Source: an optimization exercise on an open RTL-to-GDS flow (aim: small area, a short achievable clock period and few clock cycles). Production flows keep margins and buffers that such runs may drop.
The RTL was checked by simulation tests, not by an equivalence proof against the original design.
Some runs may be left out. An edit can pass the tests and still lose a function that they never use.
Power and IR drop assume default switching activity.

Figure 1. The routed nets (run 1).
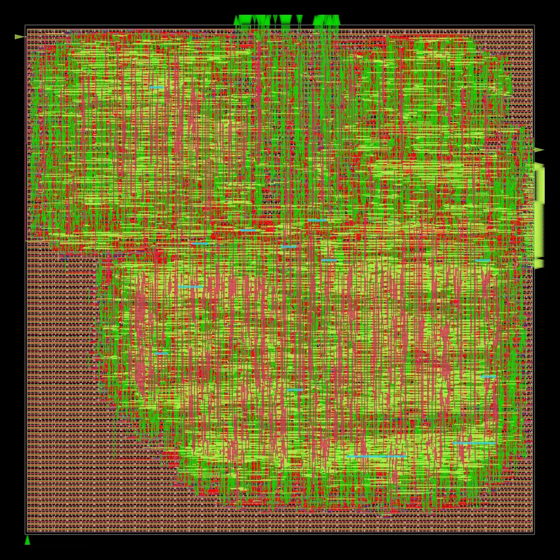
Figure 2. Register map, names as in the netlist (run 1).
Drawn at 1 px/micron. Other sequential cells in the stronger grey, the rest of the logic in the fainter grey.
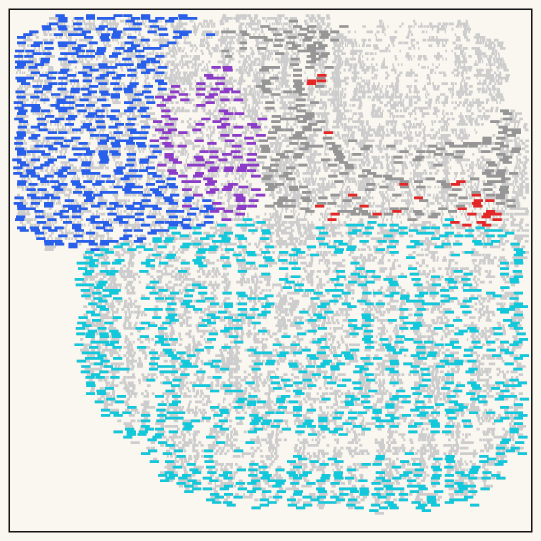
Figure 3. Congestion heat map (run 1).
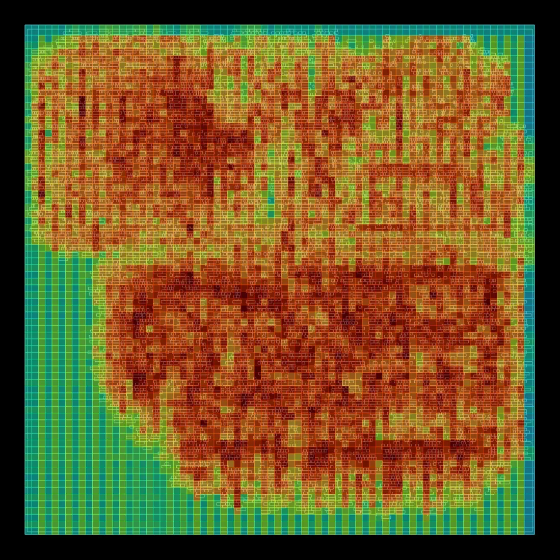
--- design/flow/run.sh ---
#!/bin/bash
# synth_recipe.tcl (not shown) runs the flow's synth.tcl, then flattens the netlist and writes it again
# the make line also repeats each setting of config.mk as NAME=value (left out here)
make -C /OpenROAD-flow-scripts/flow DESIGN_CONFIG=/design/flow/config.mk WORK_HOME=/design/flow/orfs CLKGATE_MAP_FILE= SYNTH_SCRIPT=/design/flow/synth_recipe.tcl finish
--- design/flow/config.mk ---
export PLATFORM = sky130hd
export DESIGN_NAME = SC_RISCV_32I
export DESIGN_NICKNAME = SC_RISCV_32I
export VERILOG_FILES = /design/flow/design.v
export SDC_FILE = /design/flow/constraint.sdc
export NUM_CORES = 4
export LEC_CHECK = 0
export CAP_MARGIN = 20
export CORE_MARGIN = 2
export CORE_UTILIZATION = 40
export PLACE_DENSITY = 0.6
export SLEW_MARGIN = 20
--- design/flow/constraint.sdc ---
create_clock -name core_clock -period 10.0 [get_ports {clk}]
set_input_delay 2.0000 -clock core_clock [delete_from_list [all_inputs] [get_ports {clk}]]
set_output_delay 2.0000 -clock core_clock [all_outputs]
set_load 0.01 [all_outputs]
--- design/flow/design.v ---
`timescale 1ns / 1ps
module ALU(
    input signed [31:0] A, B,
    input [3:0] ALUSel,
    output reg [31:0] ALU_result
);
wire [31:0] A_unsigned;
wire [31:0] B_unsigned;
assign A_unsigned = A;
assign B_unsigned = B;
always@ (*) begin
    case (ALUSel)
        4'b0000: ALU_result <= A + B;  
        4'b1000: ALU_result <= A - B;  
        4'b0001: ALU_result <= A << B[4:0];  
        4'b0101: ALU_result <= A >> B[4:0];  
        4'b1101: ALU_result <= A >>> B[4:0];  
        4'b0010: ALU_result <= A < B;  
        4'b0011: ALU_result <= A_unsigned < B_unsigned;  
        4'b0100: ALU_result <= A ^ B;  
        4'b0110: ALU_result <= A | B;  
        4'b0111: ALU_result <= A & B;  
        default: ALU_result <= {32{1'b0}};
    endcase
end
endmodule
module Branch_Comp(
    input [31:0] RD1, RD2,
    input BrU,
    output BrEq, BrLt
);
wire signed [31:0] RD1_signed, RD2_signed;
assign RD1_signed = RD1;
assign RD2_signed = RD2;
assign BrEq = RD1 == RD2;
assign BrLt = (BrU) ? RD1 < RD2 : RD1_signed < RD2_signed;
endmodule
module Branch_Control(
    input wire         PCSel,
    input wire         stall,
    input wire         branch_indicator,
    input wire  [31:0] Imm,
    input wire  [7:0]  PC,
    input wire  [7:0]  IF_ID_PC,
    output wire        branch_wrong,
    output wire        branch,
    output wire [7:0]  pc_branch
);
assign branch_wrong = branch_indicator && (!stall) && (PC != pc_branch);
assign branch = stall ? 1'b0 : PCSel;
assign pc_branch = stall ? 8'b0 : branch ? (IF_ID_PC + Imm)
                                         : (IF_ID_PC + 4'h4);
endmodule
module Data_Mem(
    input [31:0] Mem_Data,
    input [2:0] DatasizeSel,
    output reg [31:0] Read_Data
);
always@(*) begin  
    case (DatasizeSel[1:0])
        2'b00: begin
            Read_Data[7:0] = Mem_Data[7:0];
            Read_Data[31:8] = (!DatasizeSel[2] & Read_Data[7]) ? {24{1'b1}}: {24{1'b0}};
        end
        2'b01: begin
            Read_Data[15:8] = Mem_Data[15:8];
            Read_Data[7:0] = Mem_Data[7:0];
            Read_Data[31:16] = (!DatasizeSel[2] & Read_Data[15]) ? {16{1'b1}}: {16{1'b0}};
        end
        2'b10: begin
            Read_Data[31:24] = Mem_Data[31:24];
            Read_Data[23:16] = Mem_Data[23:16];
            Read_Data[15:8] = Mem_Data[15:8];
            Read_Data[7:0] = Mem_Data[7:0];
        end
        default: Read_Data[31:0] = 32'b0;
    endcase
end
endmodule
module Hazard(
    input wire [4:0]    IF_ID_RS1,
    input wire [4:0]    IF_ID_RS2,
    input wire [4:0]    ID_EX_RD,
    input wire [4:0]    EX_MEM_RD,
    input wire          ID_EX_RegWrite,
    input wire          EX_MEM_RegWrite,
    input wire [1:0]    ID_EX_WBSel,
    input wire [1:0]    EX_MEM_WBSel,
    input wire          branch_indicator,
    output wire         stall
);
    wire stall_load;
    wire stall_branch_EX;
    wire stall_branch_MEM;
    assign stall_load       =  ((ID_EX_RD == IF_ID_RS1 || ID_EX_RD == IF_ID_RS2) 
                             && (ID_EX_RD != 5'b0)
                             && (ID_EX_RegWrite == 1'b1)
                             && (ID_EX_WBSel == 2'b10))
                             ? 1'b1 : 1'b0;
    assign stall_branch_EX  =  ((ID_EX_RD == IF_ID_RS1 || ID_EX_RD == IF_ID_RS2)
                             && (ID_EX_RD != 5'b0) 
                             && (ID_EX_RegWrite == 1'b1) 
                             && (branch_indicator))
                             ? 1'b1 : 1'b0;
    assign stall_branch_MEM =  ((EX_MEM_RD == IF_ID_RS1 || EX_MEM_RD == IF_ID_RS2)
                             && (EX_MEM_RD != 5'b0)
                             && (EX_MEM_RegWrite == 1'b1)
                             && (EX_MEM_WBSel == 2'b10)
                             && (branch_indicator))
                             ? 1'b1 : 1'b0;
    assign stall = stall_load || stall_branch_EX || stall_branch_MEM;
endmodule
module Imm_Gen(
    input [31:7] inst,
    input [2:0] ImmSel,
    output reg [31:0] Imm
);
always@(*) begin
    case (ImmSel)
        3'b000: begin
            Imm[11:0] <= inst[31:20];
            Imm[31:12] <= {20{inst[31]}};  
        end
        3'b001: begin
            Imm[31:12] <= {30{inst[31]}};
            Imm[11:5] <= inst[31:25];
            Imm[4:0] <= inst[11:7];
        end
        3'b010: begin
            Imm[31:5] <= {27{1'b0}};  
            Imm[4:0] = inst[24:20];
        end
        3'b011: begin
            Imm[31:13] <= {29{inst[31]}};
            Imm[12] <= inst[31];
            Imm[11] <= inst[7];
            Imm[10:5] <= inst[30:25];
            Imm[4:1] <= inst[11:8];
            Imm[0] <= 1'b0;
        end
        3'b100: begin
            Imm[31:21] <= {11{inst[31]}};
            Imm[20] <= inst[31];
            Imm[19:12] <= inst[19:12];
            Imm[11] <= inst[20];
            Imm[10:1] <= inst[30:21];
            Imm[0] <= 0;
        end
        default: Imm <= {32{1'b0}};
    endcase
end
endmodule
module Main_Control(
    input  [31:0] instruction, 
    input  BrEq, BrLt,
    output reg PCSel, RegWrite, BrU,
    output reg [2:0] ImmSel,
    output reg [2:0] DatasizeSel,
    output reg ASel, BSel, MemRW, 
    output reg [3:0] ALUSel,
    output reg [1:0] WBSel,
    output reg       branch_indicator
);
always@(*) begin
    case (instruction[6] == 1'b1)
        1'b1: begin   
            DatasizeSel <= 3'b111;  
            MemRW <= 1'b0;  
            ALUSel <= 4'b0000;  
            WBSel <= 2'b00;  
            if (instruction[3] == 1'b1) begin
                PCSel <= 1'b1;  
                RegWrite <= 1'b1;  
                BrU <= 1'b0;  
                ImmSel <= 3'b100;
                ASel <= 1'b0;  
                BSel <= 1'b1;  
                branch_indicator <= 1'b0;
            end else if (instruction[2] == 1'b1) begin
                PCSel <= 1'b1;  
                RegWrite <= 1'b0;  
                BrU <= 1'b0;  
                ImmSel <= 3'b000;
                ASel <= 1'b1;  
                BSel <= 1'b1;  
                branch_indicator <= 1'b0;
            end else begin
                RegWrite <= 1'b0;  
                BrU <= instruction[13];  
                ImmSel <= 3'b011;
                ASel <= 1'b0;  
                BSel <= 1'b1;  
                case ({instruction[14], instruction[12]})
                    2'b00: begin  
                        PCSel <= BrEq;
                    end
                    2'b01: begin  
                        PCSel <= !BrEq;
                    end
                    2'b10: begin  
                        PCSel <= BrLt;
                    end
                    2'b11: begin  
                        PCSel <= !BrLt;
                    end
                endcase
                branch_indicator <= 1'b1;
            end
        end
        1'b0: begin  
            PCSel <= 1'b0;  
            BrU <= 1'b0;  
            ASel <= 1'b1;  
            branch_indicator <= 1'b0;
            case (instruction[4])
                1'b0: begin  
                    RegWrite <= !instruction[5];  
                    ImmSel <= (instruction[5]) ? 3'b001: 3'b000;
                    DatasizeSel <= instruction[14:12];  
                    BSel <= 1'b1;  
                    MemRW <= instruction[5];  
                    ALUSel <= 4'b0000;  
                    WBSel <= 2'b10;  
                end
                1'b1: begin  
                    RegWrite <= 1;  
                    ImmSel <= (instruction[5]) ? 3'b111 : (instruction[13:12] == 2'b01) ? 3'b010 : 3'b000;
                    DatasizeSel <= 3'b111;  
                    BSel <= !instruction[5];  
                    MemRW <= 1'b0;  
                    ALUSel[3] <= (instruction[5]) ? instruction[30] : (instruction[13:12] == 2'b01) ? instruction[30] : 1'b0;
                    ALUSel[2:0] <= instruction[14:12];  
                    WBSel <= 2'b01;  
                end
            endcase
        end
        default: ;
    endcase
end
endmodule
`timescale 1ns / 1ps
module Predictor(
    input wire         clk,
    input wire         rst,
    input wire         stall,
    input wire         branch_indicator,
    input wire         branch,  
    input wire   [7:0] pc_branch,
    input wire   [7:0] PC,
    input wire   [7:0] IF_ID_PC,
    output wire        taken,
    output wire  [7:0] pc_predicted
);
    reg [7:0] Buffer [0:127];
    reg [1:0] Taken  [0:127];  
    assign taken             = Taken[PC >> 2][1];
    assign pc_predicted[7:0] = Buffer[PC >> 2][7:0];
    integer i;
    always @(posedge clk or posedge rst) begin
        if (rst) begin
            for (i = 0; i < 128; i = i + 1) begin
                Buffer[i] <= 8'b0;
                Taken[i]  <= 2'b1;
            end
        end
        else begin
            if (branch_indicator && (!stall)) begin
                if (branch) begin
                    Buffer[IF_ID_PC >> 2] <= pc_branch;
                    Taken[IF_ID_PC >> 2]  <= (Taken[IF_ID_PC >> 2] != 2'b11) ? Taken[IF_ID_PC >> 2] + 1'b1 : 2'b11;
                end
                else begin
                    Buffer[IF_ID_PC >> 2] <= pc_branch;
                    Taken[IF_ID_PC >> 2]  <= (Taken[IF_ID_PC >> 2] != 2'b00) ? Taken[IF_ID_PC >> 2] - 1'b1 : 2'b00;
                end
            end
            else ;
        end
    end
endmodule
module Register_File(
    input clk, RegWrite, rst,
    input [4:0] Read_Reg1, Read_Reg2, Write_Reg,
    input [31:0] Write_Data,
    output [31:0] Read_Data1, Read_Data2
);
reg [31:0] Register_file [0:31];
integer i;
always @ (posedge clk or posedge rst) begin
    if (rst) begin
        for (i = 0; i < 32; i = i + 1) begin
            Register_file[i] <= {32{1'b0}};
        end
    end
    else if (RegWrite && Write_Reg != 5'b0) begin
        Register_file[Write_Reg] <= Write_Data;
    end else begin
        Register_file[Write_Reg] <= Register_file[Write_Reg];
    end
end
assign Read_Data1 = Register_file[Read_Reg1];
assign Read_Data2 = Register_file[Read_Reg2];
endmodule
`timescale 1ns / 1ps
module SC_RISCV_32I(
    input         clk, rst,
    output [7:0]  imem_addr,
    input  [31:0] imem_data,
    output        dmem_we,
    output [1:0]  dmem_size,
    output [31:0] dmem_addr,
    output [31:0] dmem_wdata,
    input  [31:0] dmem_rdata
);
wire        stall, branch_wrong, branch, branch_indicator, BSel;
reg  [7:0]  IF_ID_PC;
wire [31:0] WB;
reg  [4:0]  ID_EX_RD;
reg         ID_EX_RegWrite;
reg  [1:0]  ID_EX_WBSel;
reg  [4:0]  EX_MEM_RD;
reg         EX_MEM_RegWrite;
reg  [1:0]  EX_MEM_WBSel;
reg  [31:0] EX_MEM_ALU_result;
reg  [4:0]  MEM_WB_RD;
reg         MEM_WB_RegWrite;
reg  [7:0] PC;
wire [7:0] pc_4;
wire [7:0] pc_next;
wire [7:0] pc_branch;
wire [7:0] pc_predicted;
wire       taken;  
assign pc_4    = PC + 8'h4;
assign pc_next = stall        ? PC
               : branch_wrong ? pc_branch 
               : taken        ? pc_predicted
                              : pc_4;
always @(posedge clk) begin
    if (rst) begin
        PC <= 0;
    end
    else begin
        PC <= pc_next;
    end
end
wire [31:0] Instruction;            
assign imem_addr   = PC;
assign Instruction = imem_data;
Predictor BTB(  
    .clk (clk),
    .rst (rst),
    .stall  (stall),
    .branch_indicator (branch_indicator),
    .branch (branch),
    .pc_branch (pc_branch),
    .PC (PC),
    .IF_ID_PC (IF_ID_PC),
    .taken (taken),
    .pc_predicted (pc_predicted)
);
reg [31:0]  IF_ID_Instruction;  
always @(posedge clk or posedge rst) begin
    if (rst) begin
        IF_ID_Instruction[31:0] <= 32'b0;
        IF_ID_PC[7:0]           <= 8'b0;
    end
    else begin
        if (stall) begin
            IF_ID_Instruction[31:0] <= IF_ID_Instruction[31:0];
            IF_ID_PC[7:0]           <= IF_ID_PC[7:0];
        end
        else if (branch_wrong) begin
            IF_ID_Instruction[31:0] <= 32'b0;
            IF_ID_PC[7:0]           <= 8'b0;
        end
        else begin
            IF_ID_Instruction[31:0] <= Instruction[31:0];
            IF_ID_PC[7:0]           <= PC[7:0];
        end
    end
end
wire [31:0] RD1, RD2;     
wire [31:0] BrA, BrB;     
wire [31:0] Imm;          
wire [1:0]  Forward_BrASel, Forward_BrBSel;
wire        BrEq, BrLt; 
wire        PCSel;  
wire        RegWrite;  
wire        BrU;  
wire [2:0]  ImmSel;  
wire [2:0]  DatasizeSel;
wire        ASel;  
wire        Sel;  
wire        MemRW;  
wire [3:0]  ALUSel;  
wire [1:0]  WBSel;  
assign Forward_BrASel = (EX_MEM_RegWrite & (IF_ID_Instruction[19:15] == EX_MEM_RD) & (EX_MEM_RD != 5'b0)) ? 2'b10 :  
                        (MEM_WB_RegWrite & (IF_ID_Instruction[19:15] == MEM_WB_RD) & (MEM_WB_RD != 5'b0)) ? 2'b11 :  
                                                                                                            2'b00 ;  
assign Forward_BrBSel = (EX_MEM_RegWrite & (IF_ID_Instruction[24:20] == EX_MEM_RD) & (EX_MEM_RD != 5'b0)) ? 2'b10 :  
                        (MEM_WB_RegWrite & (IF_ID_Instruction[24:20] == MEM_WB_RD) & (MEM_WB_RD != 5'b0)) ? 2'b11 :  
                                                                                                            2'b00 ;  
assign BrA = (Forward_BrASel == 2'b11) ? WB                :
             (Forward_BrASel == 2'b10) ? EX_MEM_ALU_result :
                                         RD1               ;
assign BrB = (Forward_BrBSel == 2'b11) ? WB                :
             (Forward_BrBSel == 2'b10) ? EX_MEM_ALU_result :
                                         RD2               ;
Register_File Reg_File(
    .clk        (clk),                       
    .rst        (rst),                       
    .Read_Reg1  (IF_ID_Instruction[19:15]),  
    .Read_Reg2  (IF_ID_Instruction[24:20]),  
    .Write_Reg  (MEM_WB_RD[4:0]),            
    .RegWrite   (MEM_WB_RegWrite),           
    .Write_Data (WB[31:0]),                  
    .Read_Data1 (RD1),                       
    .Read_Data2 (RD2)                        
);
Imm_Gen Imm_Gen (
    .inst   (IF_ID_Instruction[31:7]),  
    .ImmSel (ImmSel),                   
    .Imm    (Imm)                       
);
Branch_Comp Br_Comp (
    .RD1(BrA),
    .RD2(BrB),
    .BrU(BrU),
    .BrEq(BrEq),
    .BrLt(BrLt)
);
Main_Control Ctrl (
    .instruction(IF_ID_Instruction),
    .BrEq(BrEq),
    .BrLt(BrLt),
    .PCSel(PCSel),
    .RegWrite(RegWrite),
    .BrU(BrU),
    .ImmSel(ImmSel),
    .DatasizeSel(DatasizeSel),
    .ASel(ASel),
    .BSel(BSel),
    .MemRW(MemRW),
    .ALUSel(ALUSel),
    .WBSel(WBSel),
    .branch_indicator(branch_indicator)
);
Hazard HazardDetect (
    .IF_ID_RS1        (IF_ID_Instruction[19:15]),  
    .IF_ID_RS2        (IF_ID_Instruction[24:20]),  
    .ID_EX_RD         (ID_EX_RD),
    .EX_MEM_RD        (EX_MEM_RD),
    .ID_EX_RegWrite   (ID_EX_RegWrite),
    .EX_MEM_RegWrite  (EX_MEM_RegWrite),
    .ID_EX_WBSel      (ID_EX_WBSel),
    .EX_MEM_WBSel     (EX_MEM_WBSel),
    .branch_indicator (branch_indicator),
    .stall            (stall)
);
Branch_Control Br_Ctrl (
    .PCSel(PCSel),
    .stall(stall),
    .branch_indicator (branch_indicator),
    .Imm(Imm),
    .PC (PC),
    .IF_ID_PC(IF_ID_PC),
    .branch_wrong (branch_wrong),
    .branch(branch),       
    .pc_branch(pc_branch)  
);
reg [4:0]   ID_EX_RS1, ID_EX_RS2;
reg [31:0]  ID_EX_RD1, ID_EX_RD2;
reg [31:0]  ID_EX_Imm;
reg [7:0]   ID_EX_PC;
reg [2:0]   ID_EX_DatasizeSel;
reg         ID_EX_ASel;  
reg         ID_EX_BSel;  
reg         ID_EX_MemRW;  
reg [3:0]   ID_EX_ALUSel;  
always @(posedge clk or posedge rst) begin
    if (rst) begin
        ID_EX_RS1[4:0]  <= 5'b0;
        ID_EX_RS2[4:0]  <= 5'b0;
        ID_EX_RD[4:0]   <= 5'b0;
        ID_EX_RD1[31:0] <= 32'b0;
        ID_EX_RD2[31:0] <= 32'b0;
        ID_EX_Imm[31:0] <= 32'b0;
        ID_EX_PC[7:0]   <= 8'b0;
        ID_EX_RegWrite <= 1'b0;
        ID_EX_DatasizeSel[2:0] <= 3'b0;
        ID_EX_ASel <= 1'b0;
        ID_EX_BSel <= 1'b0;
        ID_EX_MemRW <= 1'b0;
        ID_EX_ALUSel[3:0] <= 4'b0;
        ID_EX_WBSel[1:0] <= 2'b0;
    end
    else begin
        ID_EX_RS1[4:0]  <= IF_ID_Instruction[19:15];
        ID_EX_RS2[4:0]  <= IF_ID_Instruction[24:20];
        ID_EX_RD [4:0]  <= IF_ID_Instruction[11:7];
        if (MEM_WB_RegWrite && IF_ID_Instruction[19:15] == MEM_WB_RD && MEM_WB_RD != 5'b0) begin
            ID_EX_RD1[31:0]    <= WB;
        end
        else begin
            ID_EX_RD1[31:0]    <= RD1;
        end
        if (MEM_WB_RegWrite && IF_ID_Instruction[24:20] == MEM_WB_RD && MEM_WB_RD != 5'b0) begin
            ID_EX_RD2[31:0]    <= WB;
        end
        else begin
            ID_EX_RD2[31:0]    <= RD2;
        end
        ID_EX_Imm[31:0] <= Imm[31:0];
        ID_EX_PC[7:0]   <= IF_ID_PC[7:0];
        if (!stall) begin  
            ID_EX_RegWrite <= RegWrite;
            ID_EX_DatasizeSel[2:0] <= DatasizeSel[2:0];
            ID_EX_ASel <= ASel;
            ID_EX_BSel <= BSel;
            ID_EX_MemRW <= MemRW;
            ID_EX_ALUSel[3:0] <= ALUSel[3:0];
            ID_EX_WBSel[1:0] <= WBSel[1:0];
        end
        else begin  
            ID_EX_RegWrite <= 1'b0;
            ID_EX_DatasizeSel[2:0] <= 3'b0;
            ID_EX_ASel <= 1'b0;
            ID_EX_BSel <= 1'b0;
            ID_EX_MemRW <= 1'b0;
            ID_EX_ALUSel[3:0] <= 4'b0;
            ID_EX_WBSel[1:0] <= 2'b0;
        end
    end
end
wire [31:0] ALU_A, ALU_B;                                   
wire [31:0] ALU_result;                                     
wire [1:0] Forward_ASel, Forward_BSel;
assign Forward_ASel = (!ID_EX_ASel)                                                    ? 2'b00 :
                      (EX_MEM_RegWrite & (ID_EX_RS1 == EX_MEM_RD) & EX_MEM_RD != 5'b0) ? 2'b10 :  
                      (MEM_WB_RegWrite & (ID_EX_RS1 == MEM_WB_RD) & MEM_WB_RD != 5'b0) ? 2'b11 :  
                                                                                         2'b01 ;  
assign Forward_BSel = (ID_EX_BSel)                                                     ? 2'b01 :  
                      (EX_MEM_RegWrite & (ID_EX_RS2 == EX_MEM_RD) & EX_MEM_RD != 5'b0) ? 2'b10 :  
                      (MEM_WB_RegWrite & (ID_EX_RS2 == MEM_WB_RD) & MEM_WB_RD != 5'b0) ? 2'b11 :  
                                                                                         2'b00 ;  
assign ALU_A = Forward_ASel == 2'b11 ? WB                :
               Forward_ASel == 2'b10 ? EX_MEM_ALU_result :
               Forward_ASel == 2'b01 ? ID_EX_RD1         :
                                       ID_EX_PC          ;
assign ALU_B = Forward_BSel == 2'b11 ? WB                :
               Forward_BSel == 2'b10 ? EX_MEM_ALU_result :
               Forward_BSel == 2'b01 ? ID_EX_Imm         :
                                       ID_EX_RD2         ;
ALU ALU(
    .A(ALU_A),  
    .B(ALU_B),  
    .ALUSel(ID_EX_ALUSel),  
    .ALU_result(ALU_result)  
);
reg [4:0]   EX_MEM_RS2;
reg [31:0]  EX_MEM_RD2;
reg [4:0]   EX_MEM_PC;
reg [2:0]   EX_MEM_DatasizeSel;
reg         EX_MEM_MemRW;  
always @(posedge clk or posedge rst) begin
    if (rst) begin
        EX_MEM_RS2[4:0]         <= 5'b0;
        EX_MEM_RD[4:0]          <= 5'b0;
        EX_MEM_RD2[31:0]        <= 32'b0;
        EX_MEM_ALU_result[31:0] <= 32'b0;
        EX_MEM_PC[4:0]          <= 5'b0;
        EX_MEM_RegWrite         <= 1'b0;
        EX_MEM_DatasizeSel[2:0] <= 3'b0;
        EX_MEM_MemRW            <= 1'b0;
        EX_MEM_WBSel[1:0]       <= 2'b0;
    end
    else begin
        EX_MEM_RS2[4:0]         <= ID_EX_RS2;
        EX_MEM_RD[4:0]          <= ID_EX_RD;
        if (MEM_WB_RegWrite && ID_EX_RS2 == MEM_WB_RD && MEM_WB_RD != 5'b0) begin
            EX_MEM_RD2[31:0]    <= WB;
        end
        else begin
            EX_MEM_RD2[31:0]    <= ID_EX_RD2;
        end
        EX_MEM_ALU_result[31:0] <= ALU_result;
        EX_MEM_PC[4:0]          <= ID_EX_PC[4:0];
        EX_MEM_RegWrite         <= ID_EX_RegWrite;
        EX_MEM_DatasizeSel[2:0] <= ID_EX_DatasizeSel;
        EX_MEM_MemRW            <= ID_EX_MemRW;
        EX_MEM_WBSel[1:0]       <= ID_EX_WBSel;
    end
end
wire [31:0] Write_Data;
wire [31:0] Read_Data;              
assign Write_Data = (MEM_WB_RegWrite && EX_MEM_RS2 == MEM_WB_RD && MEM_WB_RD != 5'b0) ? WB : EX_MEM_RD2;
assign dmem_addr  = EX_MEM_ALU_result;
assign dmem_wdata = Write_Data;
assign dmem_size  = EX_MEM_DatasizeSel[1:0];
assign dmem_we    = EX_MEM_MemRW & (EX_MEM_DatasizeSel[2] == 1'b0) & (EX_MEM_DatasizeSel[1:0] != 2'b11);
Data_Mem Data_Mem(
    .Mem_Data(dmem_rdata),
    .DatasizeSel(EX_MEM_DatasizeSel),
    .Read_Data(Read_Data)  
);
reg [31:0] MEM_WB_Read_Data;
reg [31:0] MEM_WB_ALU_result;
reg [4:0]  MEM_WB_PC;
reg [1:0]  MEM_WB_WBSel;     
always @(posedge clk or posedge rst) begin
    if (rst) begin
        MEM_WB_RD[4:0]          <= 5'b0;
        MEM_WB_Read_Data[31:0]  <= 32'b0;
        MEM_WB_ALU_result[31:0] <= 32'b0;
        MEM_WB_PC[4:0]          <= 5'b0;
        MEM_WB_RegWrite         <= 1'b0;
        MEM_WB_WBSel[1:0]       <= 2'b0;
    end
    else begin
        MEM_WB_RD[4:0]          <= EX_MEM_RD[4:0];
        MEM_WB_Read_Data[31:0]  <= Read_Data;
        MEM_WB_ALU_result[31:0] <= EX_MEM_ALU_result;
        MEM_WB_PC[4:0]          <= MEM_WB_PC;
        MEM_WB_RegWrite         <= EX_MEM_RegWrite;
        MEM_WB_WBSel[1:0]       <= EX_MEM_WBSel;
    end
end
assign WB = (MEM_WB_WBSel[1] == 1'b1) ? MEM_WB_Read_Data : (MEM_WB_WBSel[0] == 1'b1) ? MEM_WB_ALU_result : MEM_WB_PC;
endmodule
==> flow_metrics.py, run 1 <==
metrics = {
    "global_route": {
        "grt_use_total_pct": 39.61,
        "antenna_found_initial": 33,
        "grt_pass1_wl_microns": 770300,
        "grt_max_degree": 187,
        "grt-ovfl-total": 0,
        "grt_pass1_vias": 97800,
    },
    "worst_setup_path": {
        "worst_ep_required_time_ns": 10.77,
        "cpPeakStageDelay_ns": 1.02,
        "cp_top_family": "simple AND/OR/NAND/NOR gates",
        "crit_top_cell": "buf_4",
        "arrival_ns": 9.77,
        "critical-path-slowest-cell": "nor2_4",
        "startpoint_type": "flop",
        "critical_path_class": "flop to flop",
        "path_buf_inv": 5,
        "endpoint_kind": "flop",
        "crit_fanout": 22,
    },
    "layout": {
        "clk_share_pct": 6.097,
        "seq_cell_count": 1984,
        "register_area_sq_um": 49690,
        "nonClkBufAreaFrac_pct": 4.375,
        "top_regs": "Reg_File.Register_file x1024, BTB.Buffer x512, BTB.Taken x128",
        "multi_input_area_share_pct": 44.49,
        "nets": 10750,
        "layout.cells.most_common": "dfrtp_1",
        "buffers": 576,
        "fillers": 24860,
        "area_dominant_class": "multi-input gates",
        "num-clock-buffers": 309,
        "largest_register_ffs": 1024,
        "antenna_cells": 31,
        "syn_to_final_growth_pct": 13.58,
        "seq_area_share_pct": 40.91,
        "drive_above_1_share_pct": 19.94,
        "final_area_sq_um": 121500,
        "multi_input_area_sq_um": 54040,
        "multi_input_gates": 7618,
        "top_register": "Reg_File.Register_file",
        "final_cell_mix": "dfrtp_1, mux2_2, nand2_1",
        "inverters": 129,
        "final_cells": 14260,
    },
    "synth": {
        "synth-simple-area-share_pct": 10.68,
        "synth.area.top_cells": "dfrtp_1, mux2_2, a22oi_1",
        "netlist_area_sq_um": 106900,
        "synthTopCellsByCount": "dfrtp_1, nand2_1, mux2_2",
        "synth.most_common_cell": "dfrtp_1",
        "synth_nets": 10940,
        "ys_async_sr_fraction_pct": 99.60,
        "ys_types": 94,
        "yosysTopAreaCellShare_pct": 44.74,
        "postSynthCellCount": 10720,
        "synth_top_family_by_area": "compound AO/OA/AOI/OAI gates",
        "ys_seq_elements": 1984,
        "synth_mux_area_share_pct": 12.08,
        "synth_fa_ha_area_share_pct": 1.806,
        "yosysSeqAreaShare_pct": 46.46,
        "synth-xor-area-share_pct": 0.8517,
        "synth_edf_count": 0,
        "synth-main-ff-cell": "dfrtp_1",
        "synth-warning-count": 10,
    },
    "sta": {
        "fmax_ghz": 0.1110,
        "fin_ws_ns": 0.9940,
        "rsz0062_at_grt": "no",
        "drv_slew": 0,
        "fin_skew_ns": 0.1318,
        "period_needed_ns": 9.006,
        "setup_viol": 0,
        "timing.hold.ws_ns": 0.3400,
        "fin_setup_tns_ns": 0,
        "maxSlewHeadroom_pct": 10.33,
        "min_period_over_period_pct": 90.06,
    },
    "power": {
        "powerDensity_nw_per_um2": 337.1,
        "finalPower_mw": 40.94,
        "comb_power_mw": 18.8,
        "p_seq_mw": 13.6,
        "sequentialPowerShare_pct": 33.3,
        "power_frac_clock_pct": 20.8,
        "p_leak_nw": 50.87,
        "top_power_group": "combinational cells",
        "swShare_pct": 47.39,
        "p_int_mw": 21.54,
        "p_switching_mw": 19.40,
    },
    "route": {
        "vias": 102200,
        "wl_microns": 553800,
        "first_iter_violations": 16520,
        "vias_per_cell": 7.168,
        "first_pass_iters": 14,
        "drc": 0,
        "ant_nets": 0,
    },
    "run": {
        "max_cap_violations": 0,
    },
    "place": {
        "place_ws_ns": 1.290,
        "gp_congestion": 1.008,
        "placed_cells": 13830,
        "dp_hpwl_microns": 344400,
        "io_buffers": 138,
    },
    "clocking": {
        "cts_tree": "yes",
        "cts.sinks": 1984,
        "cts_hold_buf": 0,
        "cts.clk_slew.worst_paths_ns": 0.06,
        "clk_latency_ns": 0.97,
        "cts_buffers": 222,
        "cts_resized": 0,
        "cts_htree_levels": 4,
        "ctsLongestPathBuffers": 4,
        "cts_root_buffer": "clkbuf_16",
        "cts_setup_buffers": 0,
    },
    "die": {
        "num_rows": 189,
        "num_io_pins": 141,
        "die_area_sq_um": 271500,
        "tap_cells": 3533,
        "fp.dieH_microns": 521.1,
        "core_area_sq_um": 265600,
    },
    "worst_hold_path": {
        "worstHoldPathType": "flop to flop",
    },
    "run_status": {
        "outcome": "finished clean",
    },
}
Testbench counts for the RTL of run 1, summed over its fixed seeds: cycles 28,347.
About Figure 1:
DR WL/cell: 38.83 microns
met2 wire length: 220500 microns

About Figure 2:
| colour | signal | placed flops |
|---|---|---|
| blue | BTB.Buffer | 512 |
| cyan | Reg_File.Register_file | 1024 |
| purple | BTB.Taken | 128 |
| red | EX_MEM_RD2 | 32 |
not coloured: 288

About Figure 3:
GRT met1 Usage: 51.14%
busiest grt layer: met2
Final Core Density: 45.74%

-- run 1: final timing paths --
check / start / to / slack (ns) / cells after the start
setup / recovery: IF_ID_Instruction[17]$_DFFE_PP0P_ / IF_ID_Instruction[17]$_DFFE_PP0P_ / 0.99 / 26
hold / removal: ID_EX_DatasizeSel[1]$_DFF_PP0_ / EX_MEM_DatasizeSel[1]$_DFF_PP0_ / 0.34 / 0
setup reg to reg: IF_ID_Instruction[17]$_DFFE_PP0P_ / IF_ID_Instruction[17]$_DFFE_PP0P_ / 0.99 / 26
hold reg to reg: ID_EX_DatasizeSel[1]$_DFF_PP0_ / EX_MEM_DatasizeSel[1]$_DFF_PP0_ / 0.34 / 0
max in group asynchronous: rst / Reg_File.Register_file[25][26]$_DFFE_PP0N_ / 5.88 / 5
min in group asynchronous: rst / BTB.Buffer[15][6]$_DFFE_PP0P_ / 1.70 / 2
-- run 1: metal layers --
| layer | up-vias | wire, microns | global-route usage (%) |
|---|---|---|---|
| met4 | 26 | 47360 | 26.31 |
| met1 | 51110 | 209100 | 51.14 |
| met2 | 8270 | 220500 | 54.68 |
| li1 | 40240 | - | - |
| met5 | - | 259 | 0.5441 |
| met3 | 2607 | 76570 | 15.23 |
Figure 4. I/O pins on the die edge (run 1).
Drawn at 1 px/micron. Pins as bars across the die edge, other pins in grey.
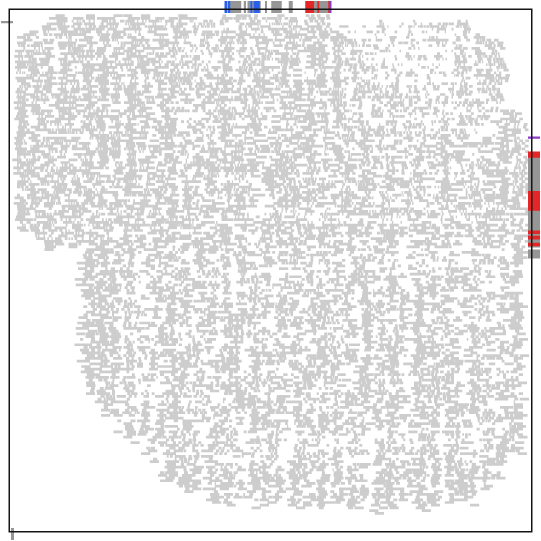

--- run 2 (changed files replaced; the others as in run 1) ---
==> design/flow/design.v <==
module Register_File(
    input         clk, rst,
    input  [4:0]  ra1, ra2,
    output [31:0] rd1, rd2,
    input         we,         
    input  [4:0]  wa,
    input  [31:0] wd
);
reg [31:0] rf [1:31];
reg [31:1] valid;
integer i;
always @(posedge clk) begin
    for (i = 1; i < 32; i = i + 1)
        if (we && wa == i) rf[i] <= wd;
end
always @(posedge clk or posedge rst) begin
    if (rst) valid <= 31'b0;
    else if (we) valid[wa] <= 1'b1;
end
wire [31:0] v = {valid, 1'b0};
wire [31:0] r1 = (ra1 == 5'd0) ? 32'b0 : rf[ra1];
wire [31:0] r2 = (ra2 == 5'd0) ? 32'b0 : rf[ra2];
assign rd1 = r1 & {32{v[ra1]}};
assign rd2 = r2 & {32{v[ra2]}};
endmodule
module SC_RISCV_32I(
    input         clk, rst,
    output [7:0]  imem_addr,
    input  [31:0] imem_data,
    output        dmem_we,
    output [1:0]  dmem_size,
    output [31:0] dmem_addr,
    output [31:0] dmem_wdata,
    input  [31:0] dmem_rdata
);
reg  [7:0]  pc;
reg  [31:0] ex_a, ex_b;           
reg  [11:0] ex_imm;
reg  [4:0]  ex_rd;
reg         ex_fwd_a, ex_fwd_b;   
reg         ex_use_imm, ex_sub, ex_arith;
reg  [7:0]  ex_sel;               
reg  [2:0]  ex_f3;
reg  [7:0]  ex_tgt, ex_fall;
reg         ex_t_ok, ex_f_ok;     
reg         ex_rw, ex_ld, ex_st, ex_br;    
reg  [31:0] mw_res, mw_sdata;
reg  [4:0]  mw_rd;
reg  [2:0]  mw_f3;
reg         mw_rw, mw_ld, mw_st;
wire [31:0] ins = imem_data;
assign imem_addr = pc;
wire [4:0] rs1 = ins[19:15];
wire [4:0] rs2 = ins[24:20];
wire [4:0] rd  = ins[11:7];
wire [2:0] f3  = ins[14:12];
wire d_br  = ins[6];
wire d_alu = ~ins[6] & ins[4];
wire d_r   = d_alu & ins[5];
wire d_ld  = ~ins[6] & ~ins[4] & ~ins[5];
wire d_st  = ~ins[6] & ~ins[4] & ins[5];
wire d_use2 = ins[5];
wire d_wr  = ~ins[6] & (ins[4] | ~ins[5]) & (rd != 5'd0);
wire d_use_imm = ~(ins[5] & (ins[4] | ins[6]));
wire [7:0] bimm = {ins[27:25], ins[11:8], 1'b0};
wire [7:0] d_tgt  = pc + bimm;
wire [7:0] d_fall = pc + 8'd4;
wire d_pred = d_br & ins[31];                
wire d_same = (bimm == 8'd4);                
wire stall = ex_ld & ((rs1 == ex_rd) | (d_use2 & (rs2 == ex_rd)));
wire [31:0] rf1, rf2;
wire [31:0] mw_wdata;
Register_File RF(
    .clk(clk), .rst(rst),
    .ra1(rs1), .ra2(rs2), .rd1(rf1), .rd2(rf2),
    .we(mw_rw), .wa(mw_rd), .wd(mw_wdata)
);
wire [31:0] d_a = (mw_rw && mw_rd == rs1) ? mw_wdata : rf1;
wire [31:0] d_b = (mw_rw && mw_rd == rs2) ? mw_wdata : rf2;
wire d_slt = d_alu & (f3 == 3'b010);
wire d_sltu = d_alu & (f3 == 3'b011);
wire d_sub = d_br | d_slt | d_sltu | (d_r & (f3 == 3'b000) & ins[30]);
wire [7:0] d_sel = d_alu ? (8'b1 << f3) : 8'b1;
wire [31:0] a  = ex_fwd_a ? mw_res : ex_a;
wire [31:0] bv = ex_fwd_b ? mw_res : ex_b;
wire [31:0] b  = ex_use_imm ? {{20{ex_imm[11]}}, ex_imm} : bv;
wire [32:0] sum = {1'b0, a} + {1'b0, b ^ {32{ex_sub}}} + {32'b0, ex_sub};
wire ltu = ~sum[32];
wire lt  = (a[31] == b[31]) ? sum[31] : a[31];
wire eq  = (a == b);
wire        left = ex_sel[1];
wire [31:0] a_rev;
genvar gi;
generate for (gi = 0; gi < 32; gi = gi + 1) begin : g_rev
    assign a_rev[gi] = a[31 - gi];
end endgenerate
wire [31:0] sh_in = left ? a_rev : a;
wire signed [32:0] sh_ext = {ex_arith & ~left & a[31], sh_in};
wire [32:0] sh_out = sh_ext >>> b[4:0];
wire [31:0] shr = sh_out[31:0];
wire [31:0] shl;
generate for (gi = 0; gi < 32; gi = gi + 1) begin : g_rev2
    assign shl[gi] = shr[31 - gi];
end endgenerate
wire [31:0] res =
      ({32{ex_sel[0]}} & sum[31:0])
    | ({32{ex_sel[1]}} & shl)
    | ({32{ex_sel[2]}} & {31'b0, lt})
    | ({32{ex_sel[3]}} & {31'b0, ltu})
    | ({32{ex_sel[4]}} & (a ^ b))
    | ({32{ex_sel[5]}} & shr)
    | ({32{ex_sel[6]}} & (a | b))
    | ({32{ex_sel[7]}} & (a & b));
wire taken = ex_f3[2] ? ((ex_f3[1] ? ltu : lt) ^ ex_f3[0]) : (eq ^ ex_f3[0]);
wire redirect = ex_br & (taken ? ~ex_t_ok : ~ex_f_ok);
wire [7:0] redirect_pc = taken ? ex_tgt : ex_fall;
assign dmem_we    = mw_st;
assign dmem_size  = mw_f3[1:0];
assign dmem_addr  = mw_res;
assign dmem_wdata = mw_sdata;
wire [31:0] ld_data;
assign ld_data[7:0]   = dmem_rdata[7:0];
assign ld_data[15:8]  = (mw_f3[1:0] == 2'b00) ? {8{~mw_f3[2] & dmem_rdata[7]}} : dmem_rdata[15:8];
assign ld_data[31:16] = (mw_f3[1:0] == 2'b10) ? dmem_rdata[31:16]
                      : (mw_f3[1:0] == 2'b01) ? {16{~mw_f3[2] & dmem_rdata[15]}}
                      :                         {16{~mw_f3[2] & dmem_rdata[7]}};
assign mw_wdata = mw_ld ? ld_data : mw_res;
always @(posedge clk or posedge rst) begin
    if (rst) begin
        pc <= 8'd0;
    end else if (redirect) begin
        pc <= redirect_pc;
    end else if (!stall) begin
        pc <= d_pred ? d_tgt : d_fall;
    end
end
wire bubble = redirect | stall;
always @(posedge clk or posedge rst) begin
    if (rst) begin
        ex_rw <= 1'b0; ex_ld <= 1'b0; ex_st <= 1'b0; ex_br <= 1'b0;
        mw_rw <= 1'b0; mw_st <= 1'b0;
    end else begin
        ex_rw <= ~bubble & d_wr;
        ex_ld <= ~bubble & d_ld & (rd != 5'd0);
        ex_st <= ~bubble & d_st;
        ex_br <= ~bubble & d_br;
        mw_rw <= ex_rw;
        mw_st <= ex_st;
    end
end
always @(posedge clk) begin
    ex_a       <= d_a;
    ex_b       <= d_b;
    ex_imm     <= d_st ? {ins[31:25], ins[11:7]} : ins[31:20];
    ex_rd      <= rd;
    ex_fwd_a   <= ex_rw & (ex_rd == rs1);
    ex_fwd_b   <= ex_rw & (ex_rd == rs2);
    ex_use_imm <= d_use_imm;
    ex_sub     <= d_sub;
    ex_arith   <= ins[30];
    ex_sel     <= d_sel;
    ex_f3      <= f3;
    ex_tgt     <= d_tgt;
    ex_fall    <= d_fall;
    ex_t_ok    <= d_pred | d_same;
    ex_f_ok    <= ~d_pred | d_same;
    mw_res     <= res;
    mw_sdata   <= bv;
    mw_rd      <= ex_rd;
    mw_f3      <= ex_f3;
    mw_ld      <= ex_ld;
end
endmodule
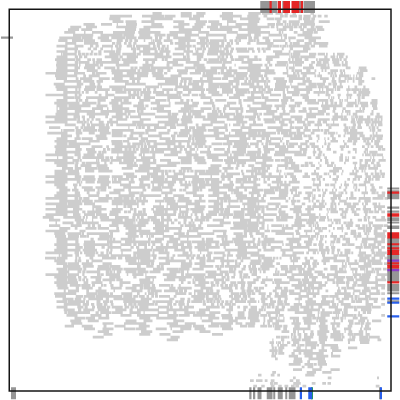
Figure 5: run 2, I/O pins on the die edge.
Drawn at 1 px/micron. Pins as bars across the die edge, other pins in grey.
| colour | port | pins | direction | edge |
|---|---|---|---|---|
| red | dmem_addr | 32 | output | 16 right, 16 top |
| green | dmem_we | 1 | output | bottom |
| purple | dmem_size | 2 | output | right |
| blue | imem_addr | 8 | output | 5 bottom, 3 right |
all pins by edge: 63 right, 46 top, 31 bottom, 1 left
Port Buf Inserts: 136
die width: 380.1 microns

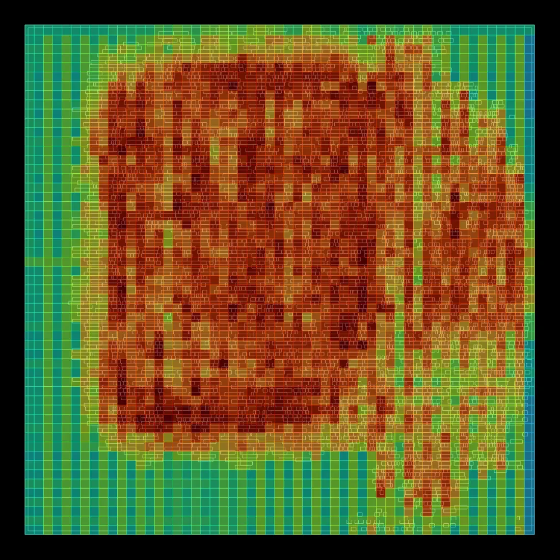
Figure 6: run 2, congestion heat map.
met3 track demand over resource: 16.25%
DR WL/cell: 41.23 microns
GRT met1 Usage: 43.05%
Final Core Density: 46.51%

==> run 2 against run 1 <==
Wire length shrank 52%. Clock power is 42% lower. Sequential cell count fell by 761. Clock skew down 0.10 ns. Total power down 67%. Largest cell class is now registers. Utilization increased by 0.77 points. Cell count is 55% lower. Combinational power down 88%. Still clean on timing, DRC and antenna. Synthesized cell count down 59%. Global-route usage down 3.9 points. Critical path type unchanged.
==> flow_metrics.py, run 2 <==
metrics = {
    "run_status": {
        "outcome": "finished clean",
    },
    "layout": {
        "syn_to_final_growth_pct": 15.94,
        "nonClkBufAreaFrac_pct": 4.051,
        "area_dominant_class": "registers",
        "multi_input_gates": 2690,
        "drive_above_1_share_pct": 13.12,
        "buffers": 306,
        "largest_register_ffs": 992,
        "register_area_sq_um": 34650,
        "top_register": "RF.rf",
        "clk_share_pct": 6.570,
        "multi_input_area_share_pct": 32.20,
        "seq_area_share_pct": 52.81,
        "final_area_sq_um": 65610,
        "num-clock-buffers": 170,
        "inverters": 128,
        "layout.cells.most_common": "edfxtp_1",
        "seq_cell_count": 1223,
        "multi_input_area_sq_um": 21130,
    },
    "clocking": {
        "cts_tree": "yes",
        "clk_latency_ns": 0.78,
        "cts_hold_buf": 0,
        "ctsLongestPathBuffers": 3,
        "cts_setup_buffers": 0,
        "cts_buffers": 132,
        "cts_root_buffer": "clkbuf_16",
        "cts_resized": 0,
        "cts_htree_levels": 4,
        "cts.clk_slew.worst_paths_ns": 0.07,
    },
    "worst_setup_path": {
        "reg2reg_slack_ns": 3.22,
        "path_buf_inv": 3,
        "arrival_ns": 7.43,
        "cp_top_family": "compound AO/OA/AOI/OAI gates",
        "worst-path-stages": 17,
        "rr_endpoint": "pc[0]$_DFFE_PP0P_",
        "reg2reg_depth": 17,
        "cpPeakStageDelay_ns": 0.65,
        "endpoint_kind": "flop",
        "critical_path_class": "flop to flop",
        "crit_fanout": 32,
        "r2r-start": "ex_fwd_b$_DFF_P_",
        "critical-path-slowest-cell": "o21ai_0",
        "startpoint_type": "flop",
        "crit_top_cell": "o21ai_0",
        "worst_ep_required_time_ns": 10.65,
        "crit_end": "pc[0]$_DFFE_PP0P_",
    },
    "worst_hold_path": {
        "min-delay-start": "ex_f3[1]$_DFF_P_",
        "worstHoldPathType": "flop to flop",
        "hold_end": "mw_f3[1]$_DFF_P_",
        "holdPathStages": 0,
    },
    "synth": {
        "synth.most_common_cell": "edfxtp_1",
        "ys_async_sr_fraction_pct": 3.679,
        "postSynthCellCount": 4354,
        "netlist_area_sq_um": 56590,
        "synth.area.top_cells": "edfxtp_1, dfxtp_1, a221oi_1",
        "synthTopCellsByCount": "edfxtp_1, a221oi_1, a22o_1",
        "synth-main-ff-cell": "edfxtp_1",
        "synth-warning-count": 35,
        "yosysSeqAreaShare_pct": 61.21,
        "ys_seq_elements": 1223,
        "ys_types": 77,
        "yosysTopAreaCellShare_pct": 52.64,
    },
    "place": {
        "dp_hpwl_microns": 150700,
        "place_ws_ns": 3.282,
        "placed_cells": 6236,
        "gp_congestion": 0.9640,
    },
    "sta": {
        "fin_setup_tns_ns": 0,
        "fin_ws_ns": 3.219,
        "drv_slew": 0,
        "maxSlewHeadroom_pct": 10.59,
        "min_period_over_period_pct": 67.81,
        "period_needed_ns": 6.781,
        "fin_skew_ns": 0.02704,
        "setup_viol": 0,
        "fmax_ghz": 0.1475,
    },
    "power": {
        "p_int_mw": 9.566,
        "powerDensity_nw_per_um2": 204.4,
        "power_frac_clock_pct": 37.0,
        "p_leak_nw": 22.54,
        "swShare_pct": 28.67,
        "p_switching_mw": 3.844,
        "sequentialPowerShare_pct": 46.5,
    },
    "global_route": {
        "grt_pass1_wl_microns": 362300,
        "grt_use_total_pct": 35.70,
        "grt_pass1_vias": 45000,
        "grt-ovfl-total": 0,
    },
    "die": {
        "die_area_sq_um": 144500,
        "tap_cells": 1890,
        "num_io_pins": 141,
    },
    "route": {
        "vias_per_cell": 7.355,
        "wl_microns": 267400,
        "first_iter_violations": 10260,
        "first_pass_iters": 14,
        "ant_nets": 0,
    },
}
Testbench counts for the RTL of run 2, summed over its fixed seeds: cycles 27,471.
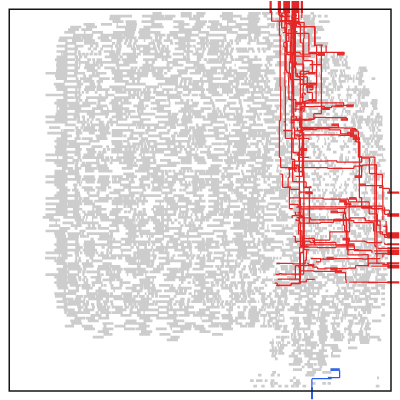
Figure 7: run 2, wires at chosen ports, followed through buffers.
Drawn at 1 px/micron.
| colour | port | bits | direction | edge | end cells | buffers | wire |
|---|---|---|---|---|---|---|---|
| red | dmem_addr | 32 | output | 16 right, 16 top | 32 | 34 | 5840 microns |
| blue | dmem_we | 1 | output | bottom | 1 | 1 | 49.0 microns |

-- run 2: cell count changes after synthesis, sizes merged, moves of 117 or more --
cell,change
dfrtp,-1867
nor2,-500
nand4,-117
edfxtp,+992
nand2,-800
a221oi,-144
mux2,-964
a21oi,-364
a22o,-182
a22oi,-587
o21ai,-691
nand3,-127
clkbuf,-584
dfxtp,+178
-- run 2: power groups by stage --
stage               clock, mW  sequential, mW  combinational [mW]
finish                   4.96            6.23                2.22
global route             5.14            6.25                2.32
CTS                      4.94            6.23                2.12
detailed placement          0            6.33                2.11
global placement            0            6.33                2.09
floorplan                   0            6.26                1.18
-- run 2: cells by family (layout without fill, tap and decap cells) --
family,count (synthesis),count (layout),share of synthesized area [%]
adders and majority gates,118,118,2.636
AOI/OAI and AO/OA,1452,1452,19.84
muxes,213,213,4.977
xor gates and xnor gates,91,91,1.422
buffers and inverters,441,675,2.972
DFF,1223,1223,61.21
other,0,7,0
and+or+nand+nor,816,816,6.947
-- run 2: per-layer routing --
metal / global-route usage [%] / wire length, microns / vias up
met2: 51.44 / 109400 / 4927
met4: 22.86 / 23060 / 29
met5: 1.157 / 663 / -
li1: - / - / 18120
met3: 16.25 / 44930 / 1555
met1: 43.05 / 89310 / 23070
Figure 8. The routed nets (run 2).
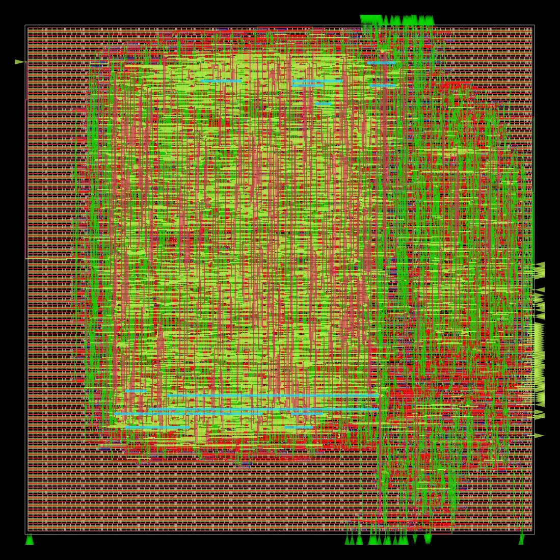

==> run 3: changes to the inputs <==
--- a/design/flow/design.v
+++ b/design/flow/design.v
@@ -34,15 +34,15 @@
     input  [31:0] dmem_rdata
 );
 reg  [7:0]  pc;
-reg  [31:0] ex_a, ex_b;           
-reg  [11:0] ex_imm;
+reg  [31:0] ex_a, ex_b, ex_s;     
 reg  [4:0]  ex_rd;
-reg         ex_fwd_a, ex_fwd_b;   
-reg         ex_use_imm, ex_sub, ex_arith;
+reg         ex_fwd_a, ex_fwd_b, ex_fwd_s;   
+reg         ex_sub, ex_arith;
 reg  [7:0]  ex_sel;               
 reg  [2:0]  ex_f3;
-reg  [7:0]  ex_tgt, ex_fall;
-reg         ex_t_ok, ex_f_ok;     
+reg  [7:0]  ex_alt;               
+reg  [2:0]  ex_bsel;              
+reg         ex_bpol;              
 reg         ex_rw, ex_ld, ex_st, ex_br;    
 reg  [31:0] mw_res, mw_sdata;
 reg  [4:0]  mw_rd;
@@ -65,7 +65,7 @@
 wire [7:0] bimm = {ins[27:25], ins[11:8], 1'b0};
 wire [7:0] d_tgt  = pc + bimm;
 wire [7:0] d_fall = pc + 8'd4;
-wire d_pred = d_br & ins[31];                
+wire d_pred = d_br & (ins[31] | (f3 == 3'b001) | (f3 == 3'b101) | (f3 == 3'b111));
 wire d_same = (bimm == 8'd4);                
 wire stall = ex_ld & ((rs1 == ex_rd) | (d_use2 & (rs2 == ex_rd)));
 wire [31:0] rf1, rf2;
@@ -81,9 +81,10 @@
 wire d_sltu = d_alu & (f3 == 3'b011);
 wire d_sub = d_br | d_slt | d_sltu | (d_r & (f3 == 3'b000) & ins[30]);
 wire [7:0] d_sel = d_alu ? (8'b1 << f3) : 8'b1;
+wire [31:0] d_imm = d_st ? {{20{ins[31]}}, ins[31:25], ins[11:7]} : {{20{ins[31]}}, ins[31:20]};
 wire [31:0] a  = ex_fwd_a ? mw_res : ex_a;
-wire [31:0] bv = ex_fwd_b ? mw_res : ex_b;
-wire [31:0] b  = ex_use_imm ? {{20{ex_imm[11]}}, ex_imm} : bv;
+wire [31:0] b  = ex_fwd_b ? mw_res : ex_b;
+wire [31:0] sd = ex_fwd_s ? mw_res : ex_s;
 wire [32:0] sum = {1'b0, a} + {1'b0, b ^ {32{ex_sub}}} + {32'b0, ex_sub};
 wire ltu = ~sum[32];
 wire lt  = (a[31] == b[31]) ? sum[31] : a[31];
@@ -111,9 +112,7 @@
     | ({32{ex_sel[5]}} & shr)
     | ({32{ex_sel[6]}} & (a | b))
     | ({32{ex_sel[7]}} & (a & b));
-wire taken = ex_f3[2] ? ((ex_f3[1] ? ltu : lt) ^ ex_f3[0]) : (eq ^ ex_f3[0]);
-wire redirect = ex_br & (taken ? ~ex_t_ok : ~ex_f_ok);
-wire [7:0] redirect_pc = taken ? ex_tgt : ex_fall;
+wire redirect = ex_br & (((ex_bsel[0] & eq) | (ex_bsel[1] & lt) | (ex_bsel[2] & ltu)) ^ ex_bpol);
 assign dmem_we    = mw_st;
 assign dmem_size  = mw_f3[1:0];
 assign dmem_addr  = mw_res;
@@ -129,7 +128,7 @@
     if (rst) begin
         pc <= 8'd0;
     end else if (redirect) begin
-        pc <= redirect_pc;
+        pc <= ex_alt;
     end else if (!stall) begin
         pc <= d_pred ? d_tgt : d_fall;
     end
@@ -150,22 +149,21 @@
 end
 always @(posedge clk) begin
     ex_a       <= d_a;
-    ex_b       <= d_b;
-    ex_imm     <= d_st ? {ins[31:25], ins[11:7]} : ins[31:20];
+    ex_b       <= d_use_imm ? d_imm : d_b;
+    ex_s       <= d_b;
     ex_rd      <= rd;
     ex_fwd_a   <= ex_rw & (ex_rd == rs1);
-    ex_fwd_b   <= ex_rw & (ex_rd == rs2);
-    ex_use_imm <= d_use_imm;
+    ex_fwd_b   <= ex_rw & (ex_rd == rs2) & ~d_use_imm;
+    ex_fwd_s   <= ex_rw & (ex_rd == rs2);
     ex_sub     <= d_sub;
     ex_arith   <= ins[30];
     ex_sel     <= d_sel;
     ex_f3      <= f3;
-    ex_tgt     <= d_tgt;
-    ex_fall    <= d_fall;
-    ex_t_ok    <= d_pred | d_same;
-    ex_f_ok    <= ~d_pred | d_same;
+    ex_alt     <= d_pred ? d_fall : d_tgt;
+    ex_bsel    <= d_same ? 3'b000 : {f3[2] & f3[1], f3[2] & ~f3[1], ~f3[2]};
+    ex_bpol    <= d_same ? 1'b0 : (f3[0] ^ d_pred);
     mw_res     <= res;
-    mw_sdata   <= bv;
+    mw_sdata   <= sd;
     mw_rd      <= ex_rd;
     mw_f3      <= ex_f3;
     mw_ld      <= ex_ld;
--- a/design/flow/config.mk
+++ b/design/flow/config.mk
@@ -7,6 +7,7 @@
 export LEC_CHECK = 0
 export CAP_MARGIN = 20
 export CORE_MARGIN = 2
-export CORE_UTILIZATION = 40
-export PLACE_DENSITY = 0.6
+export CORE_UTILIZATION = 35
+export PLACE_DENSITY = 0.55
+export SETUP_SLACK_MARGIN = 5
 export SLEW_MARGIN = 20
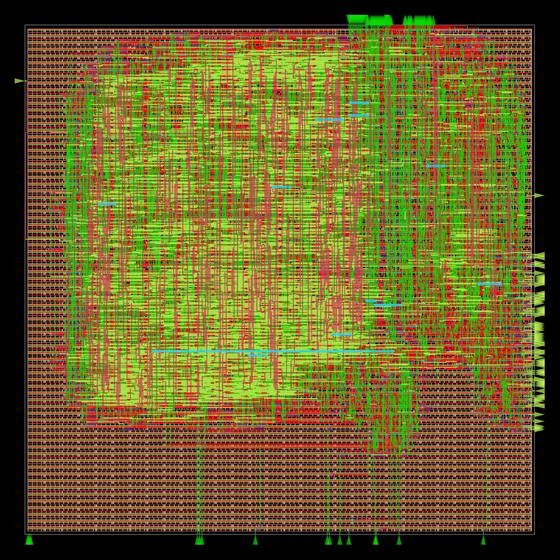
Figure 9: run 3, the routed nets.
total number of vias: 49290
highest layer used for signal routing: met5
DR WL/cell: 40.99 microns
final wirelength: 288500 microns

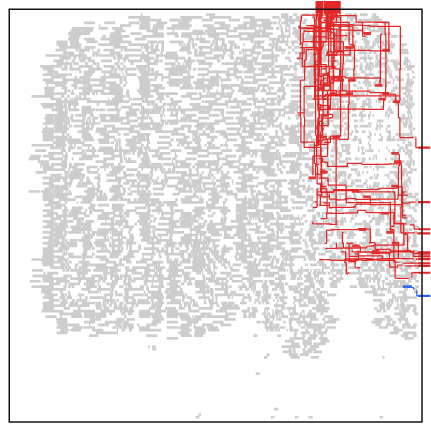
Figure 10: run 3, wires at chosen ports, followed through buffers.
Drawn at 1 px/micron.
| colour | port | bits | direction | edge | end cells | buffers | wire |
|---|---|---|---|---|---|---|---|
| blue | dmem_we | 1 | output | right | 1 | 1 | 13.1 microns |
| red | dmem_addr | 32 | output | 21 top, 11 right | 32 | 33 | 6140 microns |

==> run 3 against run 2 <==
Still clean on timing, DRC and antenna. Non-clock buffer count rose by 74. Worst hold slack lost 0.055 ns. Critical path depth fell by 7. Combinational power increased by 5%. Sequential share of layout area decreased by 1.6 points. Synthesized cell count increased by 4.6%. Clock skew up 0.0097 ns. Largest cell class unchanged.
==> flow_metrics.py, run 3 <==
metrics = {
    "synth": {
        "synth-xor-area-share_pct": 1.342,
        "synth_nets": 4738,
        "ys_types": 84,
        "postSynthCellCount": 4554,
        "synth-warning-count": 35,
        "yosysSeqAreaShare_pct": 60.20,
        "netlist_area_sq_um": 58070,
        "yosysTopAreaCell": "edfxtp_1",
        "ys_async_sr_fraction_pct": 3.632,
        "synth.avg_cell_area_sq_um": 12.75,
        "synth.most_common_cell": "edfxtp_1",
        "synth_compound_area_share_pct": 18.90,
        "synth-simple-area-share_pct": 7.821,
        "synthTopCellsByCount": "edfxtp_1, a22oi_1, nand2_1",
        "synth.area.top_cells": "edfxtp_1, dfxtp_1, a22oi_1",
        "synth_fa_ha_area_share_pct": 2.568,
        "synth_top_family_by_area": "compound AO/OA/AOI/OAI gates",
        "synth_mux_area_share_pct": 5.860,
        "synth_edf_count": 992,
        "ys_seq_elements": 1239,
        "yosysTopAreaCellShare_pct": 51.30,
        "synth-main-ff-cell": "edfxtp_1",
    },
    "worst_hold_path": {
        "min-delay-start": "ex_f3[0]$_DFF_P_",
        "holdPathStages": 0,
        "worstHoldPathType": "flop to flop",
    },
    "sta": {
        "fin_skew_ns": 0.03671,
        "fin_setup_tns_ns": 0,
        "period_needed_ns": 5.332,
        "fmax_ghz": 0.1876,
        "drv_slew": 0,
        "min_period_over_period_pct": 53.32,
        "hold_viol": 0,
        "timing.hold.ws_ns": 0.3243,
        "worst_pin_slew_ns": 1.174,
        "rsz0062_at_grt": "yes",
        "setup_viol": 0,
        "maxSlewHeadroom_pct": 21.75,
        "fin_ws_ns": 4.668,
    },
    "layout": {
        "fin_util_pct": 41.43,
        "syn_to_final_growth_pct": 17.58,
        "largest_register_ffs": 992,
        "drive_above_1_share_pct": 16.13,
        "final_area_sq_um": 68280,
        "top_register": "RF.rf",
        "final_cell_mix": "edfxtp_1, a22oi_1, nand2_1",
        "final_cells": 7037,
        "nets": 4922,
        "fillers": 15270,
        "layout.cells.most_common": "edfxtp_1",
    },
    "global_route": {
        "grt_pass1_vias": 46400,
        "antenna_found_initial": 19,
        "grt-ovfl-total": 0,
        "grt_max_degree": 54,
        "grt_pass1_wl_microns": 388900,
        "grt_use_total_pct": 33.14,
    },
    "place": {
        "io_buffers": 136,
        "dp_hpwl_microns": 165400,
        "gp_congestion": 0.9503,
        "placed_cells": 6729,
        "place_ws_ns": 3.218,
        "place_area_sq_um": 63070,
    },
    "route": {
        "first_pass_iters": 12,
        "wl_met2_microns": 118900,
        "ant_nets": 0,
        "first_iter_violations": 9655,
        "wl_met1_microns": 100100,
        "drc": 0,
        "vias_per_cell": 7.004,
        "wl_met3_microns": 45870,
    },
    "clocking": {
        "cts_tree": "yes",
        "cts_root_buffer": "clkbuf_16",
        "clk_latency_ns": 0.80,
        "cts_hold_buf": 0,
        "cts_htree_levels": 4,
        "cts_setup_buffers": 38,
        "cts.sinks": 1239,
        "cts_buffers": 133,
        "ctsLongestPathBuffers": 3,
        "cts.clk_slew.worst_paths_ns": 0.06,
        "cts_resized": 56,
    },
    "worst_setup_path": {
        "r2r-start": "ex_fwd_a$_DFF_P_",
        "path_buf_inv": 2,
        "endpoint_kind": "flop",
        "critical-path-slowest-cell": "clkdlybuf4s50_1",
        "crit_fanout": 23,
        "startpoint_type": "input pin",
        "cpPeakStageDelay_ns": 0.80,
        "worst-path-stages": 10,
        "arrival_ns": 6.05,
        "cp_top_family": "simple AND/OR/NAND/NOR gates",
        "startpoint": "imem_data[24]",
        "crit_chain": "clkdlybuf4s50_1, nand2_2, nor2_4, buf_12, a22oi_1, and3_1, nand4_1, o22ai_1, o31ai_1, mux2_2",
        "critical_path_class": "input pin to flop",
        "reg2reg_depth": 13,
        "worst_ep_required_time_ns": 10.72,
    },
    "die": {
        "die_area_sq_um": 169200,
        "num_rows": 149,
        "core_area_sq_um": 164800,
        "num_io_pins": 141,
        "start_util_pct": 35.24,
    },
    "power": {
        "vdd_drop_max_mv": 0.1586,
        "powerDensity_nw_per_um2": 200.0,
        "p_leak_nw": 23.45,
        "finalPower_mw": 13.66,
    },
    "run": {
        "max_cap_violations": 0,
    },
    "run_status": {
        "outcome": "finished clean",
    },
}
Testbench counts for the RTL of run 3, summed over its fixed seeds: cycles 27,146.
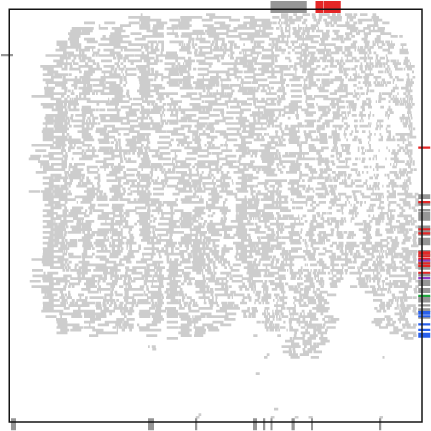
Figure 11: run 3, I/O pins on the die edge.
Drawn at 1 px/micron. Pins as bars across the die edge, other pins in grey.
| colour | port | pins | direction | edge |
|---|---|---|---|---|
| blue | imem_addr | 8 | output | right |
| purple | dmem_size | 2 | output | right |
| green | dmem_we | 1 | output | right |
| red | dmem_addr | 32 | output | 21 top, 11 right |
Die H: 411.3 microns
die width: 411.3 microns

==> run 3: per-layer routing <==
| metal | track usage (%) | vias up |
|---|---|---|
| li1 | - | 18810 |
| met1 | 40.82 | 24200 |
| met5 | 0.1131 | - |
| met2 | 48.20 | 4888 |
| met4 | 20.00 | 24 |
| met3 | 13.88 | 1361 |
==> run 3: cell type report <==
class	instances	area (sq um)	share of cell area, %
sequential	1239	34970	51.21
multi-input combinational	2851	22290	32.65
clock buffer	168	3637	5.327
timing repair buffer	380	3457	5.063
tap	2189	2739	4.011
clock inverter	70	661.9	0.9694
inverter	133	505.5	0.7403
antenna	7	17.52	0.02565
==> run 3: power by group <==
group          internal, mW  switching, mW
clock                  2.82           2.16
sequential             6.10          0.242
combinational         0.768           1.57
==> run 3: path summary, 6_finish.rpt <==
kind | to | slack, ns
setup / recovery | ex_b[30]$_DFF_P_ | 4.67
setup reg to reg | pc[1]$_DFFE_PP0P_ | 5.24
min in group asynchronous | pc[3]$_DFFE_PP0P_ | 1.74
max in group asynchronous | RF.valid[14]$_DFFE_PP0P_ | 7.70
hold reg to reg | mw_f3[0]$_DFF_P_ | 0.32
hold / removal | mw_f3[0]$_DFF_P_ | 0.32
Figure 12. Congestion heat map (run 3).
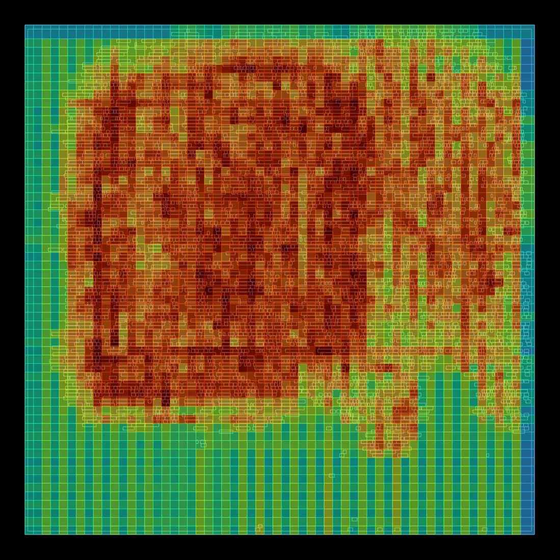

## Run 4: files that changed since run 3, shown whole
removed: design/flow/run.sh
==> design/flow/design.v <==
module KS_Add32(
    input  [31:0] a, b,
    input         cin,
    output [31:0] sum,
    output        cout
);
wire [31:0] p = a ^ b;
wire [31:0] G [0:5];
wire [31:0] P [0:5];
assign G[0] = {a[31:1] & b[31:1], (a[0] & b[0]) | (p[0] & cin)};
assign P[0] = p;
genvar l, i;
generate for (l = 0; l < 5; l = l + 1) begin : g_lvl
    for (i = 0; i < 32; i = i + 1) begin : g_bit
        if (i >= (1 << l)) begin : g_op
            assign G[l+1][i] = G[l][i] | (P[l][i] & G[l][i - (1 << l)]);
            assign P[l+1][i] = P[l][i] & P[l][i - (1 << l)];
        end else begin : g_pass
            assign G[l+1][i] = G[l][i];
            assign P[l+1][i] = P[l][i];
        end
    end
end endgenerate
assign sum  = p ^ {G[5][30:0], cin};
assign cout = G[5][31];
endmodule
module Register_File(
    input         clk, rst,
    input  [4:0]  ra1, ra2,
    input         byp1, byp2,       
    input         imm2,             
    input  [31:0] imm,
    output [31:0] rd1, rd2,
    output [31:0] rd2_raw,          
    input         we,               
    input  [4:0]  wa,
    input  [31:0] wd
);
reg [31:0] rf [1:31];
reg [31:1] valid;
integer i;
always @(posedge clk) begin
    for (i = 1; i < 32; i = i + 1)
        if (we && wa == i) rf[i] <= wd;
end
always @(posedge clk or posedge rst) begin
    if (rst) valid <= 31'b0;
    else if (we) valid[wa] <= 1'b1;
end
reg [31:0] t1, t2;
integer k;
always @(*) begin
    t1 = 32'b0;
    t2 = 32'b0;
    for (k = 1; k < 32; k = k + 1) begin
        t1 = t1 | ({32{(ra1 == k) & valid[k]}} & rf[k]);
        t2 = t2 | ({32{(ra2 == k) & valid[k]}} & rf[k]);
    end
end
assign rd1     = ({32{byp1}} & wd) | ({32{~byp1}} & t1);
assign rd2_raw = ({32{byp2}} & wd) | ({32{~byp2}} & t2);
assign rd2     = ({32{imm2}} & imm) | ({32{~imm2 & byp2}} & wd) | ({32{~imm2 & ~byp2}} & t2);
endmodule
module SC_RISCV_32I(
    input         clk, rst,
    output [7:0]  imem_addr,
    input  [31:0] imem_data,
    output        dmem_we,
    output [1:0]  dmem_size,
    output [31:0] dmem_addr,
    output [31:0] dmem_wdata,
    input  [31:0] dmem_rdata
);
reg  [7:0]  pc;
reg  [7:0]  pc_o;                 
reg  [31:0] ex_a, ex_b, ex_s;     
reg  [4:0]  ex_rd;
reg         ex_fwd_a, ex_fwd_b, ex_fwd_s;   
reg         ex_sub, ex_arith;
reg  [7:0]  ex_sel;               
reg  [2:0]  ex_f3;
reg  [7:0]  ex_alt;               
reg  [2:0]  ex_bsel;              
reg         ex_bpol;              
reg         ex_rw, ex_ld, ex_st, ex_br;    
reg  [31:0] mw_res, mw_sdata;
reg  [31:0] mw_addr;              
reg  [4:0]  mw_rd;
reg  [2:0]  mw_f3;
reg         mw_rw, mw_ld, mw_st;
wire [31:0] ins = imem_data;
assign imem_addr = pc_o;
wire [4:0] rs1 = ins[19:15];
wire [4:0] rs2 = ins[24:20];
wire [4:0] rd  = ins[11:7];
wire [2:0] f3  = ins[14:12];
wire d_br  = ins[6];
wire d_alu = ~ins[6] & ins[4];
wire d_r   = d_alu & ins[5];
wire d_ld  = ~ins[6] & ~ins[4] & ~ins[5];
wire d_st  = ~ins[6] & ~ins[4] & ins[5];
wire d_use2 = ins[5];
wire d_wr  = ~ins[6] & (ins[4] | ~ins[5]) & (rd != 5'd0);
wire d_use_imm = ~(ins[5] & (ins[4] | ins[6]));
wire [7:0] bimm = {ins[27:25], ins[11:8], 1'b0};
wire [7:0] d_tgt  = pc + bimm;
wire [7:0] d_fall = pc + 8'd4;
wire d_pred = d_br & (ins[31] | (f3 == 3'b001) | (f3 == 3'b101) | (f3 == 3'b111));
wire d_same = (bimm == 8'd4);                
wire stall = ex_ld & ((rs1 == ex_rd) | (d_use2 & (rs2 == ex_rd)));
wire [31:0] d_a, d_b, d_bi;
wire [31:0] mw_wdata;
wire [31:0] d_imm;
Register_File RF(
    .clk(clk), .rst(rst),
    .ra1(rs1), .ra2(rs2),
    .byp1(mw_rw && mw_rd == rs1), .byp2(mw_rw && mw_rd == rs2),
    .imm2(d_use_imm), .imm(d_imm),
    .rd1(d_a), .rd2(d_bi), .rd2_raw(d_b),
    .we(mw_rw), .wa(mw_rd), .wd(mw_wdata)
);
wire d_slt = d_alu & (f3 == 3'b010);
wire d_sltu = d_alu & (f3 == 3'b011);
wire d_sub = d_br | d_slt | d_sltu | (d_r & (f3 == 3'b000) & ins[30]);
wire [7:0] d_sel = d_alu ? (8'b1 << f3) : 8'b1;
assign d_imm = d_st ? {{20{ins[31]}}, ins[31:25], ins[11:7]} : {{20{ins[31]}}, ins[31:20]};
wire [31:0] a  = ex_fwd_a ? mw_res : ex_a;
wire [31:0] b  = ex_fwd_b ? mw_res : ex_b;
wire [31:0] sd = ex_fwd_s ? mw_res : ex_s;
wire [32:0] sum;
KS_Add32 ADD(.a(a), .b(b ^ {32{ex_sub}}), .cin(ex_sub), .sum(sum[31:0]), .cout(sum[32]));
wire ltu = ~sum[32];
wire lt  = (a[31] == b[31]) ? sum[31] : a[31];
wire c_eq0  = (ex_a == ex_b);
wire c_ltu0 = (ex_a < ex_b);
wire c_lt0  = (ex_a[31] != ex_b[31]) ? ex_a[31] : c_ltu0;
wire c_eq1  = (mw_res == ex_b);
wire c_ltu1 = (mw_res < ex_b);
wire c_lt1  = (mw_res[31] != ex_b[31]) ? mw_res[31] : c_ltu1;
wire c_eq2  = (ex_a == mw_res);
wire c_ltu2 = (ex_a < mw_res);
wire c_lt2  = (ex_a[31] != mw_res[31]) ? ex_a[31] : c_ltu2;
wire c0 = (ex_bsel[0] & c_eq0) | (ex_bsel[1] & c_lt0) | (ex_bsel[2] & c_ltu0);
wire c1 = (ex_bsel[0] & c_eq1) | (ex_bsel[1] & c_lt1) | (ex_bsel[2] & c_ltu1);
wire c2 = (ex_bsel[0] & c_eq2) | (ex_bsel[1] & c_lt2) | (ex_bsel[2] & c_ltu2);
wire c3 = ex_bsel[0];
wire        left = ex_sel[1];
wire [31:0] a_rev;
genvar gi;
generate for (gi = 0; gi < 32; gi = gi + 1) begin : g_rev
    assign a_rev[gi] = a[31 - gi];
end endgenerate
wire [31:0] sh_in = left ? a_rev : a;
wire signed [32:0] sh_ext = {ex_arith & ~left & a[31], sh_in};
wire [32:0] sh_out = sh_ext >>> b[4:0];
wire [31:0] shr = sh_out[31:0];
wire [31:0] shl;
generate for (gi = 0; gi < 32; gi = gi + 1) begin : g_rev2
    assign shl[gi] = shr[31 - gi];
end endgenerate
wire [31:0] res =
      ({32{ex_sel[0]}} & sum[31:0])
    | ({32{ex_sel[1]}} & shl)
    | ({32{ex_sel[2]}} & {31'b0, lt})
    | ({32{ex_sel[3]}} & {31'b0, ltu})
    | ({32{ex_sel[4]}} & (a ^ b))
    | ({32{ex_sel[5]}} & shr)
    | ({32{ex_sel[6]}} & (a | b))
    | ({32{ex_sel[7]}} & (a & b));
wire redirect = ex_br & (((ex_fwd_a & ex_fwd_b) ? c3 : ex_fwd_a ? c1 : ex_fwd_b ? c2 : c0) ^ ex_bpol);
assign dmem_we    = mw_st;
assign dmem_size  = mw_f3[1:0];
assign dmem_addr  = mw_addr;
assign dmem_wdata = mw_sdata;
wire [31:0] ld_data;
assign ld_data[7:0]   = dmem_rdata[7:0];
assign ld_data[15:8]  = (mw_f3[1:0] == 2'b00) ? {8{~mw_f3[2] & dmem_rdata[7]}} : dmem_rdata[15:8];
assign ld_data[31:16] = (mw_f3[1:0] == 2'b10) ? dmem_rdata[31:16]
                      : (mw_f3[1:0] == 2'b01) ? {16{~mw_f3[2] & dmem_rdata[15]}}
                      :                         {16{~mw_f3[2] & dmem_rdata[7]}};
assign mw_wdata = mw_ld ? ld_data : mw_res;
wire [7:0] pc_next = redirect ? ex_alt : stall ? pc : d_pred ? d_tgt : d_fall;
always @(posedge clk or posedge rst) begin
    if (rst) pc <= 8'd0;
    else     pc <= pc_next;
end
always @(posedge clk) begin
    pc_o <= rst ? 8'd0 : pc_next;
end
always @(posedge clk or posedge rst) begin
    if (rst) mw_addr <= 32'd0;
    else     mw_addr <= res;
end
wire bubble = redirect | stall;
always @(posedge clk or posedge rst) begin
    if (rst) begin
        ex_rw <= 1'b0; ex_ld <= 1'b0; ex_st <= 1'b0; ex_br <= 1'b0;
        mw_rw <= 1'b0; mw_st <= 1'b0;
    end else begin
        ex_rw <= ~bubble & d_wr;
        ex_ld <= ~bubble & d_ld & (rd != 5'd0);
        ex_st <= ~bubble & d_st;
        ex_br <= ~bubble & d_br;
        mw_rw <= ex_rw;
        mw_st <= ex_st;
    end
end
always @(posedge clk) begin
    ex_a       <= d_a;
    ex_b       <= d_bi;
    ex_s       <= d_b;
    ex_rd      <= rd;
    ex_fwd_a   <= ex_rw & (ex_rd == rs1);
    ex_fwd_b   <= ex_rw & (ex_rd == rs2) & ~d_use_imm;
    ex_fwd_s   <= ex_rw & (ex_rd == rs2);
    ex_sub     <= d_sub;
    ex_arith   <= ins[30];
    ex_sel     <= d_sel;
    ex_f3      <= f3;
    ex_alt     <= d_pred ? d_fall : d_tgt;
    ex_bsel    <= d_same ? 3'b000 : {f3[2] & f3[1], f3[2] & ~f3[1], ~f3[2]};
    ex_bpol    <= d_same ? 1'b0 : (f3[0] ^ d_pred);
    mw_res     <= res;
    mw_sdata   <= sd;
    mw_rd      <= ex_rd;
    mw_f3      <= ex_f3;
    mw_ld      <= ex_ld;
end
endmodule
==> design/flow/flow/run.sh <==
#!/bin/bash
set -euo pipefail
bash standard.sh synth > log_synth.txt 2>&1
bash standard.sh SETUP_SLACK_MARGIN=6.5 finish > log_layout.txt 2>&1
==> design/flow/standard.sh <==
#!/bin/bash
# synth_recipe.tcl (not shown) runs the flow's synth.tcl, then flattens the netlist and writes it again
# the make line also repeats each setting of config.mk as NAME=value (left out here)
make -C /OpenROAD-flow-scripts/flow DESIGN_CONFIG=/design/flow/config.mk WORK_HOME=/design/flow/orfs CLKGATE_MAP_FILE= SYNTH_SCRIPT=/design/flow/synth_recipe.tcl "${@:-finish}"
==> design/flow/config.mk <==
export PLATFORM = sky130hd
export DESIGN_NAME = SC_RISCV_32I
export DESIGN_NICKNAME = SC_RISCV_32I
export VERILOG_FILES = /design/flow/design.v
export SDC_FILE = /design/flow/constraint.sdc
export NUM_CORES = 4
export LEC_CHECK = 0
export CAP_MARGIN = 20
export CORE_MARGIN = 2
export CORE_UTILIZATION = 35
export PLACE_DENSITY = 0.55
export SLEW_MARGIN = 20
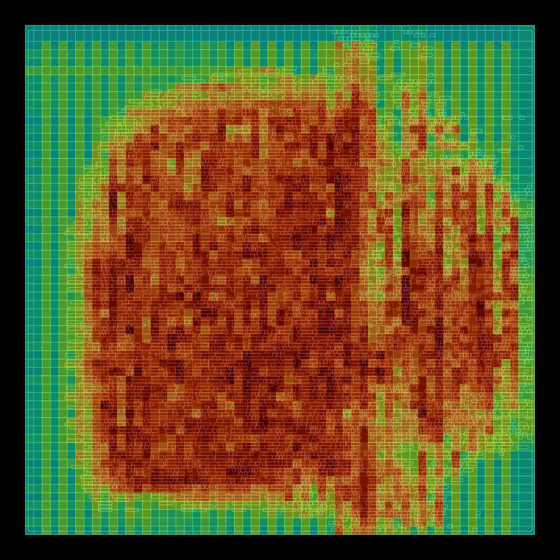
Figure 13: run 4, congestion heat map.
met2 Track Usage GR: 52.41%
met3 track demand over resource: 15.66%

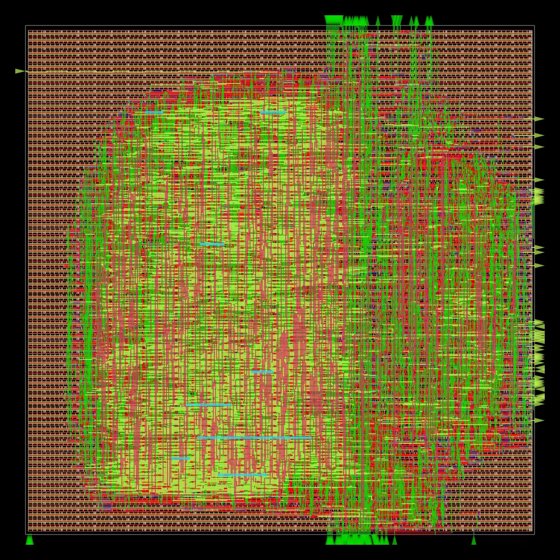
Figure 14: run 4, the routed nets.
wl on met1: 109200 microns
total number of vias: 54530
final wirelength: 331300 microns
Tot GR Track Use: 36.28%

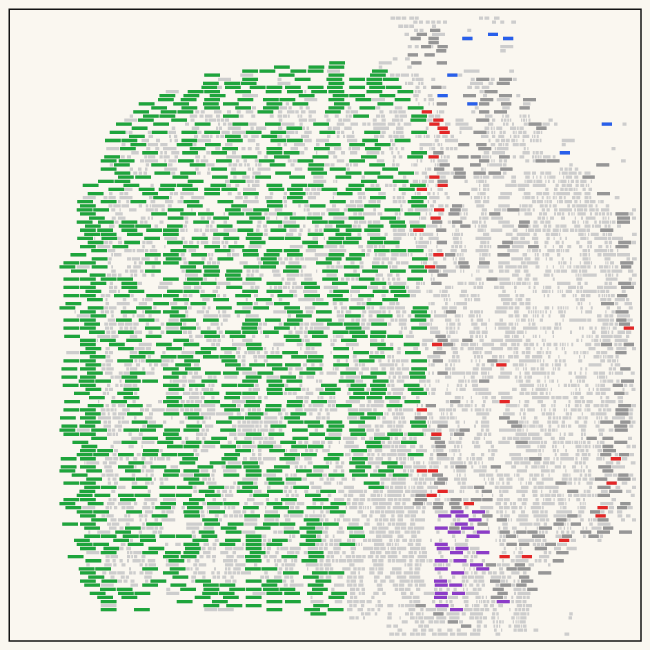
Figure 15: run 4, register map, names as in the netlist.
Drawn at 1.5 px/micron. Other sequential cells in the stronger grey, the rest of the logic in the fainter grey.
| colour | signal | placed flops |
|---|---|---|
| purple | RF.valid | 31 |
| red | ex_s | 32 |
| green | RF.rf | 992 |
| blue | pc_o | 8 |
not coloured: 216

==> run 4 against run 3 <==
Utilization rose by 5.0 points. Non-clock buffer count rose by 333. Clock-buffer cell count did not move. Sequential power rose by 11%. Largest cell class unchanged. Critical path type is now flop to flop. Worst setup slack improved by 1.6 ns. Clock power rose by 9.8%. Still clean. Largest power group unchanged.
==> flow_metrics.py, run 4 <==
metrics = {
    "run": {
        "max_cap_violations": 0,
    },
    "die": {
        "num_rows": 152,
        "num_io_pins": 141,
        "start_util_pct": 35.26,
        "die_area_sq_um": 176600,
        "core_area_sq_um": 171900,
        "die_w_microns": 420.2,
        "fp.dieH_microns": 420.2,
    },
    "worst_setup_path": {
        "crit_fanout": 5,
        "crit_top_cell": "o211ai_1",
        "r2r-start": "ex_fwd_b$_DFF_P_",
        "worst-path-stages": 15,
        "crit_chain": "buf_6, buf_16, mux2i_4, xnor2_2, ha_4, buf_12, nand2_8, or2_4, or3_4, o2111ai_2, o211ai_1, buf_4, o21ai_4, or4b_1, o211ai_1",
        "reg2reg_depth": 15,
        "reg2reg_slack_ns": 6.24,
        "startpoint_type": "flop",
        "crit_end": "mw_addr[29]$_DFF_PP0_",
        "startpoint": "ex_fwd_b$_DFF_P_",
        "path_buf_inv": 4,
        "arrival_ns": 4.39,
        "endpoint_kind": "flop",
        "cpPeakStageDelay_ns": 0.45,
        "critical_path_class": "flop to flop",
        "critical-path-slowest-cell": "or4b_1",
        "worst_ep_required_time_ns": 10.62,
        "cp_top_family": "simple AND/OR/NAND/NOR gates",
        "rr_endpoint": "mw_addr[29]$_DFF_PP0_",
    },
    "synth": {
        "synth_compound_area_share_pct": 19.41,
        "synth-warning-count": 4,
        "ys_async_sr_fraction_pct": 6.020,
        "ys_seq_elements": 1279,
        "postSynthCellCount": 4827,
        "yosysSeqAreaShare_pct": 59.25,
        "synth-xor-area-share_pct": 1.286,
        "ys_types": 81,
        "synth.area.top_cells": "edfxtp_1, dfxtp_1, ha_1",
        "synth_fa_ha_area_share_pct": 4.400,
        "synth.most_common_cell": "edfxtp_1",
        "netlist_area_sq_um": 60630,
        "synth-simple-area-share_pct": 7.652,
        "yosysTopAreaCell": "edfxtp_1",
        "synth_top_family_by_area": "compound AO/OA/AOI/OAI gates",
        "synth_edf_count": 992,
        "synthTopCellsByCount": "edfxtp_1, a22oi_1, a221oi_1",
        "yosysTopAreaCellShare_pct": 49.13,
        "synth.avg_cell_area_sq_um": 12.56,
        "synth_nets": 5105,
        "synth-main-ff-cell": "edfxtp_1",
    },
    "global_route": {
        "antenna_found_initial": 14,
        "grt_max_degree": 65,
        "grt_pass1_vias": 50620,
        "top_usage_layer": "met2",
        "grt_use_met1_pct": 42.03,
        "grt-ovfl-total": 0,
    },
    "sta": {
        "drv_slew": 0,
        "rsz0062_at_grt": "yes",
        "fin_setup_tns_ns": 0,
        "setup_viol": 0,
        "maxSlewHeadroom_pct": 5.566,
        "period_needed_ns": 3.762,
        "fin_skew_ns": 0.05999,
        "worst_pin_slew_ns": 1.402,
        "hold_viol": 0,
        "fmax_ghz": 0.2658,
        "min_period_over_period_pct": 37.62,
    },
    "power": {
        "sequentialPowerShare_pct": 42.5,
        "p_seq_mw": 7.03,
        "p_switching_mw": 5.398,
        "comb_power_mw": 4.04,
        "p_int_mw": 11.15,
        "powerClk_mw": 5.48,
        "finalPower_mw": 16.55,
        "p_leak_nw": 29.13,
        "swShare_pct": 32.62,
        "powerDensity_nw_per_um2": 207.2,
        "vdd_drop_max_mv": 0.2069,
        "power_frac_comb_pct": 24.4,
        "power_frac_clock_pct": 33.1,
        "top_power_group": "registers",
    },
    "place": {
        "dp_hpwl_microns": 180400,
        "io_buffers": 136,
        "gp_congestion": 0.9825,
        "place_area_sq_um": 66630,
    },
    "route": {
        "ant_nets": 0,
        "wl_met3_microns": 52010,
        "top_layer": "met5",
        "first_pass_iters": 11,
        "wl_met2_microns": 135100,
        "drc": 0,
        "first_iter_violations": 10680,
        "wl_per_cell_microns": 42.64,
        "vias_per_cell": 7.019,
    },
    "layout": {
        "top_register": "RF.rf",
        "nets": 5610,
        "drive_above_1_share_pct": 30.10,
        "layout.cells.most_common": "edfxtp_1",
        "final_area_sq_um": 79890,
        "syn_to_final_growth_pct": 31.77,
        "largest_register_ffs": 992,
    },
    "clocking": {
        "cts.clk_slew.worst_paths_ns": 0.06,
        "cts_root_buffer": "clkbuf_16",
        "cts.sinks": 1279,
        "cts_setup_buffers": 246,
        "cts_resized": 831,
        "clk_latency_ns": 0.83,
        "cts_tree": "yes",
        "ctsLongestPathBuffers": 3,
        "cts_buffers": 141,
        "cts_htree_levels": 4,
        "cts_hold_buf": 0,
    },
    "run_status": {
        "outcome": "finished clean",
    },
    "worst_hold_path": {
        "min-delay-start": "ex_f3[1]$_DFF_P_",
        "hold_end": "mw_f3[1]$_DFF_P_",
        "worstHoldPathType": "flop to flop",
    },
}
Testbench counts for the RTL of run 4, summed over its fixed seeds: cycles 27,146.
[run 4: final cells by class]
class | count | area (sq um) | area share (%)
diodes | 14 | 35.03 | 0.04385
clock buffers | 168 | 3721 | 4.658
clock inverters | 89 | 1057 | 1.323
inverters | 182 | 715.7 | 0.8958
multi-input cells | 3013 | 27260 | 34.12
flip-flops and latches | 1279 | 36040 | 45.11
well taps | 2310 | 2890 | 3.618
repair buffers | 713 | 8163 | 10.22
repair inverters | 2 | 10.01 | 0.01253
[run 4: metrics by stage]
step,utilization (%),std cells,hold slack (ns),worst slack (ns)
finish,46.47,7770,0.3344,6.238
global route,46.45,7757,0.3362,6.197
CTS,44.94,7613,0.3334,6.227
detailed placement,38.75,7069,0.3143,3.722
global placement,38.75,7069,0.3157,3.715
floorplan,-,4827,0.3096,6.186
[run 4: worst reg2reg max path: stages (launching register included)]
cell and delay (ns):
dfxtp_4 0.44, buf_6 0.17, buf_16 0.16, mux2i_4 0.34
xnor2_2 0.12, ha_4 0.31, buf_12 0.10, nand2_8 0.04
or2_4 0.23, or3_4 0.33, o2111ai_2 0.19, o211ai_1 0.11
buf_4 0.19, o21ai_4 0.14, or4b_1 0.45, o211ai_1 0.24
Figure 16. Wires at chosen ports, followed through buffers (run 4).
Drawn at 1 px/micron.
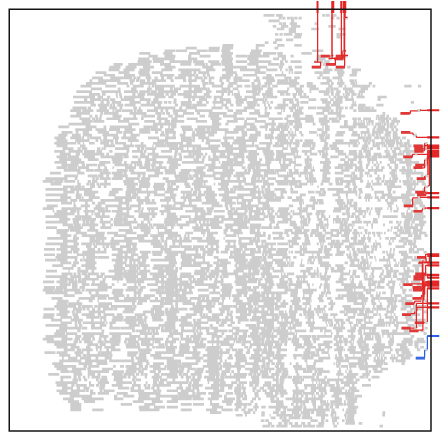

==> run 5: changes to the inputs <==
--- a/design/flow/design.v
+++ b/design/flow/design.v
@@ -121,16 +121,16 @@
 );
 wire d_slt = d_alu & (f3 == 3'b010);
 wire d_sltu = d_alu & (f3 == 3'b011);
-wire d_sub = d_br | d_slt | d_sltu | (d_r & (f3 == 3'b000) & ins[30]);
+wire d_sub = d_slt | d_sltu | (d_r & (f3 == 3'b000) & ins[30]);
 wire [7:0] d_sel = d_alu ? (8'b1 << f3) : 8'b1;
 assign d_imm = d_st ? {{20{ins[31]}}, ins[31:25], ins[11:7]} : {{20{ins[31]}}, ins[31:20]};
 wire [31:0] a  = ex_fwd_a ? mw_res : ex_a;
-wire [31:0] b  = ex_fwd_b ? mw_res : ex_b;
+wire [31:0] b  = ex_fwd_b ? (mw_res ^ {32{ex_sub}}) : (ex_b ^ {32{ex_sub}});
 wire [31:0] sd = ex_fwd_s ? mw_res : ex_s;
 wire [32:0] sum;
-KS_Add32 ADD(.a(a), .b(b ^ {32{ex_sub}}), .cin(ex_sub), .sum(sum[31:0]), .cout(sum[32]));
+KS_Add32 ADD(.a(a), .b(b), .cin(ex_sub), .sum(sum[31:0]), .cout(sum[32]));
 wire ltu = ~sum[32];
-wire lt  = (a[31] == b[31]) ? sum[31] : a[31];
+wire lt  = (a[31] != b[31]) ? sum[31] : a[31];    
 wire c_eq0  = (ex_a == ex_b);
 wire c_ltu0 = (ex_a < ex_b);
 wire c_lt0  = (ex_a[31] != ex_b[31]) ? ex_a[31] : c_ltu0;
--- a/design/flow/config.mk
+++ b/design/flow/config.mk
@@ -8,5 +8,8 @@
 export CAP_MARGIN = 20
 export CORE_MARGIN = 2
 export CORE_UTILIZATION = 35
+export CTS_BUF_LIST = sky130_fd_sc_hd__clkbuf_8
+export CTS_CLUSTER_DIAMETER = 60
+export CTS_CLUSTER_SIZE = 16
 export PLACE_DENSITY = 0.55
 export SLEW_MARGIN = 20
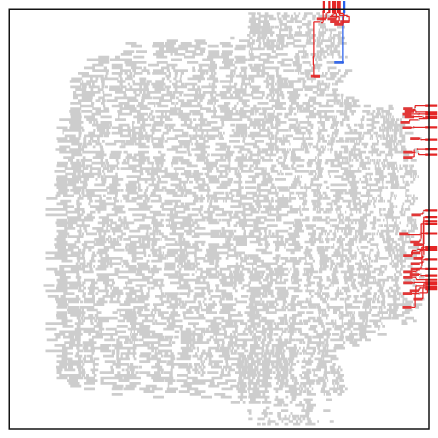
Figure 17: run 5, wires at chosen ports, followed through buffers.
Drawn at 1 px/micron.
| colour | port | bits | direction | edge | end cells | buffers | wire |
|---|---|---|---|---|---|---|---|
| blue | dmem_we | 1 | output | top | 1 | 1 | 52.4 microns |
| red | dmem_addr | 32 | output | 26 right, 6 top | 32 | 32 | 646 microns |
I/O pin total: 141

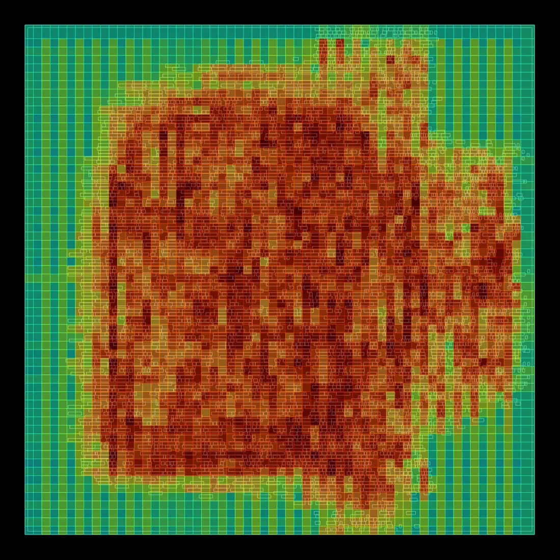
Figure 18: run 5, congestion heat map.
met3 track demand over resource: 13.48%
Final Core Density: 42.54%
DR WL/cell: 42.60 microns
GRT met1 Usage: 40.49%

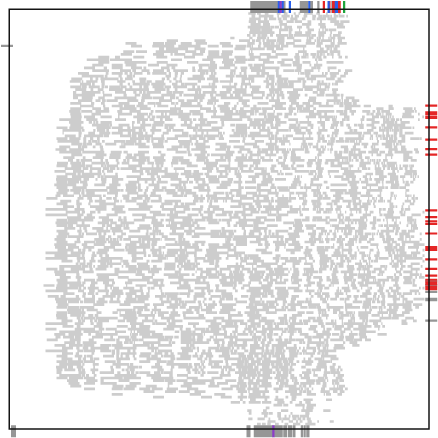
Figure 19: run 5, I/O pins on the die edge.
Drawn at 1 px/micron. Pins as bars across the die edge, other pins in grey.
| colour | port | pins | direction | edge |
|---|---|---|---|---|
| red | dmem_addr | 32 | output | 26 right, 6 top |
| blue | imem_addr | 8 | output | top |
| green | dmem_we | 1 | output | top |
| purple | dmem_size | 2 | output | 1 top, 1 bottom |
all pins by edge: 60 top, 48 bottom, 32 right, 1 left

==> run 5 against run 4 <==
Still clean on timing, DRC and antenna. Global-route usage down 2.0 points. Non-clock buffer count fell by 213. Total power is 18% lower. Clock-buffer cell count shrank 54. Die area shrank 0.90%. Sequential share of layout area grew 4.4 points. Worst setup slack better by 0.083 ns. Final area shrank 8.9%. Critical path type unchanged. Critical endpoint is now mw_res[27]$_DFF_P_. Largest power group unchanged.
==> flow_metrics.py, run 5 <==
metrics = {
    "synth": {
        "synthTopCellsByCount": "edfxtp_1, a22oi_1, clkbuf_1",
        "synth.area.top_cells": "edfxtp_1, dfxtp_1, a221oi_1",
        "synth_edf_count": 992,
        "synth_compound_area_share_pct": 19.61,
        "ys_seq_elements": 1279,
        "yosysTopAreaCell": "edfxtp_1",
        "yosysTopAreaCellShare_pct": 49.58,
        "synth-xor-area-share_pct": 1.216,
        "synth_fa_ha_area_share_pct": 3.794,
        "postSynthCellCount": 4791,
        "ys_types": 78,
        "synth-simple-area-share_pct": 7.649,
        "synth-warning-count": 4,
        "synth.most_common_cell": "edfxtp_1",
        "synth_nets": 5038,
        "synth-main-ff-cell": "edfxtp_1",
        "synth_mux_area_share_pct": 4.401,
        "synth.avg_cell_area_sq_um": 12.54,
        "yosysSeqAreaShare_pct": 59.79,
        "ys_async_sr_fraction_pct": 6.020,
        "netlist_area_sq_um": 60080,
        "synth_top_family_by_area": "compound AO/OA/AOI/OAI gates",
    },
    "global_route": {
        "grt_pass1_wl_microns": 414100,
        "grt_max_degree": 56,
        "antenna_found_initial": 19,
        "grt-ovfl-total": 0,
        "grt_pass1_vias": 48830,
        "grt_use_total_pct": 34.32,
    },
    "power": {
        "p_seq_mw": 6.91,
        "p_switching_mw": 4.628,
        "p_int_mw": 8.968,
        "swShare_pct": 34.04,
        "power_frac_comb_pct": 24.5,
        "comb_power_mw": 3.34,
        "powerClk_mw": 3.35,
        "p_leak_nw": 25.68,
        "vdd_drop_max_mv": 0.1089,
        "sequentialPowerShare_pct": 50.8,
        "powerDensity_nw_per_um2": 186.7,
        "power_frac_clock_pct": 24.6,
        "top_power_group": "registers",
    },
    "clocking": {
        "cts_htree_levels": 3,
        "cts_tree": "yes",
        "clk_latency_ns": 0.92,
        "ctsLongestPathBuffers": 3,
        "cts_root_buffer": "clkbuf_8",
        "cts_buffers": 111,
        "cts_setup_buffers": 92,
        "cts_resized": 825,
        "cts_hold_buf": 0,
        "cts.sinks": 1279,
        "cts.clk_slew.worst_paths_ns": 0.10,
    },
    "layout": {
        "top_register": "RF.rf",
        "syn_to_final_growth_pct": 21.19,
        "largest_register_ffs": 992,
        "drive_above_1_share_pct": 26.07,
        "fillers": 15730,
        "final_cells": 7356,
        "final_cell_mix": "edfxtp_1, a22oi_1, a22o_1",
        "final_area_sq_um": 72810,
        "layout.cells.most_common": "edfxtp_1",
        "nets": 5286,
    },
    "sta": {
        "drv_slew": 0,
        "min_period_over_period_pct": 36.79,
        "rsz0062_at_grt": "yes",
        "period_needed_ns": 3.679,
        "timing.hold.ws_ns": 0.3307,
        "worst_pin_slew_ns": 1.240,
        "fin_setup_tns_ns": 0,
        "fin_skew_ns": 0.05735,
        "setup_viol": 0,
        "fmax_ghz": 0.2718,
        "maxSlewHeadroom_pct": 17.36,
        "hold_viol": 0,
    },
    "die": {
        "num_rows": 152,
        "die_w_microns": 418.3,
        "core_area_sq_um": 171200,
        "start_util_pct": 35.10,
        "fp.dieH_microns": 418.3,
        "die_area_sq_um": 175000,
    },
    "worst_setup_path": {
        "critical-path-slowest-cell": "o21ai_0",
        "path_buf_inv": 5,
        "startpoint": "ex_fwd_b$_DFF_P_",
        "worst-path-stages": 13,
        "startpoint_type": "flop",
        "reg2reg_slack_ns": 6.32,
        "critical_path_class": "flop to flop",
        "r2r-start": "ex_fwd_b$_DFF_P_",
        "rr_endpoint": "mw_res[27]$_DFF_P_",
        "reg2reg_depth": 13,
        "worst_ep_required_time_ns": 10.76,
        "cp_top_family": "compound AO/OA/AOI/OAI gates",
        "crit_chain": "buf_12, mux2i_4, buf_12, xnor2_4, buf_12, clkinv_16, buf_4, mux2i_1, mux4_2, o21ai_0, o21ai_1, a2bb2oi_1, o211ai_1",
        "crit_top_cell": "buf_12",
        "arrival_ns": 4.44,
        "crit_fanout": 10,
        "endpoint_kind": "flop",
        "crit_end": "mw_res[27]$_DFF_P_",
        "cpPeakStageDelay_ns": 0.59,
    },
    "run_status": {
        "outcome": "finished clean",
    },
    "route": {
        "vias": 51860,
        "first_iter_violations": 9994,
        "first_pass_iters": 12,
        "drc": 0,
        "wl_microns": 313400,
        "vias_per_cell": 7.050,
        "ant_nets": 0,
    },
    "place": {
        "io_buffers": 136,
        "place_area_sq_um": 65400,
        "dp_hpwl_microns": 175600,
        "placed_cells": 6946,
        "gp_congestion": 0.9492,
    },
    "worst_hold_path": {
        "worstHoldPathType": "flop to flop",
        "hold_end": "mw_f3[0]$_DFF_P_",
        "holdPathStages": 0,
        "min-delay-start": "ex_f3[0]$_DFF_P_",
    },
    "run": {
        "max_cap_violations": 0,
    },
}
Testbench counts for the RTL of run 5, summed over its fixed seeds: cycles 27,146.
## run 5: changes by cell type after synthesis, sizes merged, moves of 13 or more
cell,change
ha,-31
a21o,+24
clkbuf,+61
buf,-51
inv,-13
nand2,+13
nand3,-23
## run 5: metal layers
layer	track usage (%)	up-vias	part of all wire [%]
met5	0.4724	-	0.073
met4	26.39	20	10
met3	13.48	1583	15
met2	49.98	5140	41
met1	40.49	25390	33
li1	-	19730	-
## run 5: per-stage QoR
stage / power [mW] / utilization, % / setup WS, ns
global placement: 9.723 / 38.21 / 3.893
global route: 13.95 / 42.52 / 6.280
floorplan: 8.413 / - / 5.648
CTS: 13.24 / 41.23 / 6.425
finish: 13.60 / 42.54 / 6.321
detailed placement: 9.744 / 38.21 / 3.890
## run 5: cell type report
cell class / count / area, sq um / area share, %
inverters: 172 / 705.7 / 0.9692
multi-input cells: 2971 / 25660 / 35.25
flip-flops and latches: 1279 / 36050 / 49.52
well taps: 2233 / 2794 / 3.837
diodes: 14 / 35.03 / 0.04811
repair buffers: 500 / 5231 / 7.185
repair inverters: 4 / 26.28 / 0.03609
clock buffers: 114 / 1569 / 2.155
clock inverters: 69 / 734.5 / 1.009
Figure 20. Register map, names as in the netlist (run 5).
Drawn at 1.5 px/micron. Other sequential cells in the stronger grey, the rest of the logic in the fainter grey.
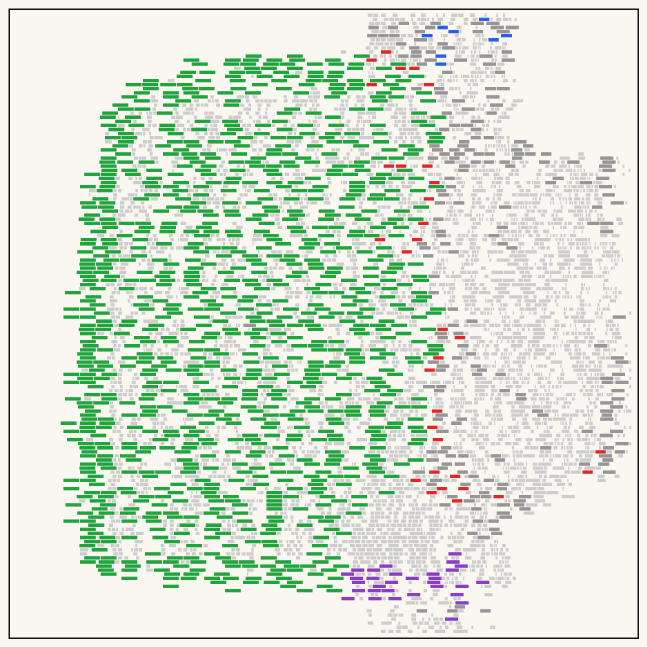

==> run 6: changes to the inputs <==
--- a/design/flow/design.v
+++ b/design/flow/design.v
@@ -105,7 +105,11 @@
 wire [7:0] bimm = {ins[27:25], ins[11:8], 1'b0};
 wire [7:0] d_tgt  = pc + bimm;
 wire [7:0] d_fall = pc + 8'd4;
-wire d_pred = d_br & (ins[31] | (f3 == 3'b001) | (f3 == 3'b101) | (f3 == 3'b111));
+wire d_self = (rs1 == rs2);
+wire d_rs1z = (rs1 == 5'd0);
+wire d_pred = d_br & (d_self ? ((f3 == 3'b000) | (f3 == 3'b101) | (f3 == 3'b111))
+                    : (ins[31] | (f3 == 3'b001) | (f3 == 3'b101)
+                       | ((f3 == 3'b111) & ~d_rs1z) | ((f3 == 3'b110) & d_rs1z)));
 wire d_same = (bimm == 8'd4);                
 wire stall = ex_ld & ((rs1 == ex_rd) | (d_use2 & (rs2 == ex_rd)));
 wire [31:0] d_a, d_b, d_bi;
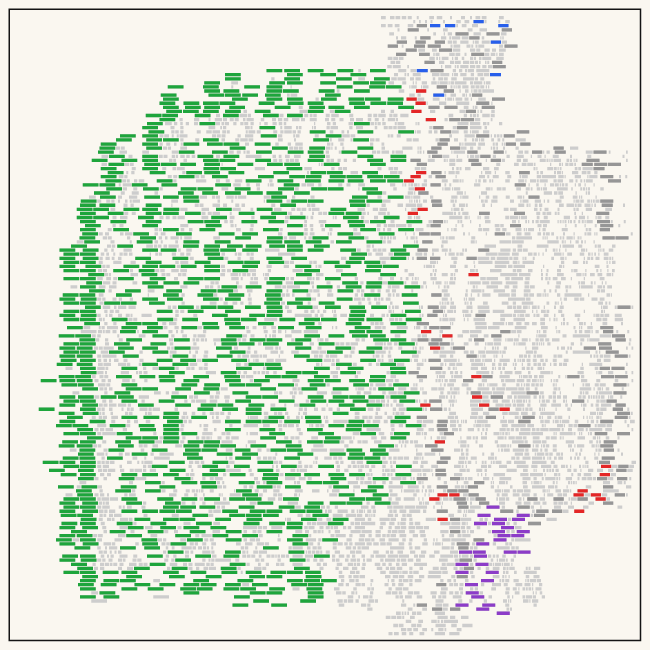
Figure 21: run 6, register map, names as in the netlist.
Drawn at 1.5 px/micron. Other sequential cells in the stronger grey, the rest of the logic in the fainter grey.
| colour | signal | placed flops |
|---|---|---|
| blue | pc_o | 8 |
| red | ex_s | 32 |
| green | RF.rf | 992 |
| purple | RF.valid | 31 |
not coloured: 216
seq pwr: 6.91 mW
Final Core Density: 43.81%
register area: 36060 sq um
sequential cell area share: 47.93%

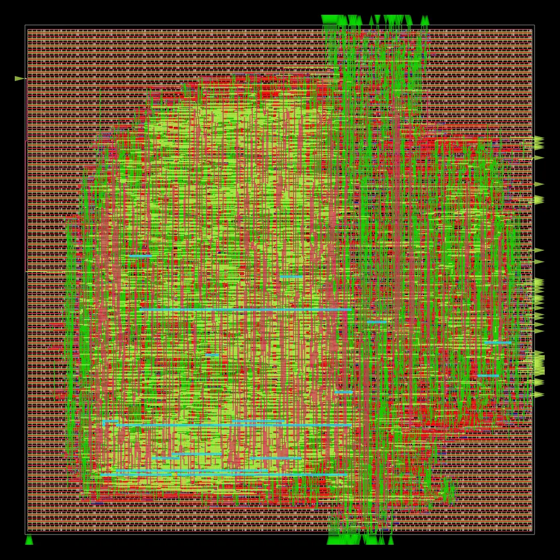
Figure 22: run 6, the routed nets.
total number of vias: 53660
metal3 WL: 49680 microns
met2 wire length: 132600 microns
DR WL/cell: 42.39 microns

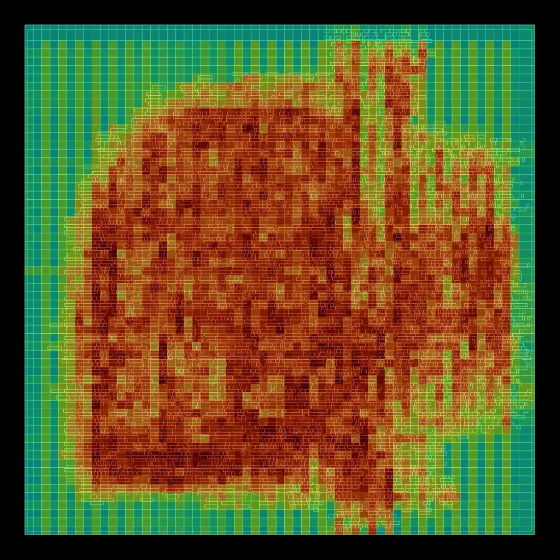
Figure 23: run 6, congestion heat map.
met3 track demand over resource: 14.91%
met2 Track Usage GR: 51.09%

==> run 6 against run 5 <==
Still clean on timing, DRC and antenna. Wire length is 3.1% higher. Total power grew 4.4%. Sequential cell count did not move. Final area is 3.3% higher. Worst hold slack better by 0.029 ns. Synthesized area grew 0.74%. Worst setup slack gained 0.018 ns. Via count is 3.5% higher. Combinational power is 13% higher. Sequential share of layout area down 1.6 points. Maximum frequency is 0.50% higher. Critical path type is now input pin to flop. Largest cell class unchanged.
==> flow_metrics.py, run 6 <==
metrics = {
    "run_status": {
        "outcome": "finished clean",
    },
    "global_route": {
        "antenna_found_initial": 21,
        "grt-ovfl-total": 0,
        "grt_use_met1_pct": 41.94,
        "grt_use_total_pct": 35.27,
        "top_usage_layer": "met2",
        "grt_pass1_vias": 49470,
        "grt_pass1_wl_microns": 424700,
        "grt_max_degree": 58,
    },
    "sta": {
        "drv_slew": 0,
        "fin_ws_ns": 6.340,
        "min_period_over_period_pct": 36.60,
        "timing.hold.ws_ns": 0.3598,
        "setup_viol": 0,
        "rsz0062_at_grt": "yes",
        "fin_skew_ns": 0.09638,
        "hold_viol": 0,
        "period_needed_ns": 3.660,
        "maxSlewHeadroom_pct": 16.68,
    },
    "worst_setup_path": {
        "crit_fanout": 18,
        "endpoint_kind": "flop",
        "cp_top_family": "simple AND/OR/NAND/NOR gates",
        "path_buf_inv": 2,
        "worst_ep_required_time_ns": 10.74,
        "arrival_ns": 4.40,
        "crit_top_cell": "buf_6",
        "critical_path_class": "input pin to flop",
        "crit_chain": "buf_6, nand2_1, nor2_1, and3_4, buf_6, a221oi_1, nand4_1, nor3_1, a21oi_1",
        "startpoint_type": "input pin",
        "rr_endpoint": "mw_addr[30]$_DFF_PP0_",
        "reg2reg_slack_ns": 6.43,
        "reg2reg_depth": 15,
        "critical-path-slowest-cell": "and3_4",
        "r2r-start": "ex_fwd_b$_DFF_P_",
    },
    "clocking": {
        "cts_htree_levels": 3,
        "clk_latency_ns": 0.94,
        "cts_setup_buffers": 171,
        "cts.clk_slew.worst_paths_ns": 0.11,
        "cts_buffers": 113,
        "cts_hold_buf": 0,
        "cts_root_buffer": "clkbuf_8",
        "cts_tree": "yes",
        "cts.sinks": 1279,
    },
    "layout": {
        "nonClkBufAreaFrac_pct": 8.793,
        "layout.cells.most_common": "edfxtp_1",
        "fillers": 15540,
        "buffers": 612,
        "nets": 5465,
        "num-clock-buffers": 116,
        "seq_cell_count": 1279,
        "final_area_sq_um": 75230,
        "final_cell_mix": "edfxtp_1, a22oi_1, buf_4",
        "final_cells": 7625,
        "syn_to_final_growth_pct": 24.29,
        "multi_input_area_share_pct": 35.18,
        "top_register": "RF.rf",
        "multi_input_area_sq_um": 26460,
        "inverters": 166,
        "drive_above_1_share_pct": 27.62,
        "multi_input_gates": 3046,
        "antenna_cells": 19,
        "area_dominant_class": "registers",
        "clk_share_pct": 3.306,
        "largest_register_ffs": 992,
    },
    "synth": {
        "synth.avg_cell_area_sq_um": 12.48,
        "ys_async_sr_fraction_pct": 6.020,
        "synth.area.top_cells": "edfxtp_1, dfxtp_1, a22oi_1",
        "netlist_area_sq_um": 60520,
        "synthTopCellsByCount": "edfxtp_1, a22oi_1, clkbuf_1",
        "yosysTopAreaCell": "edfxtp_1",
        "ys_seq_elements": 1279,
        "synth_nets": 5097,
        "postSynthCellCount": 4850,
        "synth.most_common_cell": "edfxtp_1",
        "yosysSeqAreaShare_pct": 59.35,
        "synth-warning-count": 4,
        "ys_types": 89,
        "yosysTopAreaCellShare_pct": 49.22,
        "synth_edf_count": 992,
    },
    "power": {
        "p_switching_mw": 4.918,
        "top_power_group": "registers",
        "p_int_mw": 9.274,
        "power_frac_comb_pct": 26.6,
        "p_leak_nw": 26.72,
        "sequentialPowerShare_pct": 48.7,
        "power_frac_clock_pct": 24.7,
        "vdd_drop_max_mv": 0.1213,
        "finalPower_mw": 14.19,
        "comb_power_mw": 3.78,
        "powerDensity_nw_per_um2": 188.7,
        "swShare_pct": 34.66,
    },
    "place": {
        "dp_hpwl_microns": 180000,
        "gp_congestion": 0.9938,
        "place_area_sq_um": 65750,
        "io_buffers": 136,
        "place_ws_ns": 3.515,
        "placed_cells": 7080,
    },
    "die": {
        "num_io_pins": 141,
        "tap_cells": 2310,
        "core_area_sq_um": 171700,
        "die_w_microns": 419.8,
        "start_util_pct": 35.24,
        "fp.dieH_microns": 419.8,
        "num_rows": 152,
        "die_area_sq_um": 176300,
    },
    "worst_hold_path": {
        "worstHoldPathType": "flop to flop",
        "hold_end": "mw_f3[1]$_DFF_P_",
        "min-delay-start": "ex_f3[1]$_DFF_P_",
    },
    "route": {
        "top_layer": "met5",
        "vias_per_cell": 7.037,
        "first_iter_violations": 10160,
        "wl_microns": 323200,
        "drc": 0,
        "first_pass_iters": 8,
        "ant_nets": 0,
        "wl_met1_microns": 109200,
    },
    "run": {
        "max_cap_violations": 0,
    },
}
Testbench counts for the RTL of run 6, summed over its fixed seeds: cycles 27,077.
==> run 6: cell count changes in the layout (fill, tap and decap cells not counted), moves of 20 or more <==
cell,previous run,this run
a21o_1,76,39
a21oi_1,133,153
a221oi_2,124,98
a22oi_1,323,351
buf_12,45,77
buf_4,229,299
nand3_1,134,162
nand4_1,127,105
==> run 6: logic make-up (layout without fill, tap and decap cells) <==
logic type	count (synthesis)	after routing	share of synthesized area, %
compound gates	1546	1555	19.34
xor+xnor	89	89	1.335
fa+ha+maj	181	181	3.767
buf+inv	546	971	3.527
flops	1279	1279	59.35
mux	239	239	4.780
other cells	0	19	0
simple gates	970	982	7.905
==> run 6: worst max-delay path by stage <==
stage                            end  slack [ns]             start  depth (start not counted)
2_1_floorplan        pc[6]$_DFF_PP0_        6.00     imem_data[19]                         11
3_3_place_gp         ex_b[4]$_DFF_P_        3.41     imem_data[20]                         10
3_5_place_dp         ex_b[4]$_DFF_P_        3.51     imem_data[20]                         10
4_1_cts        mw_addr[30]$_DFF_PP0_        6.37  ex_fwd_b$_DFF_P_                         15
5_1_grt           pc_o[1]$_SDFF_PP0_        6.32     imem_data[21]                         12
6_report            ex_a[14]$_DFF_P_        6.34     imem_data[17]                          9
Figure 24. Wires at chosen ports, followed through buffers (run 6).
Drawn at 1 px/micron.
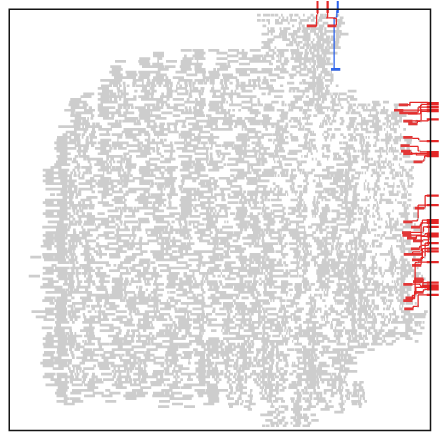

==> run 7: changes to the inputs <==
--- a/design/flow/design.v
+++ b/design/flow/design.v
@@ -84,7 +84,6 @@
 reg         ex_bpol;              
 reg         ex_rw, ex_ld, ex_st, ex_br;    
 reg  [31:0] mw_res, mw_sdata;
-reg  [31:0] mw_addr;              
 reg  [4:0]  mw_rd;
 reg  [2:0]  mw_f3;
 reg         mw_rw, mw_ld, mw_st;
@@ -174,7 +173,7 @@
 wire redirect = ex_br & (((ex_fwd_a & ex_fwd_b) ? c3 : ex_fwd_a ? c1 : ex_fwd_b ? c2 : c0) ^ ex_bpol);
 assign dmem_we    = mw_st;
 assign dmem_size  = mw_f3[1:0];
-assign dmem_addr  = mw_addr;
+assign dmem_addr  = mw_res;
 assign dmem_wdata = mw_sdata;
 wire [31:0] ld_data;
 assign ld_data[7:0]   = dmem_rdata[7:0];
@@ -190,10 +189,6 @@
 end
 always @(posedge clk) begin
     pc_o <= rst ? 8'd0 : pc_next;
-end
-always @(posedge clk or posedge rst) begin
-    if (rst) mw_addr <= 32'd0;
-    else     mw_addr <= res;
 end
 wire bubble = redirect | stall;
 always @(posedge clk or posedge rst) begin
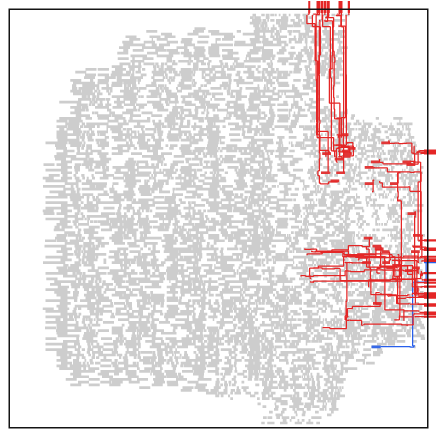
Figure 25: run 7, wires at chosen ports, followed through buffers.
Drawn at 1 px/micron.
| colour | port | bits | direction | edge | end cells | buffers | wire |
|---|---|---|---|---|---|---|---|
| blue | dmem_we | 1 | output | right | 1 | 1 | 134 microns |
| red | dmem_addr | 32 | output | 22 right, 10 top | 32 | 52 | 4590 microns |

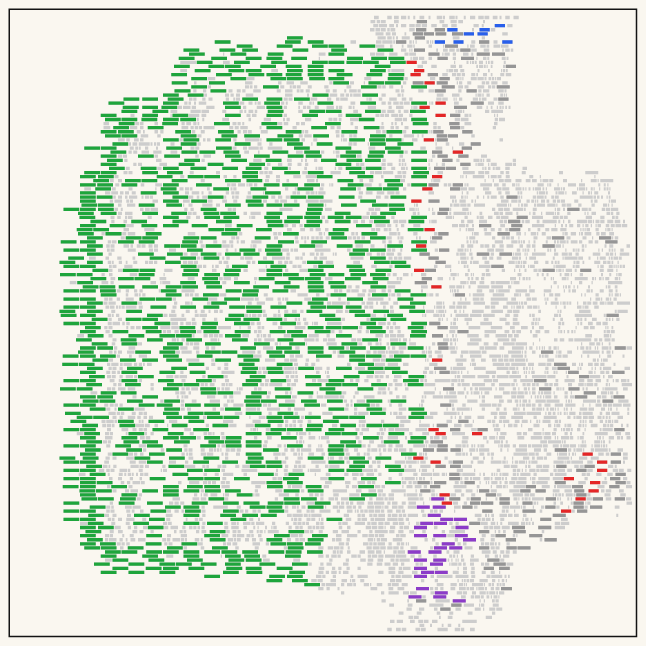
Figure 26: run 7, register map, names as in the netlist.
Drawn at 1.5 px/micron. Other sequential cells in the stronger grey, the rest of the logic in the fainter grey.
| colour | signal | placed flops |
|---|---|---|
| red | ex_s | 32 |
| purple | RF.valid | 31 |
| blue | pc_o | 8 |
| green | RF.rf | 992 |
sequential cell area share: 46.79%
register area: 35290 sq um
seq pwr: 6.64 mW
Final Core Density: 44.50%

==> run 7 against run 6 <==
Critical path depth is 4 higher. First-iteration DRC count rose by 6.0%. Worst hold slack got worse by 0.052 ns. Largest cell class unchanged.
==> flow_metrics.py, run 7 <==
metrics = {
    "worst_setup_path": {
        "cpPeakStageDelay_ns": 0.48,
        "reg2reg_slack_ns": 6.26,
        "cp_top_family": "buffers and inverters",
        "crit_top_cell": "buf_12",
        "crit_fanout": 8,
        "critical-path-slowest-cell": "nand4_1",
        "r2r-start": "mw_res[28]$_DFF_P_",
        "reg2reg_depth": 13,
        "critical_path_class": "flop to flop",
        "rr_endpoint": "pc_o[2]$_SDFF_PP0_",
        "startpoint": "mw_res[28]$_DFF_P_",
        "endpoint_kind": "flop",
        "worst-path-stages": 13,
        "crit_chain": "buf_12, buf_4, buf_4, ha_1, and4_1, nand4_1, o21ai_0, a21oi_2, a211oi_4, mux2i_4, buf_12, buf_12, mux2_2",
        "startpoint_type": "flop",
        "crit_end": "pc_o[2]$_SDFF_PP0_",
        "worst_ep_required_time_ns": 10.78,
        "arrival_ns": 4.52,
        "path_buf_inv": 5,
    },
    "synth": {
        "yosysSeqAreaShare_pct": 58.80,
        "synth-xor-area-share_pct": 1.353,
        "ys_async_sr_fraction_pct": 3.609,
        "synth_fa_ha_area_share_pct": 3.817,
        "synth.area.top_cells": "edfxtp_1, dfxtp_1, a22oi_1",
        "synth_nets": 5065,
        "synth.avg_cell_area_sq_um": 12.40,
        "synth_compound_area_share_pct": 19.60,
        "synth_top_family_by_area": "compound AO/OA/AOI/OAI gates",
        "ys_types": 89,
        "ys_seq_elements": 1247,
        "synth_mux_area_share_pct": 4.844,
        "synth.most_common_cell": "edfxtp_1",
        "synth-simple-area-share_pct": 8.011,
        "synth-warning-count": 4,
        "synthTopCellsByCount": "edfxtp_1, a22oi_1, clkbuf_1",
        "postSynthCellCount": 4818,
        "synth-main-ff-cell": "edfxtp_1",
        "synth_edf_count": 992,
        "yosysTopAreaCellShare_pct": 49.88,
        "yosysTopAreaCell": "edfxtp_1",
        "netlist_area_sq_um": 59720,
    },
    "die": {
        "num_io_pins": 141,
        "start_util_pct": 35.24,
        "die_w_microns": 417.1,
        "tap_cells": 2218,
        "die_area_sq_um": 174000,
        "num_rows": 151,
        "core_area_sq_um": 169500,
        "fp.dieH_microns": 417.1,
    },
    "route": {
        "wl_met2_microns": 135000,
        "first_pass_iters": 13,
        "wl_microns": 332400,
        "vias_per_cell": 7.144,
        "ant_nets": 0,
        "top_layer": "met5",
        "first_iter_violations": 10770,
        "vias": 54190,
        "wl_met3_microns": 52850,
        "drc": 0,
    },
    "clocking": {
        "cts.clk_slew.worst_paths_ns": 0.10,
        "cts.sinks": 1247,
        "clk_latency_ns": 0.94,
        "cts_hold_buf": 0,
        "cts_buffers": 106,
        "ctsLongestPathBuffers": 3,
        "cts_root_buffer": "clkbuf_8",
        "cts_tree": "yes",
        "cts_htree_levels": 3,
    },
    "sta": {
        "min_period_over_period_pct": 37.42,
        "drv_slew": 0,
        "fmax_ghz": 0.2672,
        "worst_pin_slew_ns": 1.292,
        "maxSlewHeadroom_pct": 12.95,
        "period_needed_ns": 3.742,
        "hold_viol": 0,
        "fin_skew_ns": 0.07368,
        "fin_setup_tns_ns": 0,
        "rsz0062_at_grt": "yes",
        "setup_viol": 0,
    },
    "place": {
        "gp_congestion": 0.9597,
        "io_buffers": 136,
        "dp_hpwl_microns": 180700,
    },
    "power": {
        "vdd_drop_max_mv": 0.1185,
        "power_frac_clock_pct": 22.9,
        "p_switching_mw": 4.914,
        "powerDensity_nw_per_um2": 185.9,
        "swShare_pct": 35.05,
        "p_int_mw": 9.106,
        "power_frac_comb_pct": 29.8,
        "finalPower_mw": 14.02,
        "p_leak_nw": 26.80,
        "sequentialPowerShare_pct": 47.3,
    },
    "layout": {
        "multi_input_area_sq_um": 26600,
        "nets": 5528,
        "area_dominant_class": "registers",
        "clk_share_pct": 2.895,
        "fillers": 15190,
        "antenna_cells": 16,
        "syn_to_final_growth_pct": 26.28,
        "multi_input_area_share_pct": 35.27,
        "buffers": 710,
        "top_register": "RF.rf",
        "drive_above_1_share_pct": 29.13,
        "final_cell_mix": "edfxtp_1, buf_4, a22oi_1",
        "multi_input_gates": 3049,
        "num-clock-buffers": 106,
        "largest_register_ffs": 992,
        "nonClkBufAreaFrac_pct": 10.41,
        "seq_cell_count": 1247,
        "layout.cells.most_common": "edfxtp_1",
        "inverters": 167,
    },
    "global_route": {
        "grt_pass1_vias": 49640,
        "grt_use_total_pct": 35.75,
        "grt-ovfl-total": 0,
        "antenna_found_initial": 18,
        "grt_max_degree": 55,
        "grt_pass1_wl_microns": 427300,
    },
    "worst_hold_path": {
        "holdPathStages": 0,
        "min-delay-start": "ex_f3[1]$_DFF_P_",
        "hold_end": "mw_f3[1]$_DFF_P_",
        "worstHoldPathType": "flop to flop",
    },
    "run_status": {
        "outcome": "finished clean",
    },
    "run": {
        "max_cap_violations": 0,
    },
}
Testbench counts for the RTL of run 7, summed over its fixed seeds: cycles 27,077.
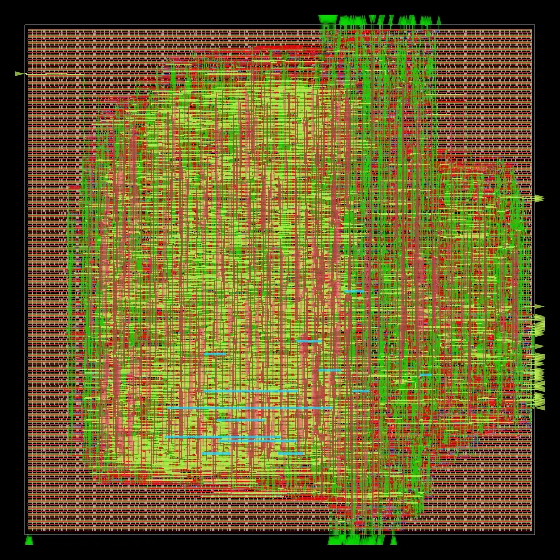
Figure 27: run 7, the routed nets.
DR WL/cell: 43.83 microns
wl on met1: 108200 microns

## run 7: cell count changes in the layout (fill, tap and decap cells not counted), sizes merged, moves of 8 or more
cell           change
buf               +70
clkdlybuf4s15     +14
clkinv             -9
clkinvlp           +8
dfrtp             -32
## run 7: repair_timing
action	in CTS	in global routing
gates cloned	30	20
gates resized for setup	867	401
pin swaps	85	173
buffers inserted	197	179
endpoints found under the setup margin	775	453
## run 7: power by group through the flow
stage          clock network (mW)  logic [mW]  registers, mW
2_1_floorplan                   0        1.70           6.62
3_3_place_gp                    0        2.94           6.79
3_5_place_dp                    0        2.95           6.79
4_1_cts                      3.18        3.68           6.61
5_1_grt                      3.37        4.32           6.65
6_report                     3.20        4.18           6.64
## run 7: through the flow
stage	instances	hold slack, ns	worst slack [ns]	instance area, sq um
after detailed placement	6964	0.3179	3.649	64980
after floorplan	4818	0.3096	6.004	61690
after global placement	6964	0.3150	3.419	64980
after global routing	7570	0.3197	6.219	75380
final	7585	0.3077	6.258	75420
after CTS	7369	0.3111	6.219	71430
## run 7: metal layers
layer	global-route usage [%]	up-vias
met2	51.95	5635
met3	14.59	1840
met1	41.57	26350
met5	0.7224	-
li1	-	20330
met4	28.36	29

afterwards: timing with drivers on the ports:
In the flow no input, the clock included, has a driving cell. The finished layouts below were timed again as built, in two steps. Step 1 assumes that a clkbuf_16 drives the clock port and a buf_2 every other input. Step 2 moves the port delays by t, midway between the first and last clock arrival at a register: inputs arrive t later, outputs are due t later. That takes back most of the time a late clock gives input paths. a / b / c = ideal / step 1 / step 2; a / b = the first two.
run	shift t [ns]	slack for setup (ns)	worst setup path at the end	clock arrival spread, ns	worst slew at a driven data input, ns
run 1	0.998	0.994 / 0.994 / 0.994	register to register	0.131 / 0.132	0.07
run 2	0.844	3.219 / 3.219 / 3.219	register to register	0.031 / 0.030	0.10
run 3	0.859	4.668 / 4.653 / 3.794	input to register	0.038 / 0.038	0.09
run 4	0.893	6.238 / 6.238 / 5.377	input to register	0.061 / 0.061	0.09
run 5	0.974	6.321 / 6.306 / 5.332	input to register	0.077 / 0.077	0.16
run 6	0.974	6.340 / 6.318 / 5.345	input to register	0.100 / 0.099	0.21
run 7	0.982	6.258 / 6.258 / 5.397	input to register	0.075 / 0.074	0.20
After both steps setup and hold are still met in every run listed. For run 6, which loses most, drivers alone change the setup slack by -0.022 ns; drivers and shift together by -0.995 ns.
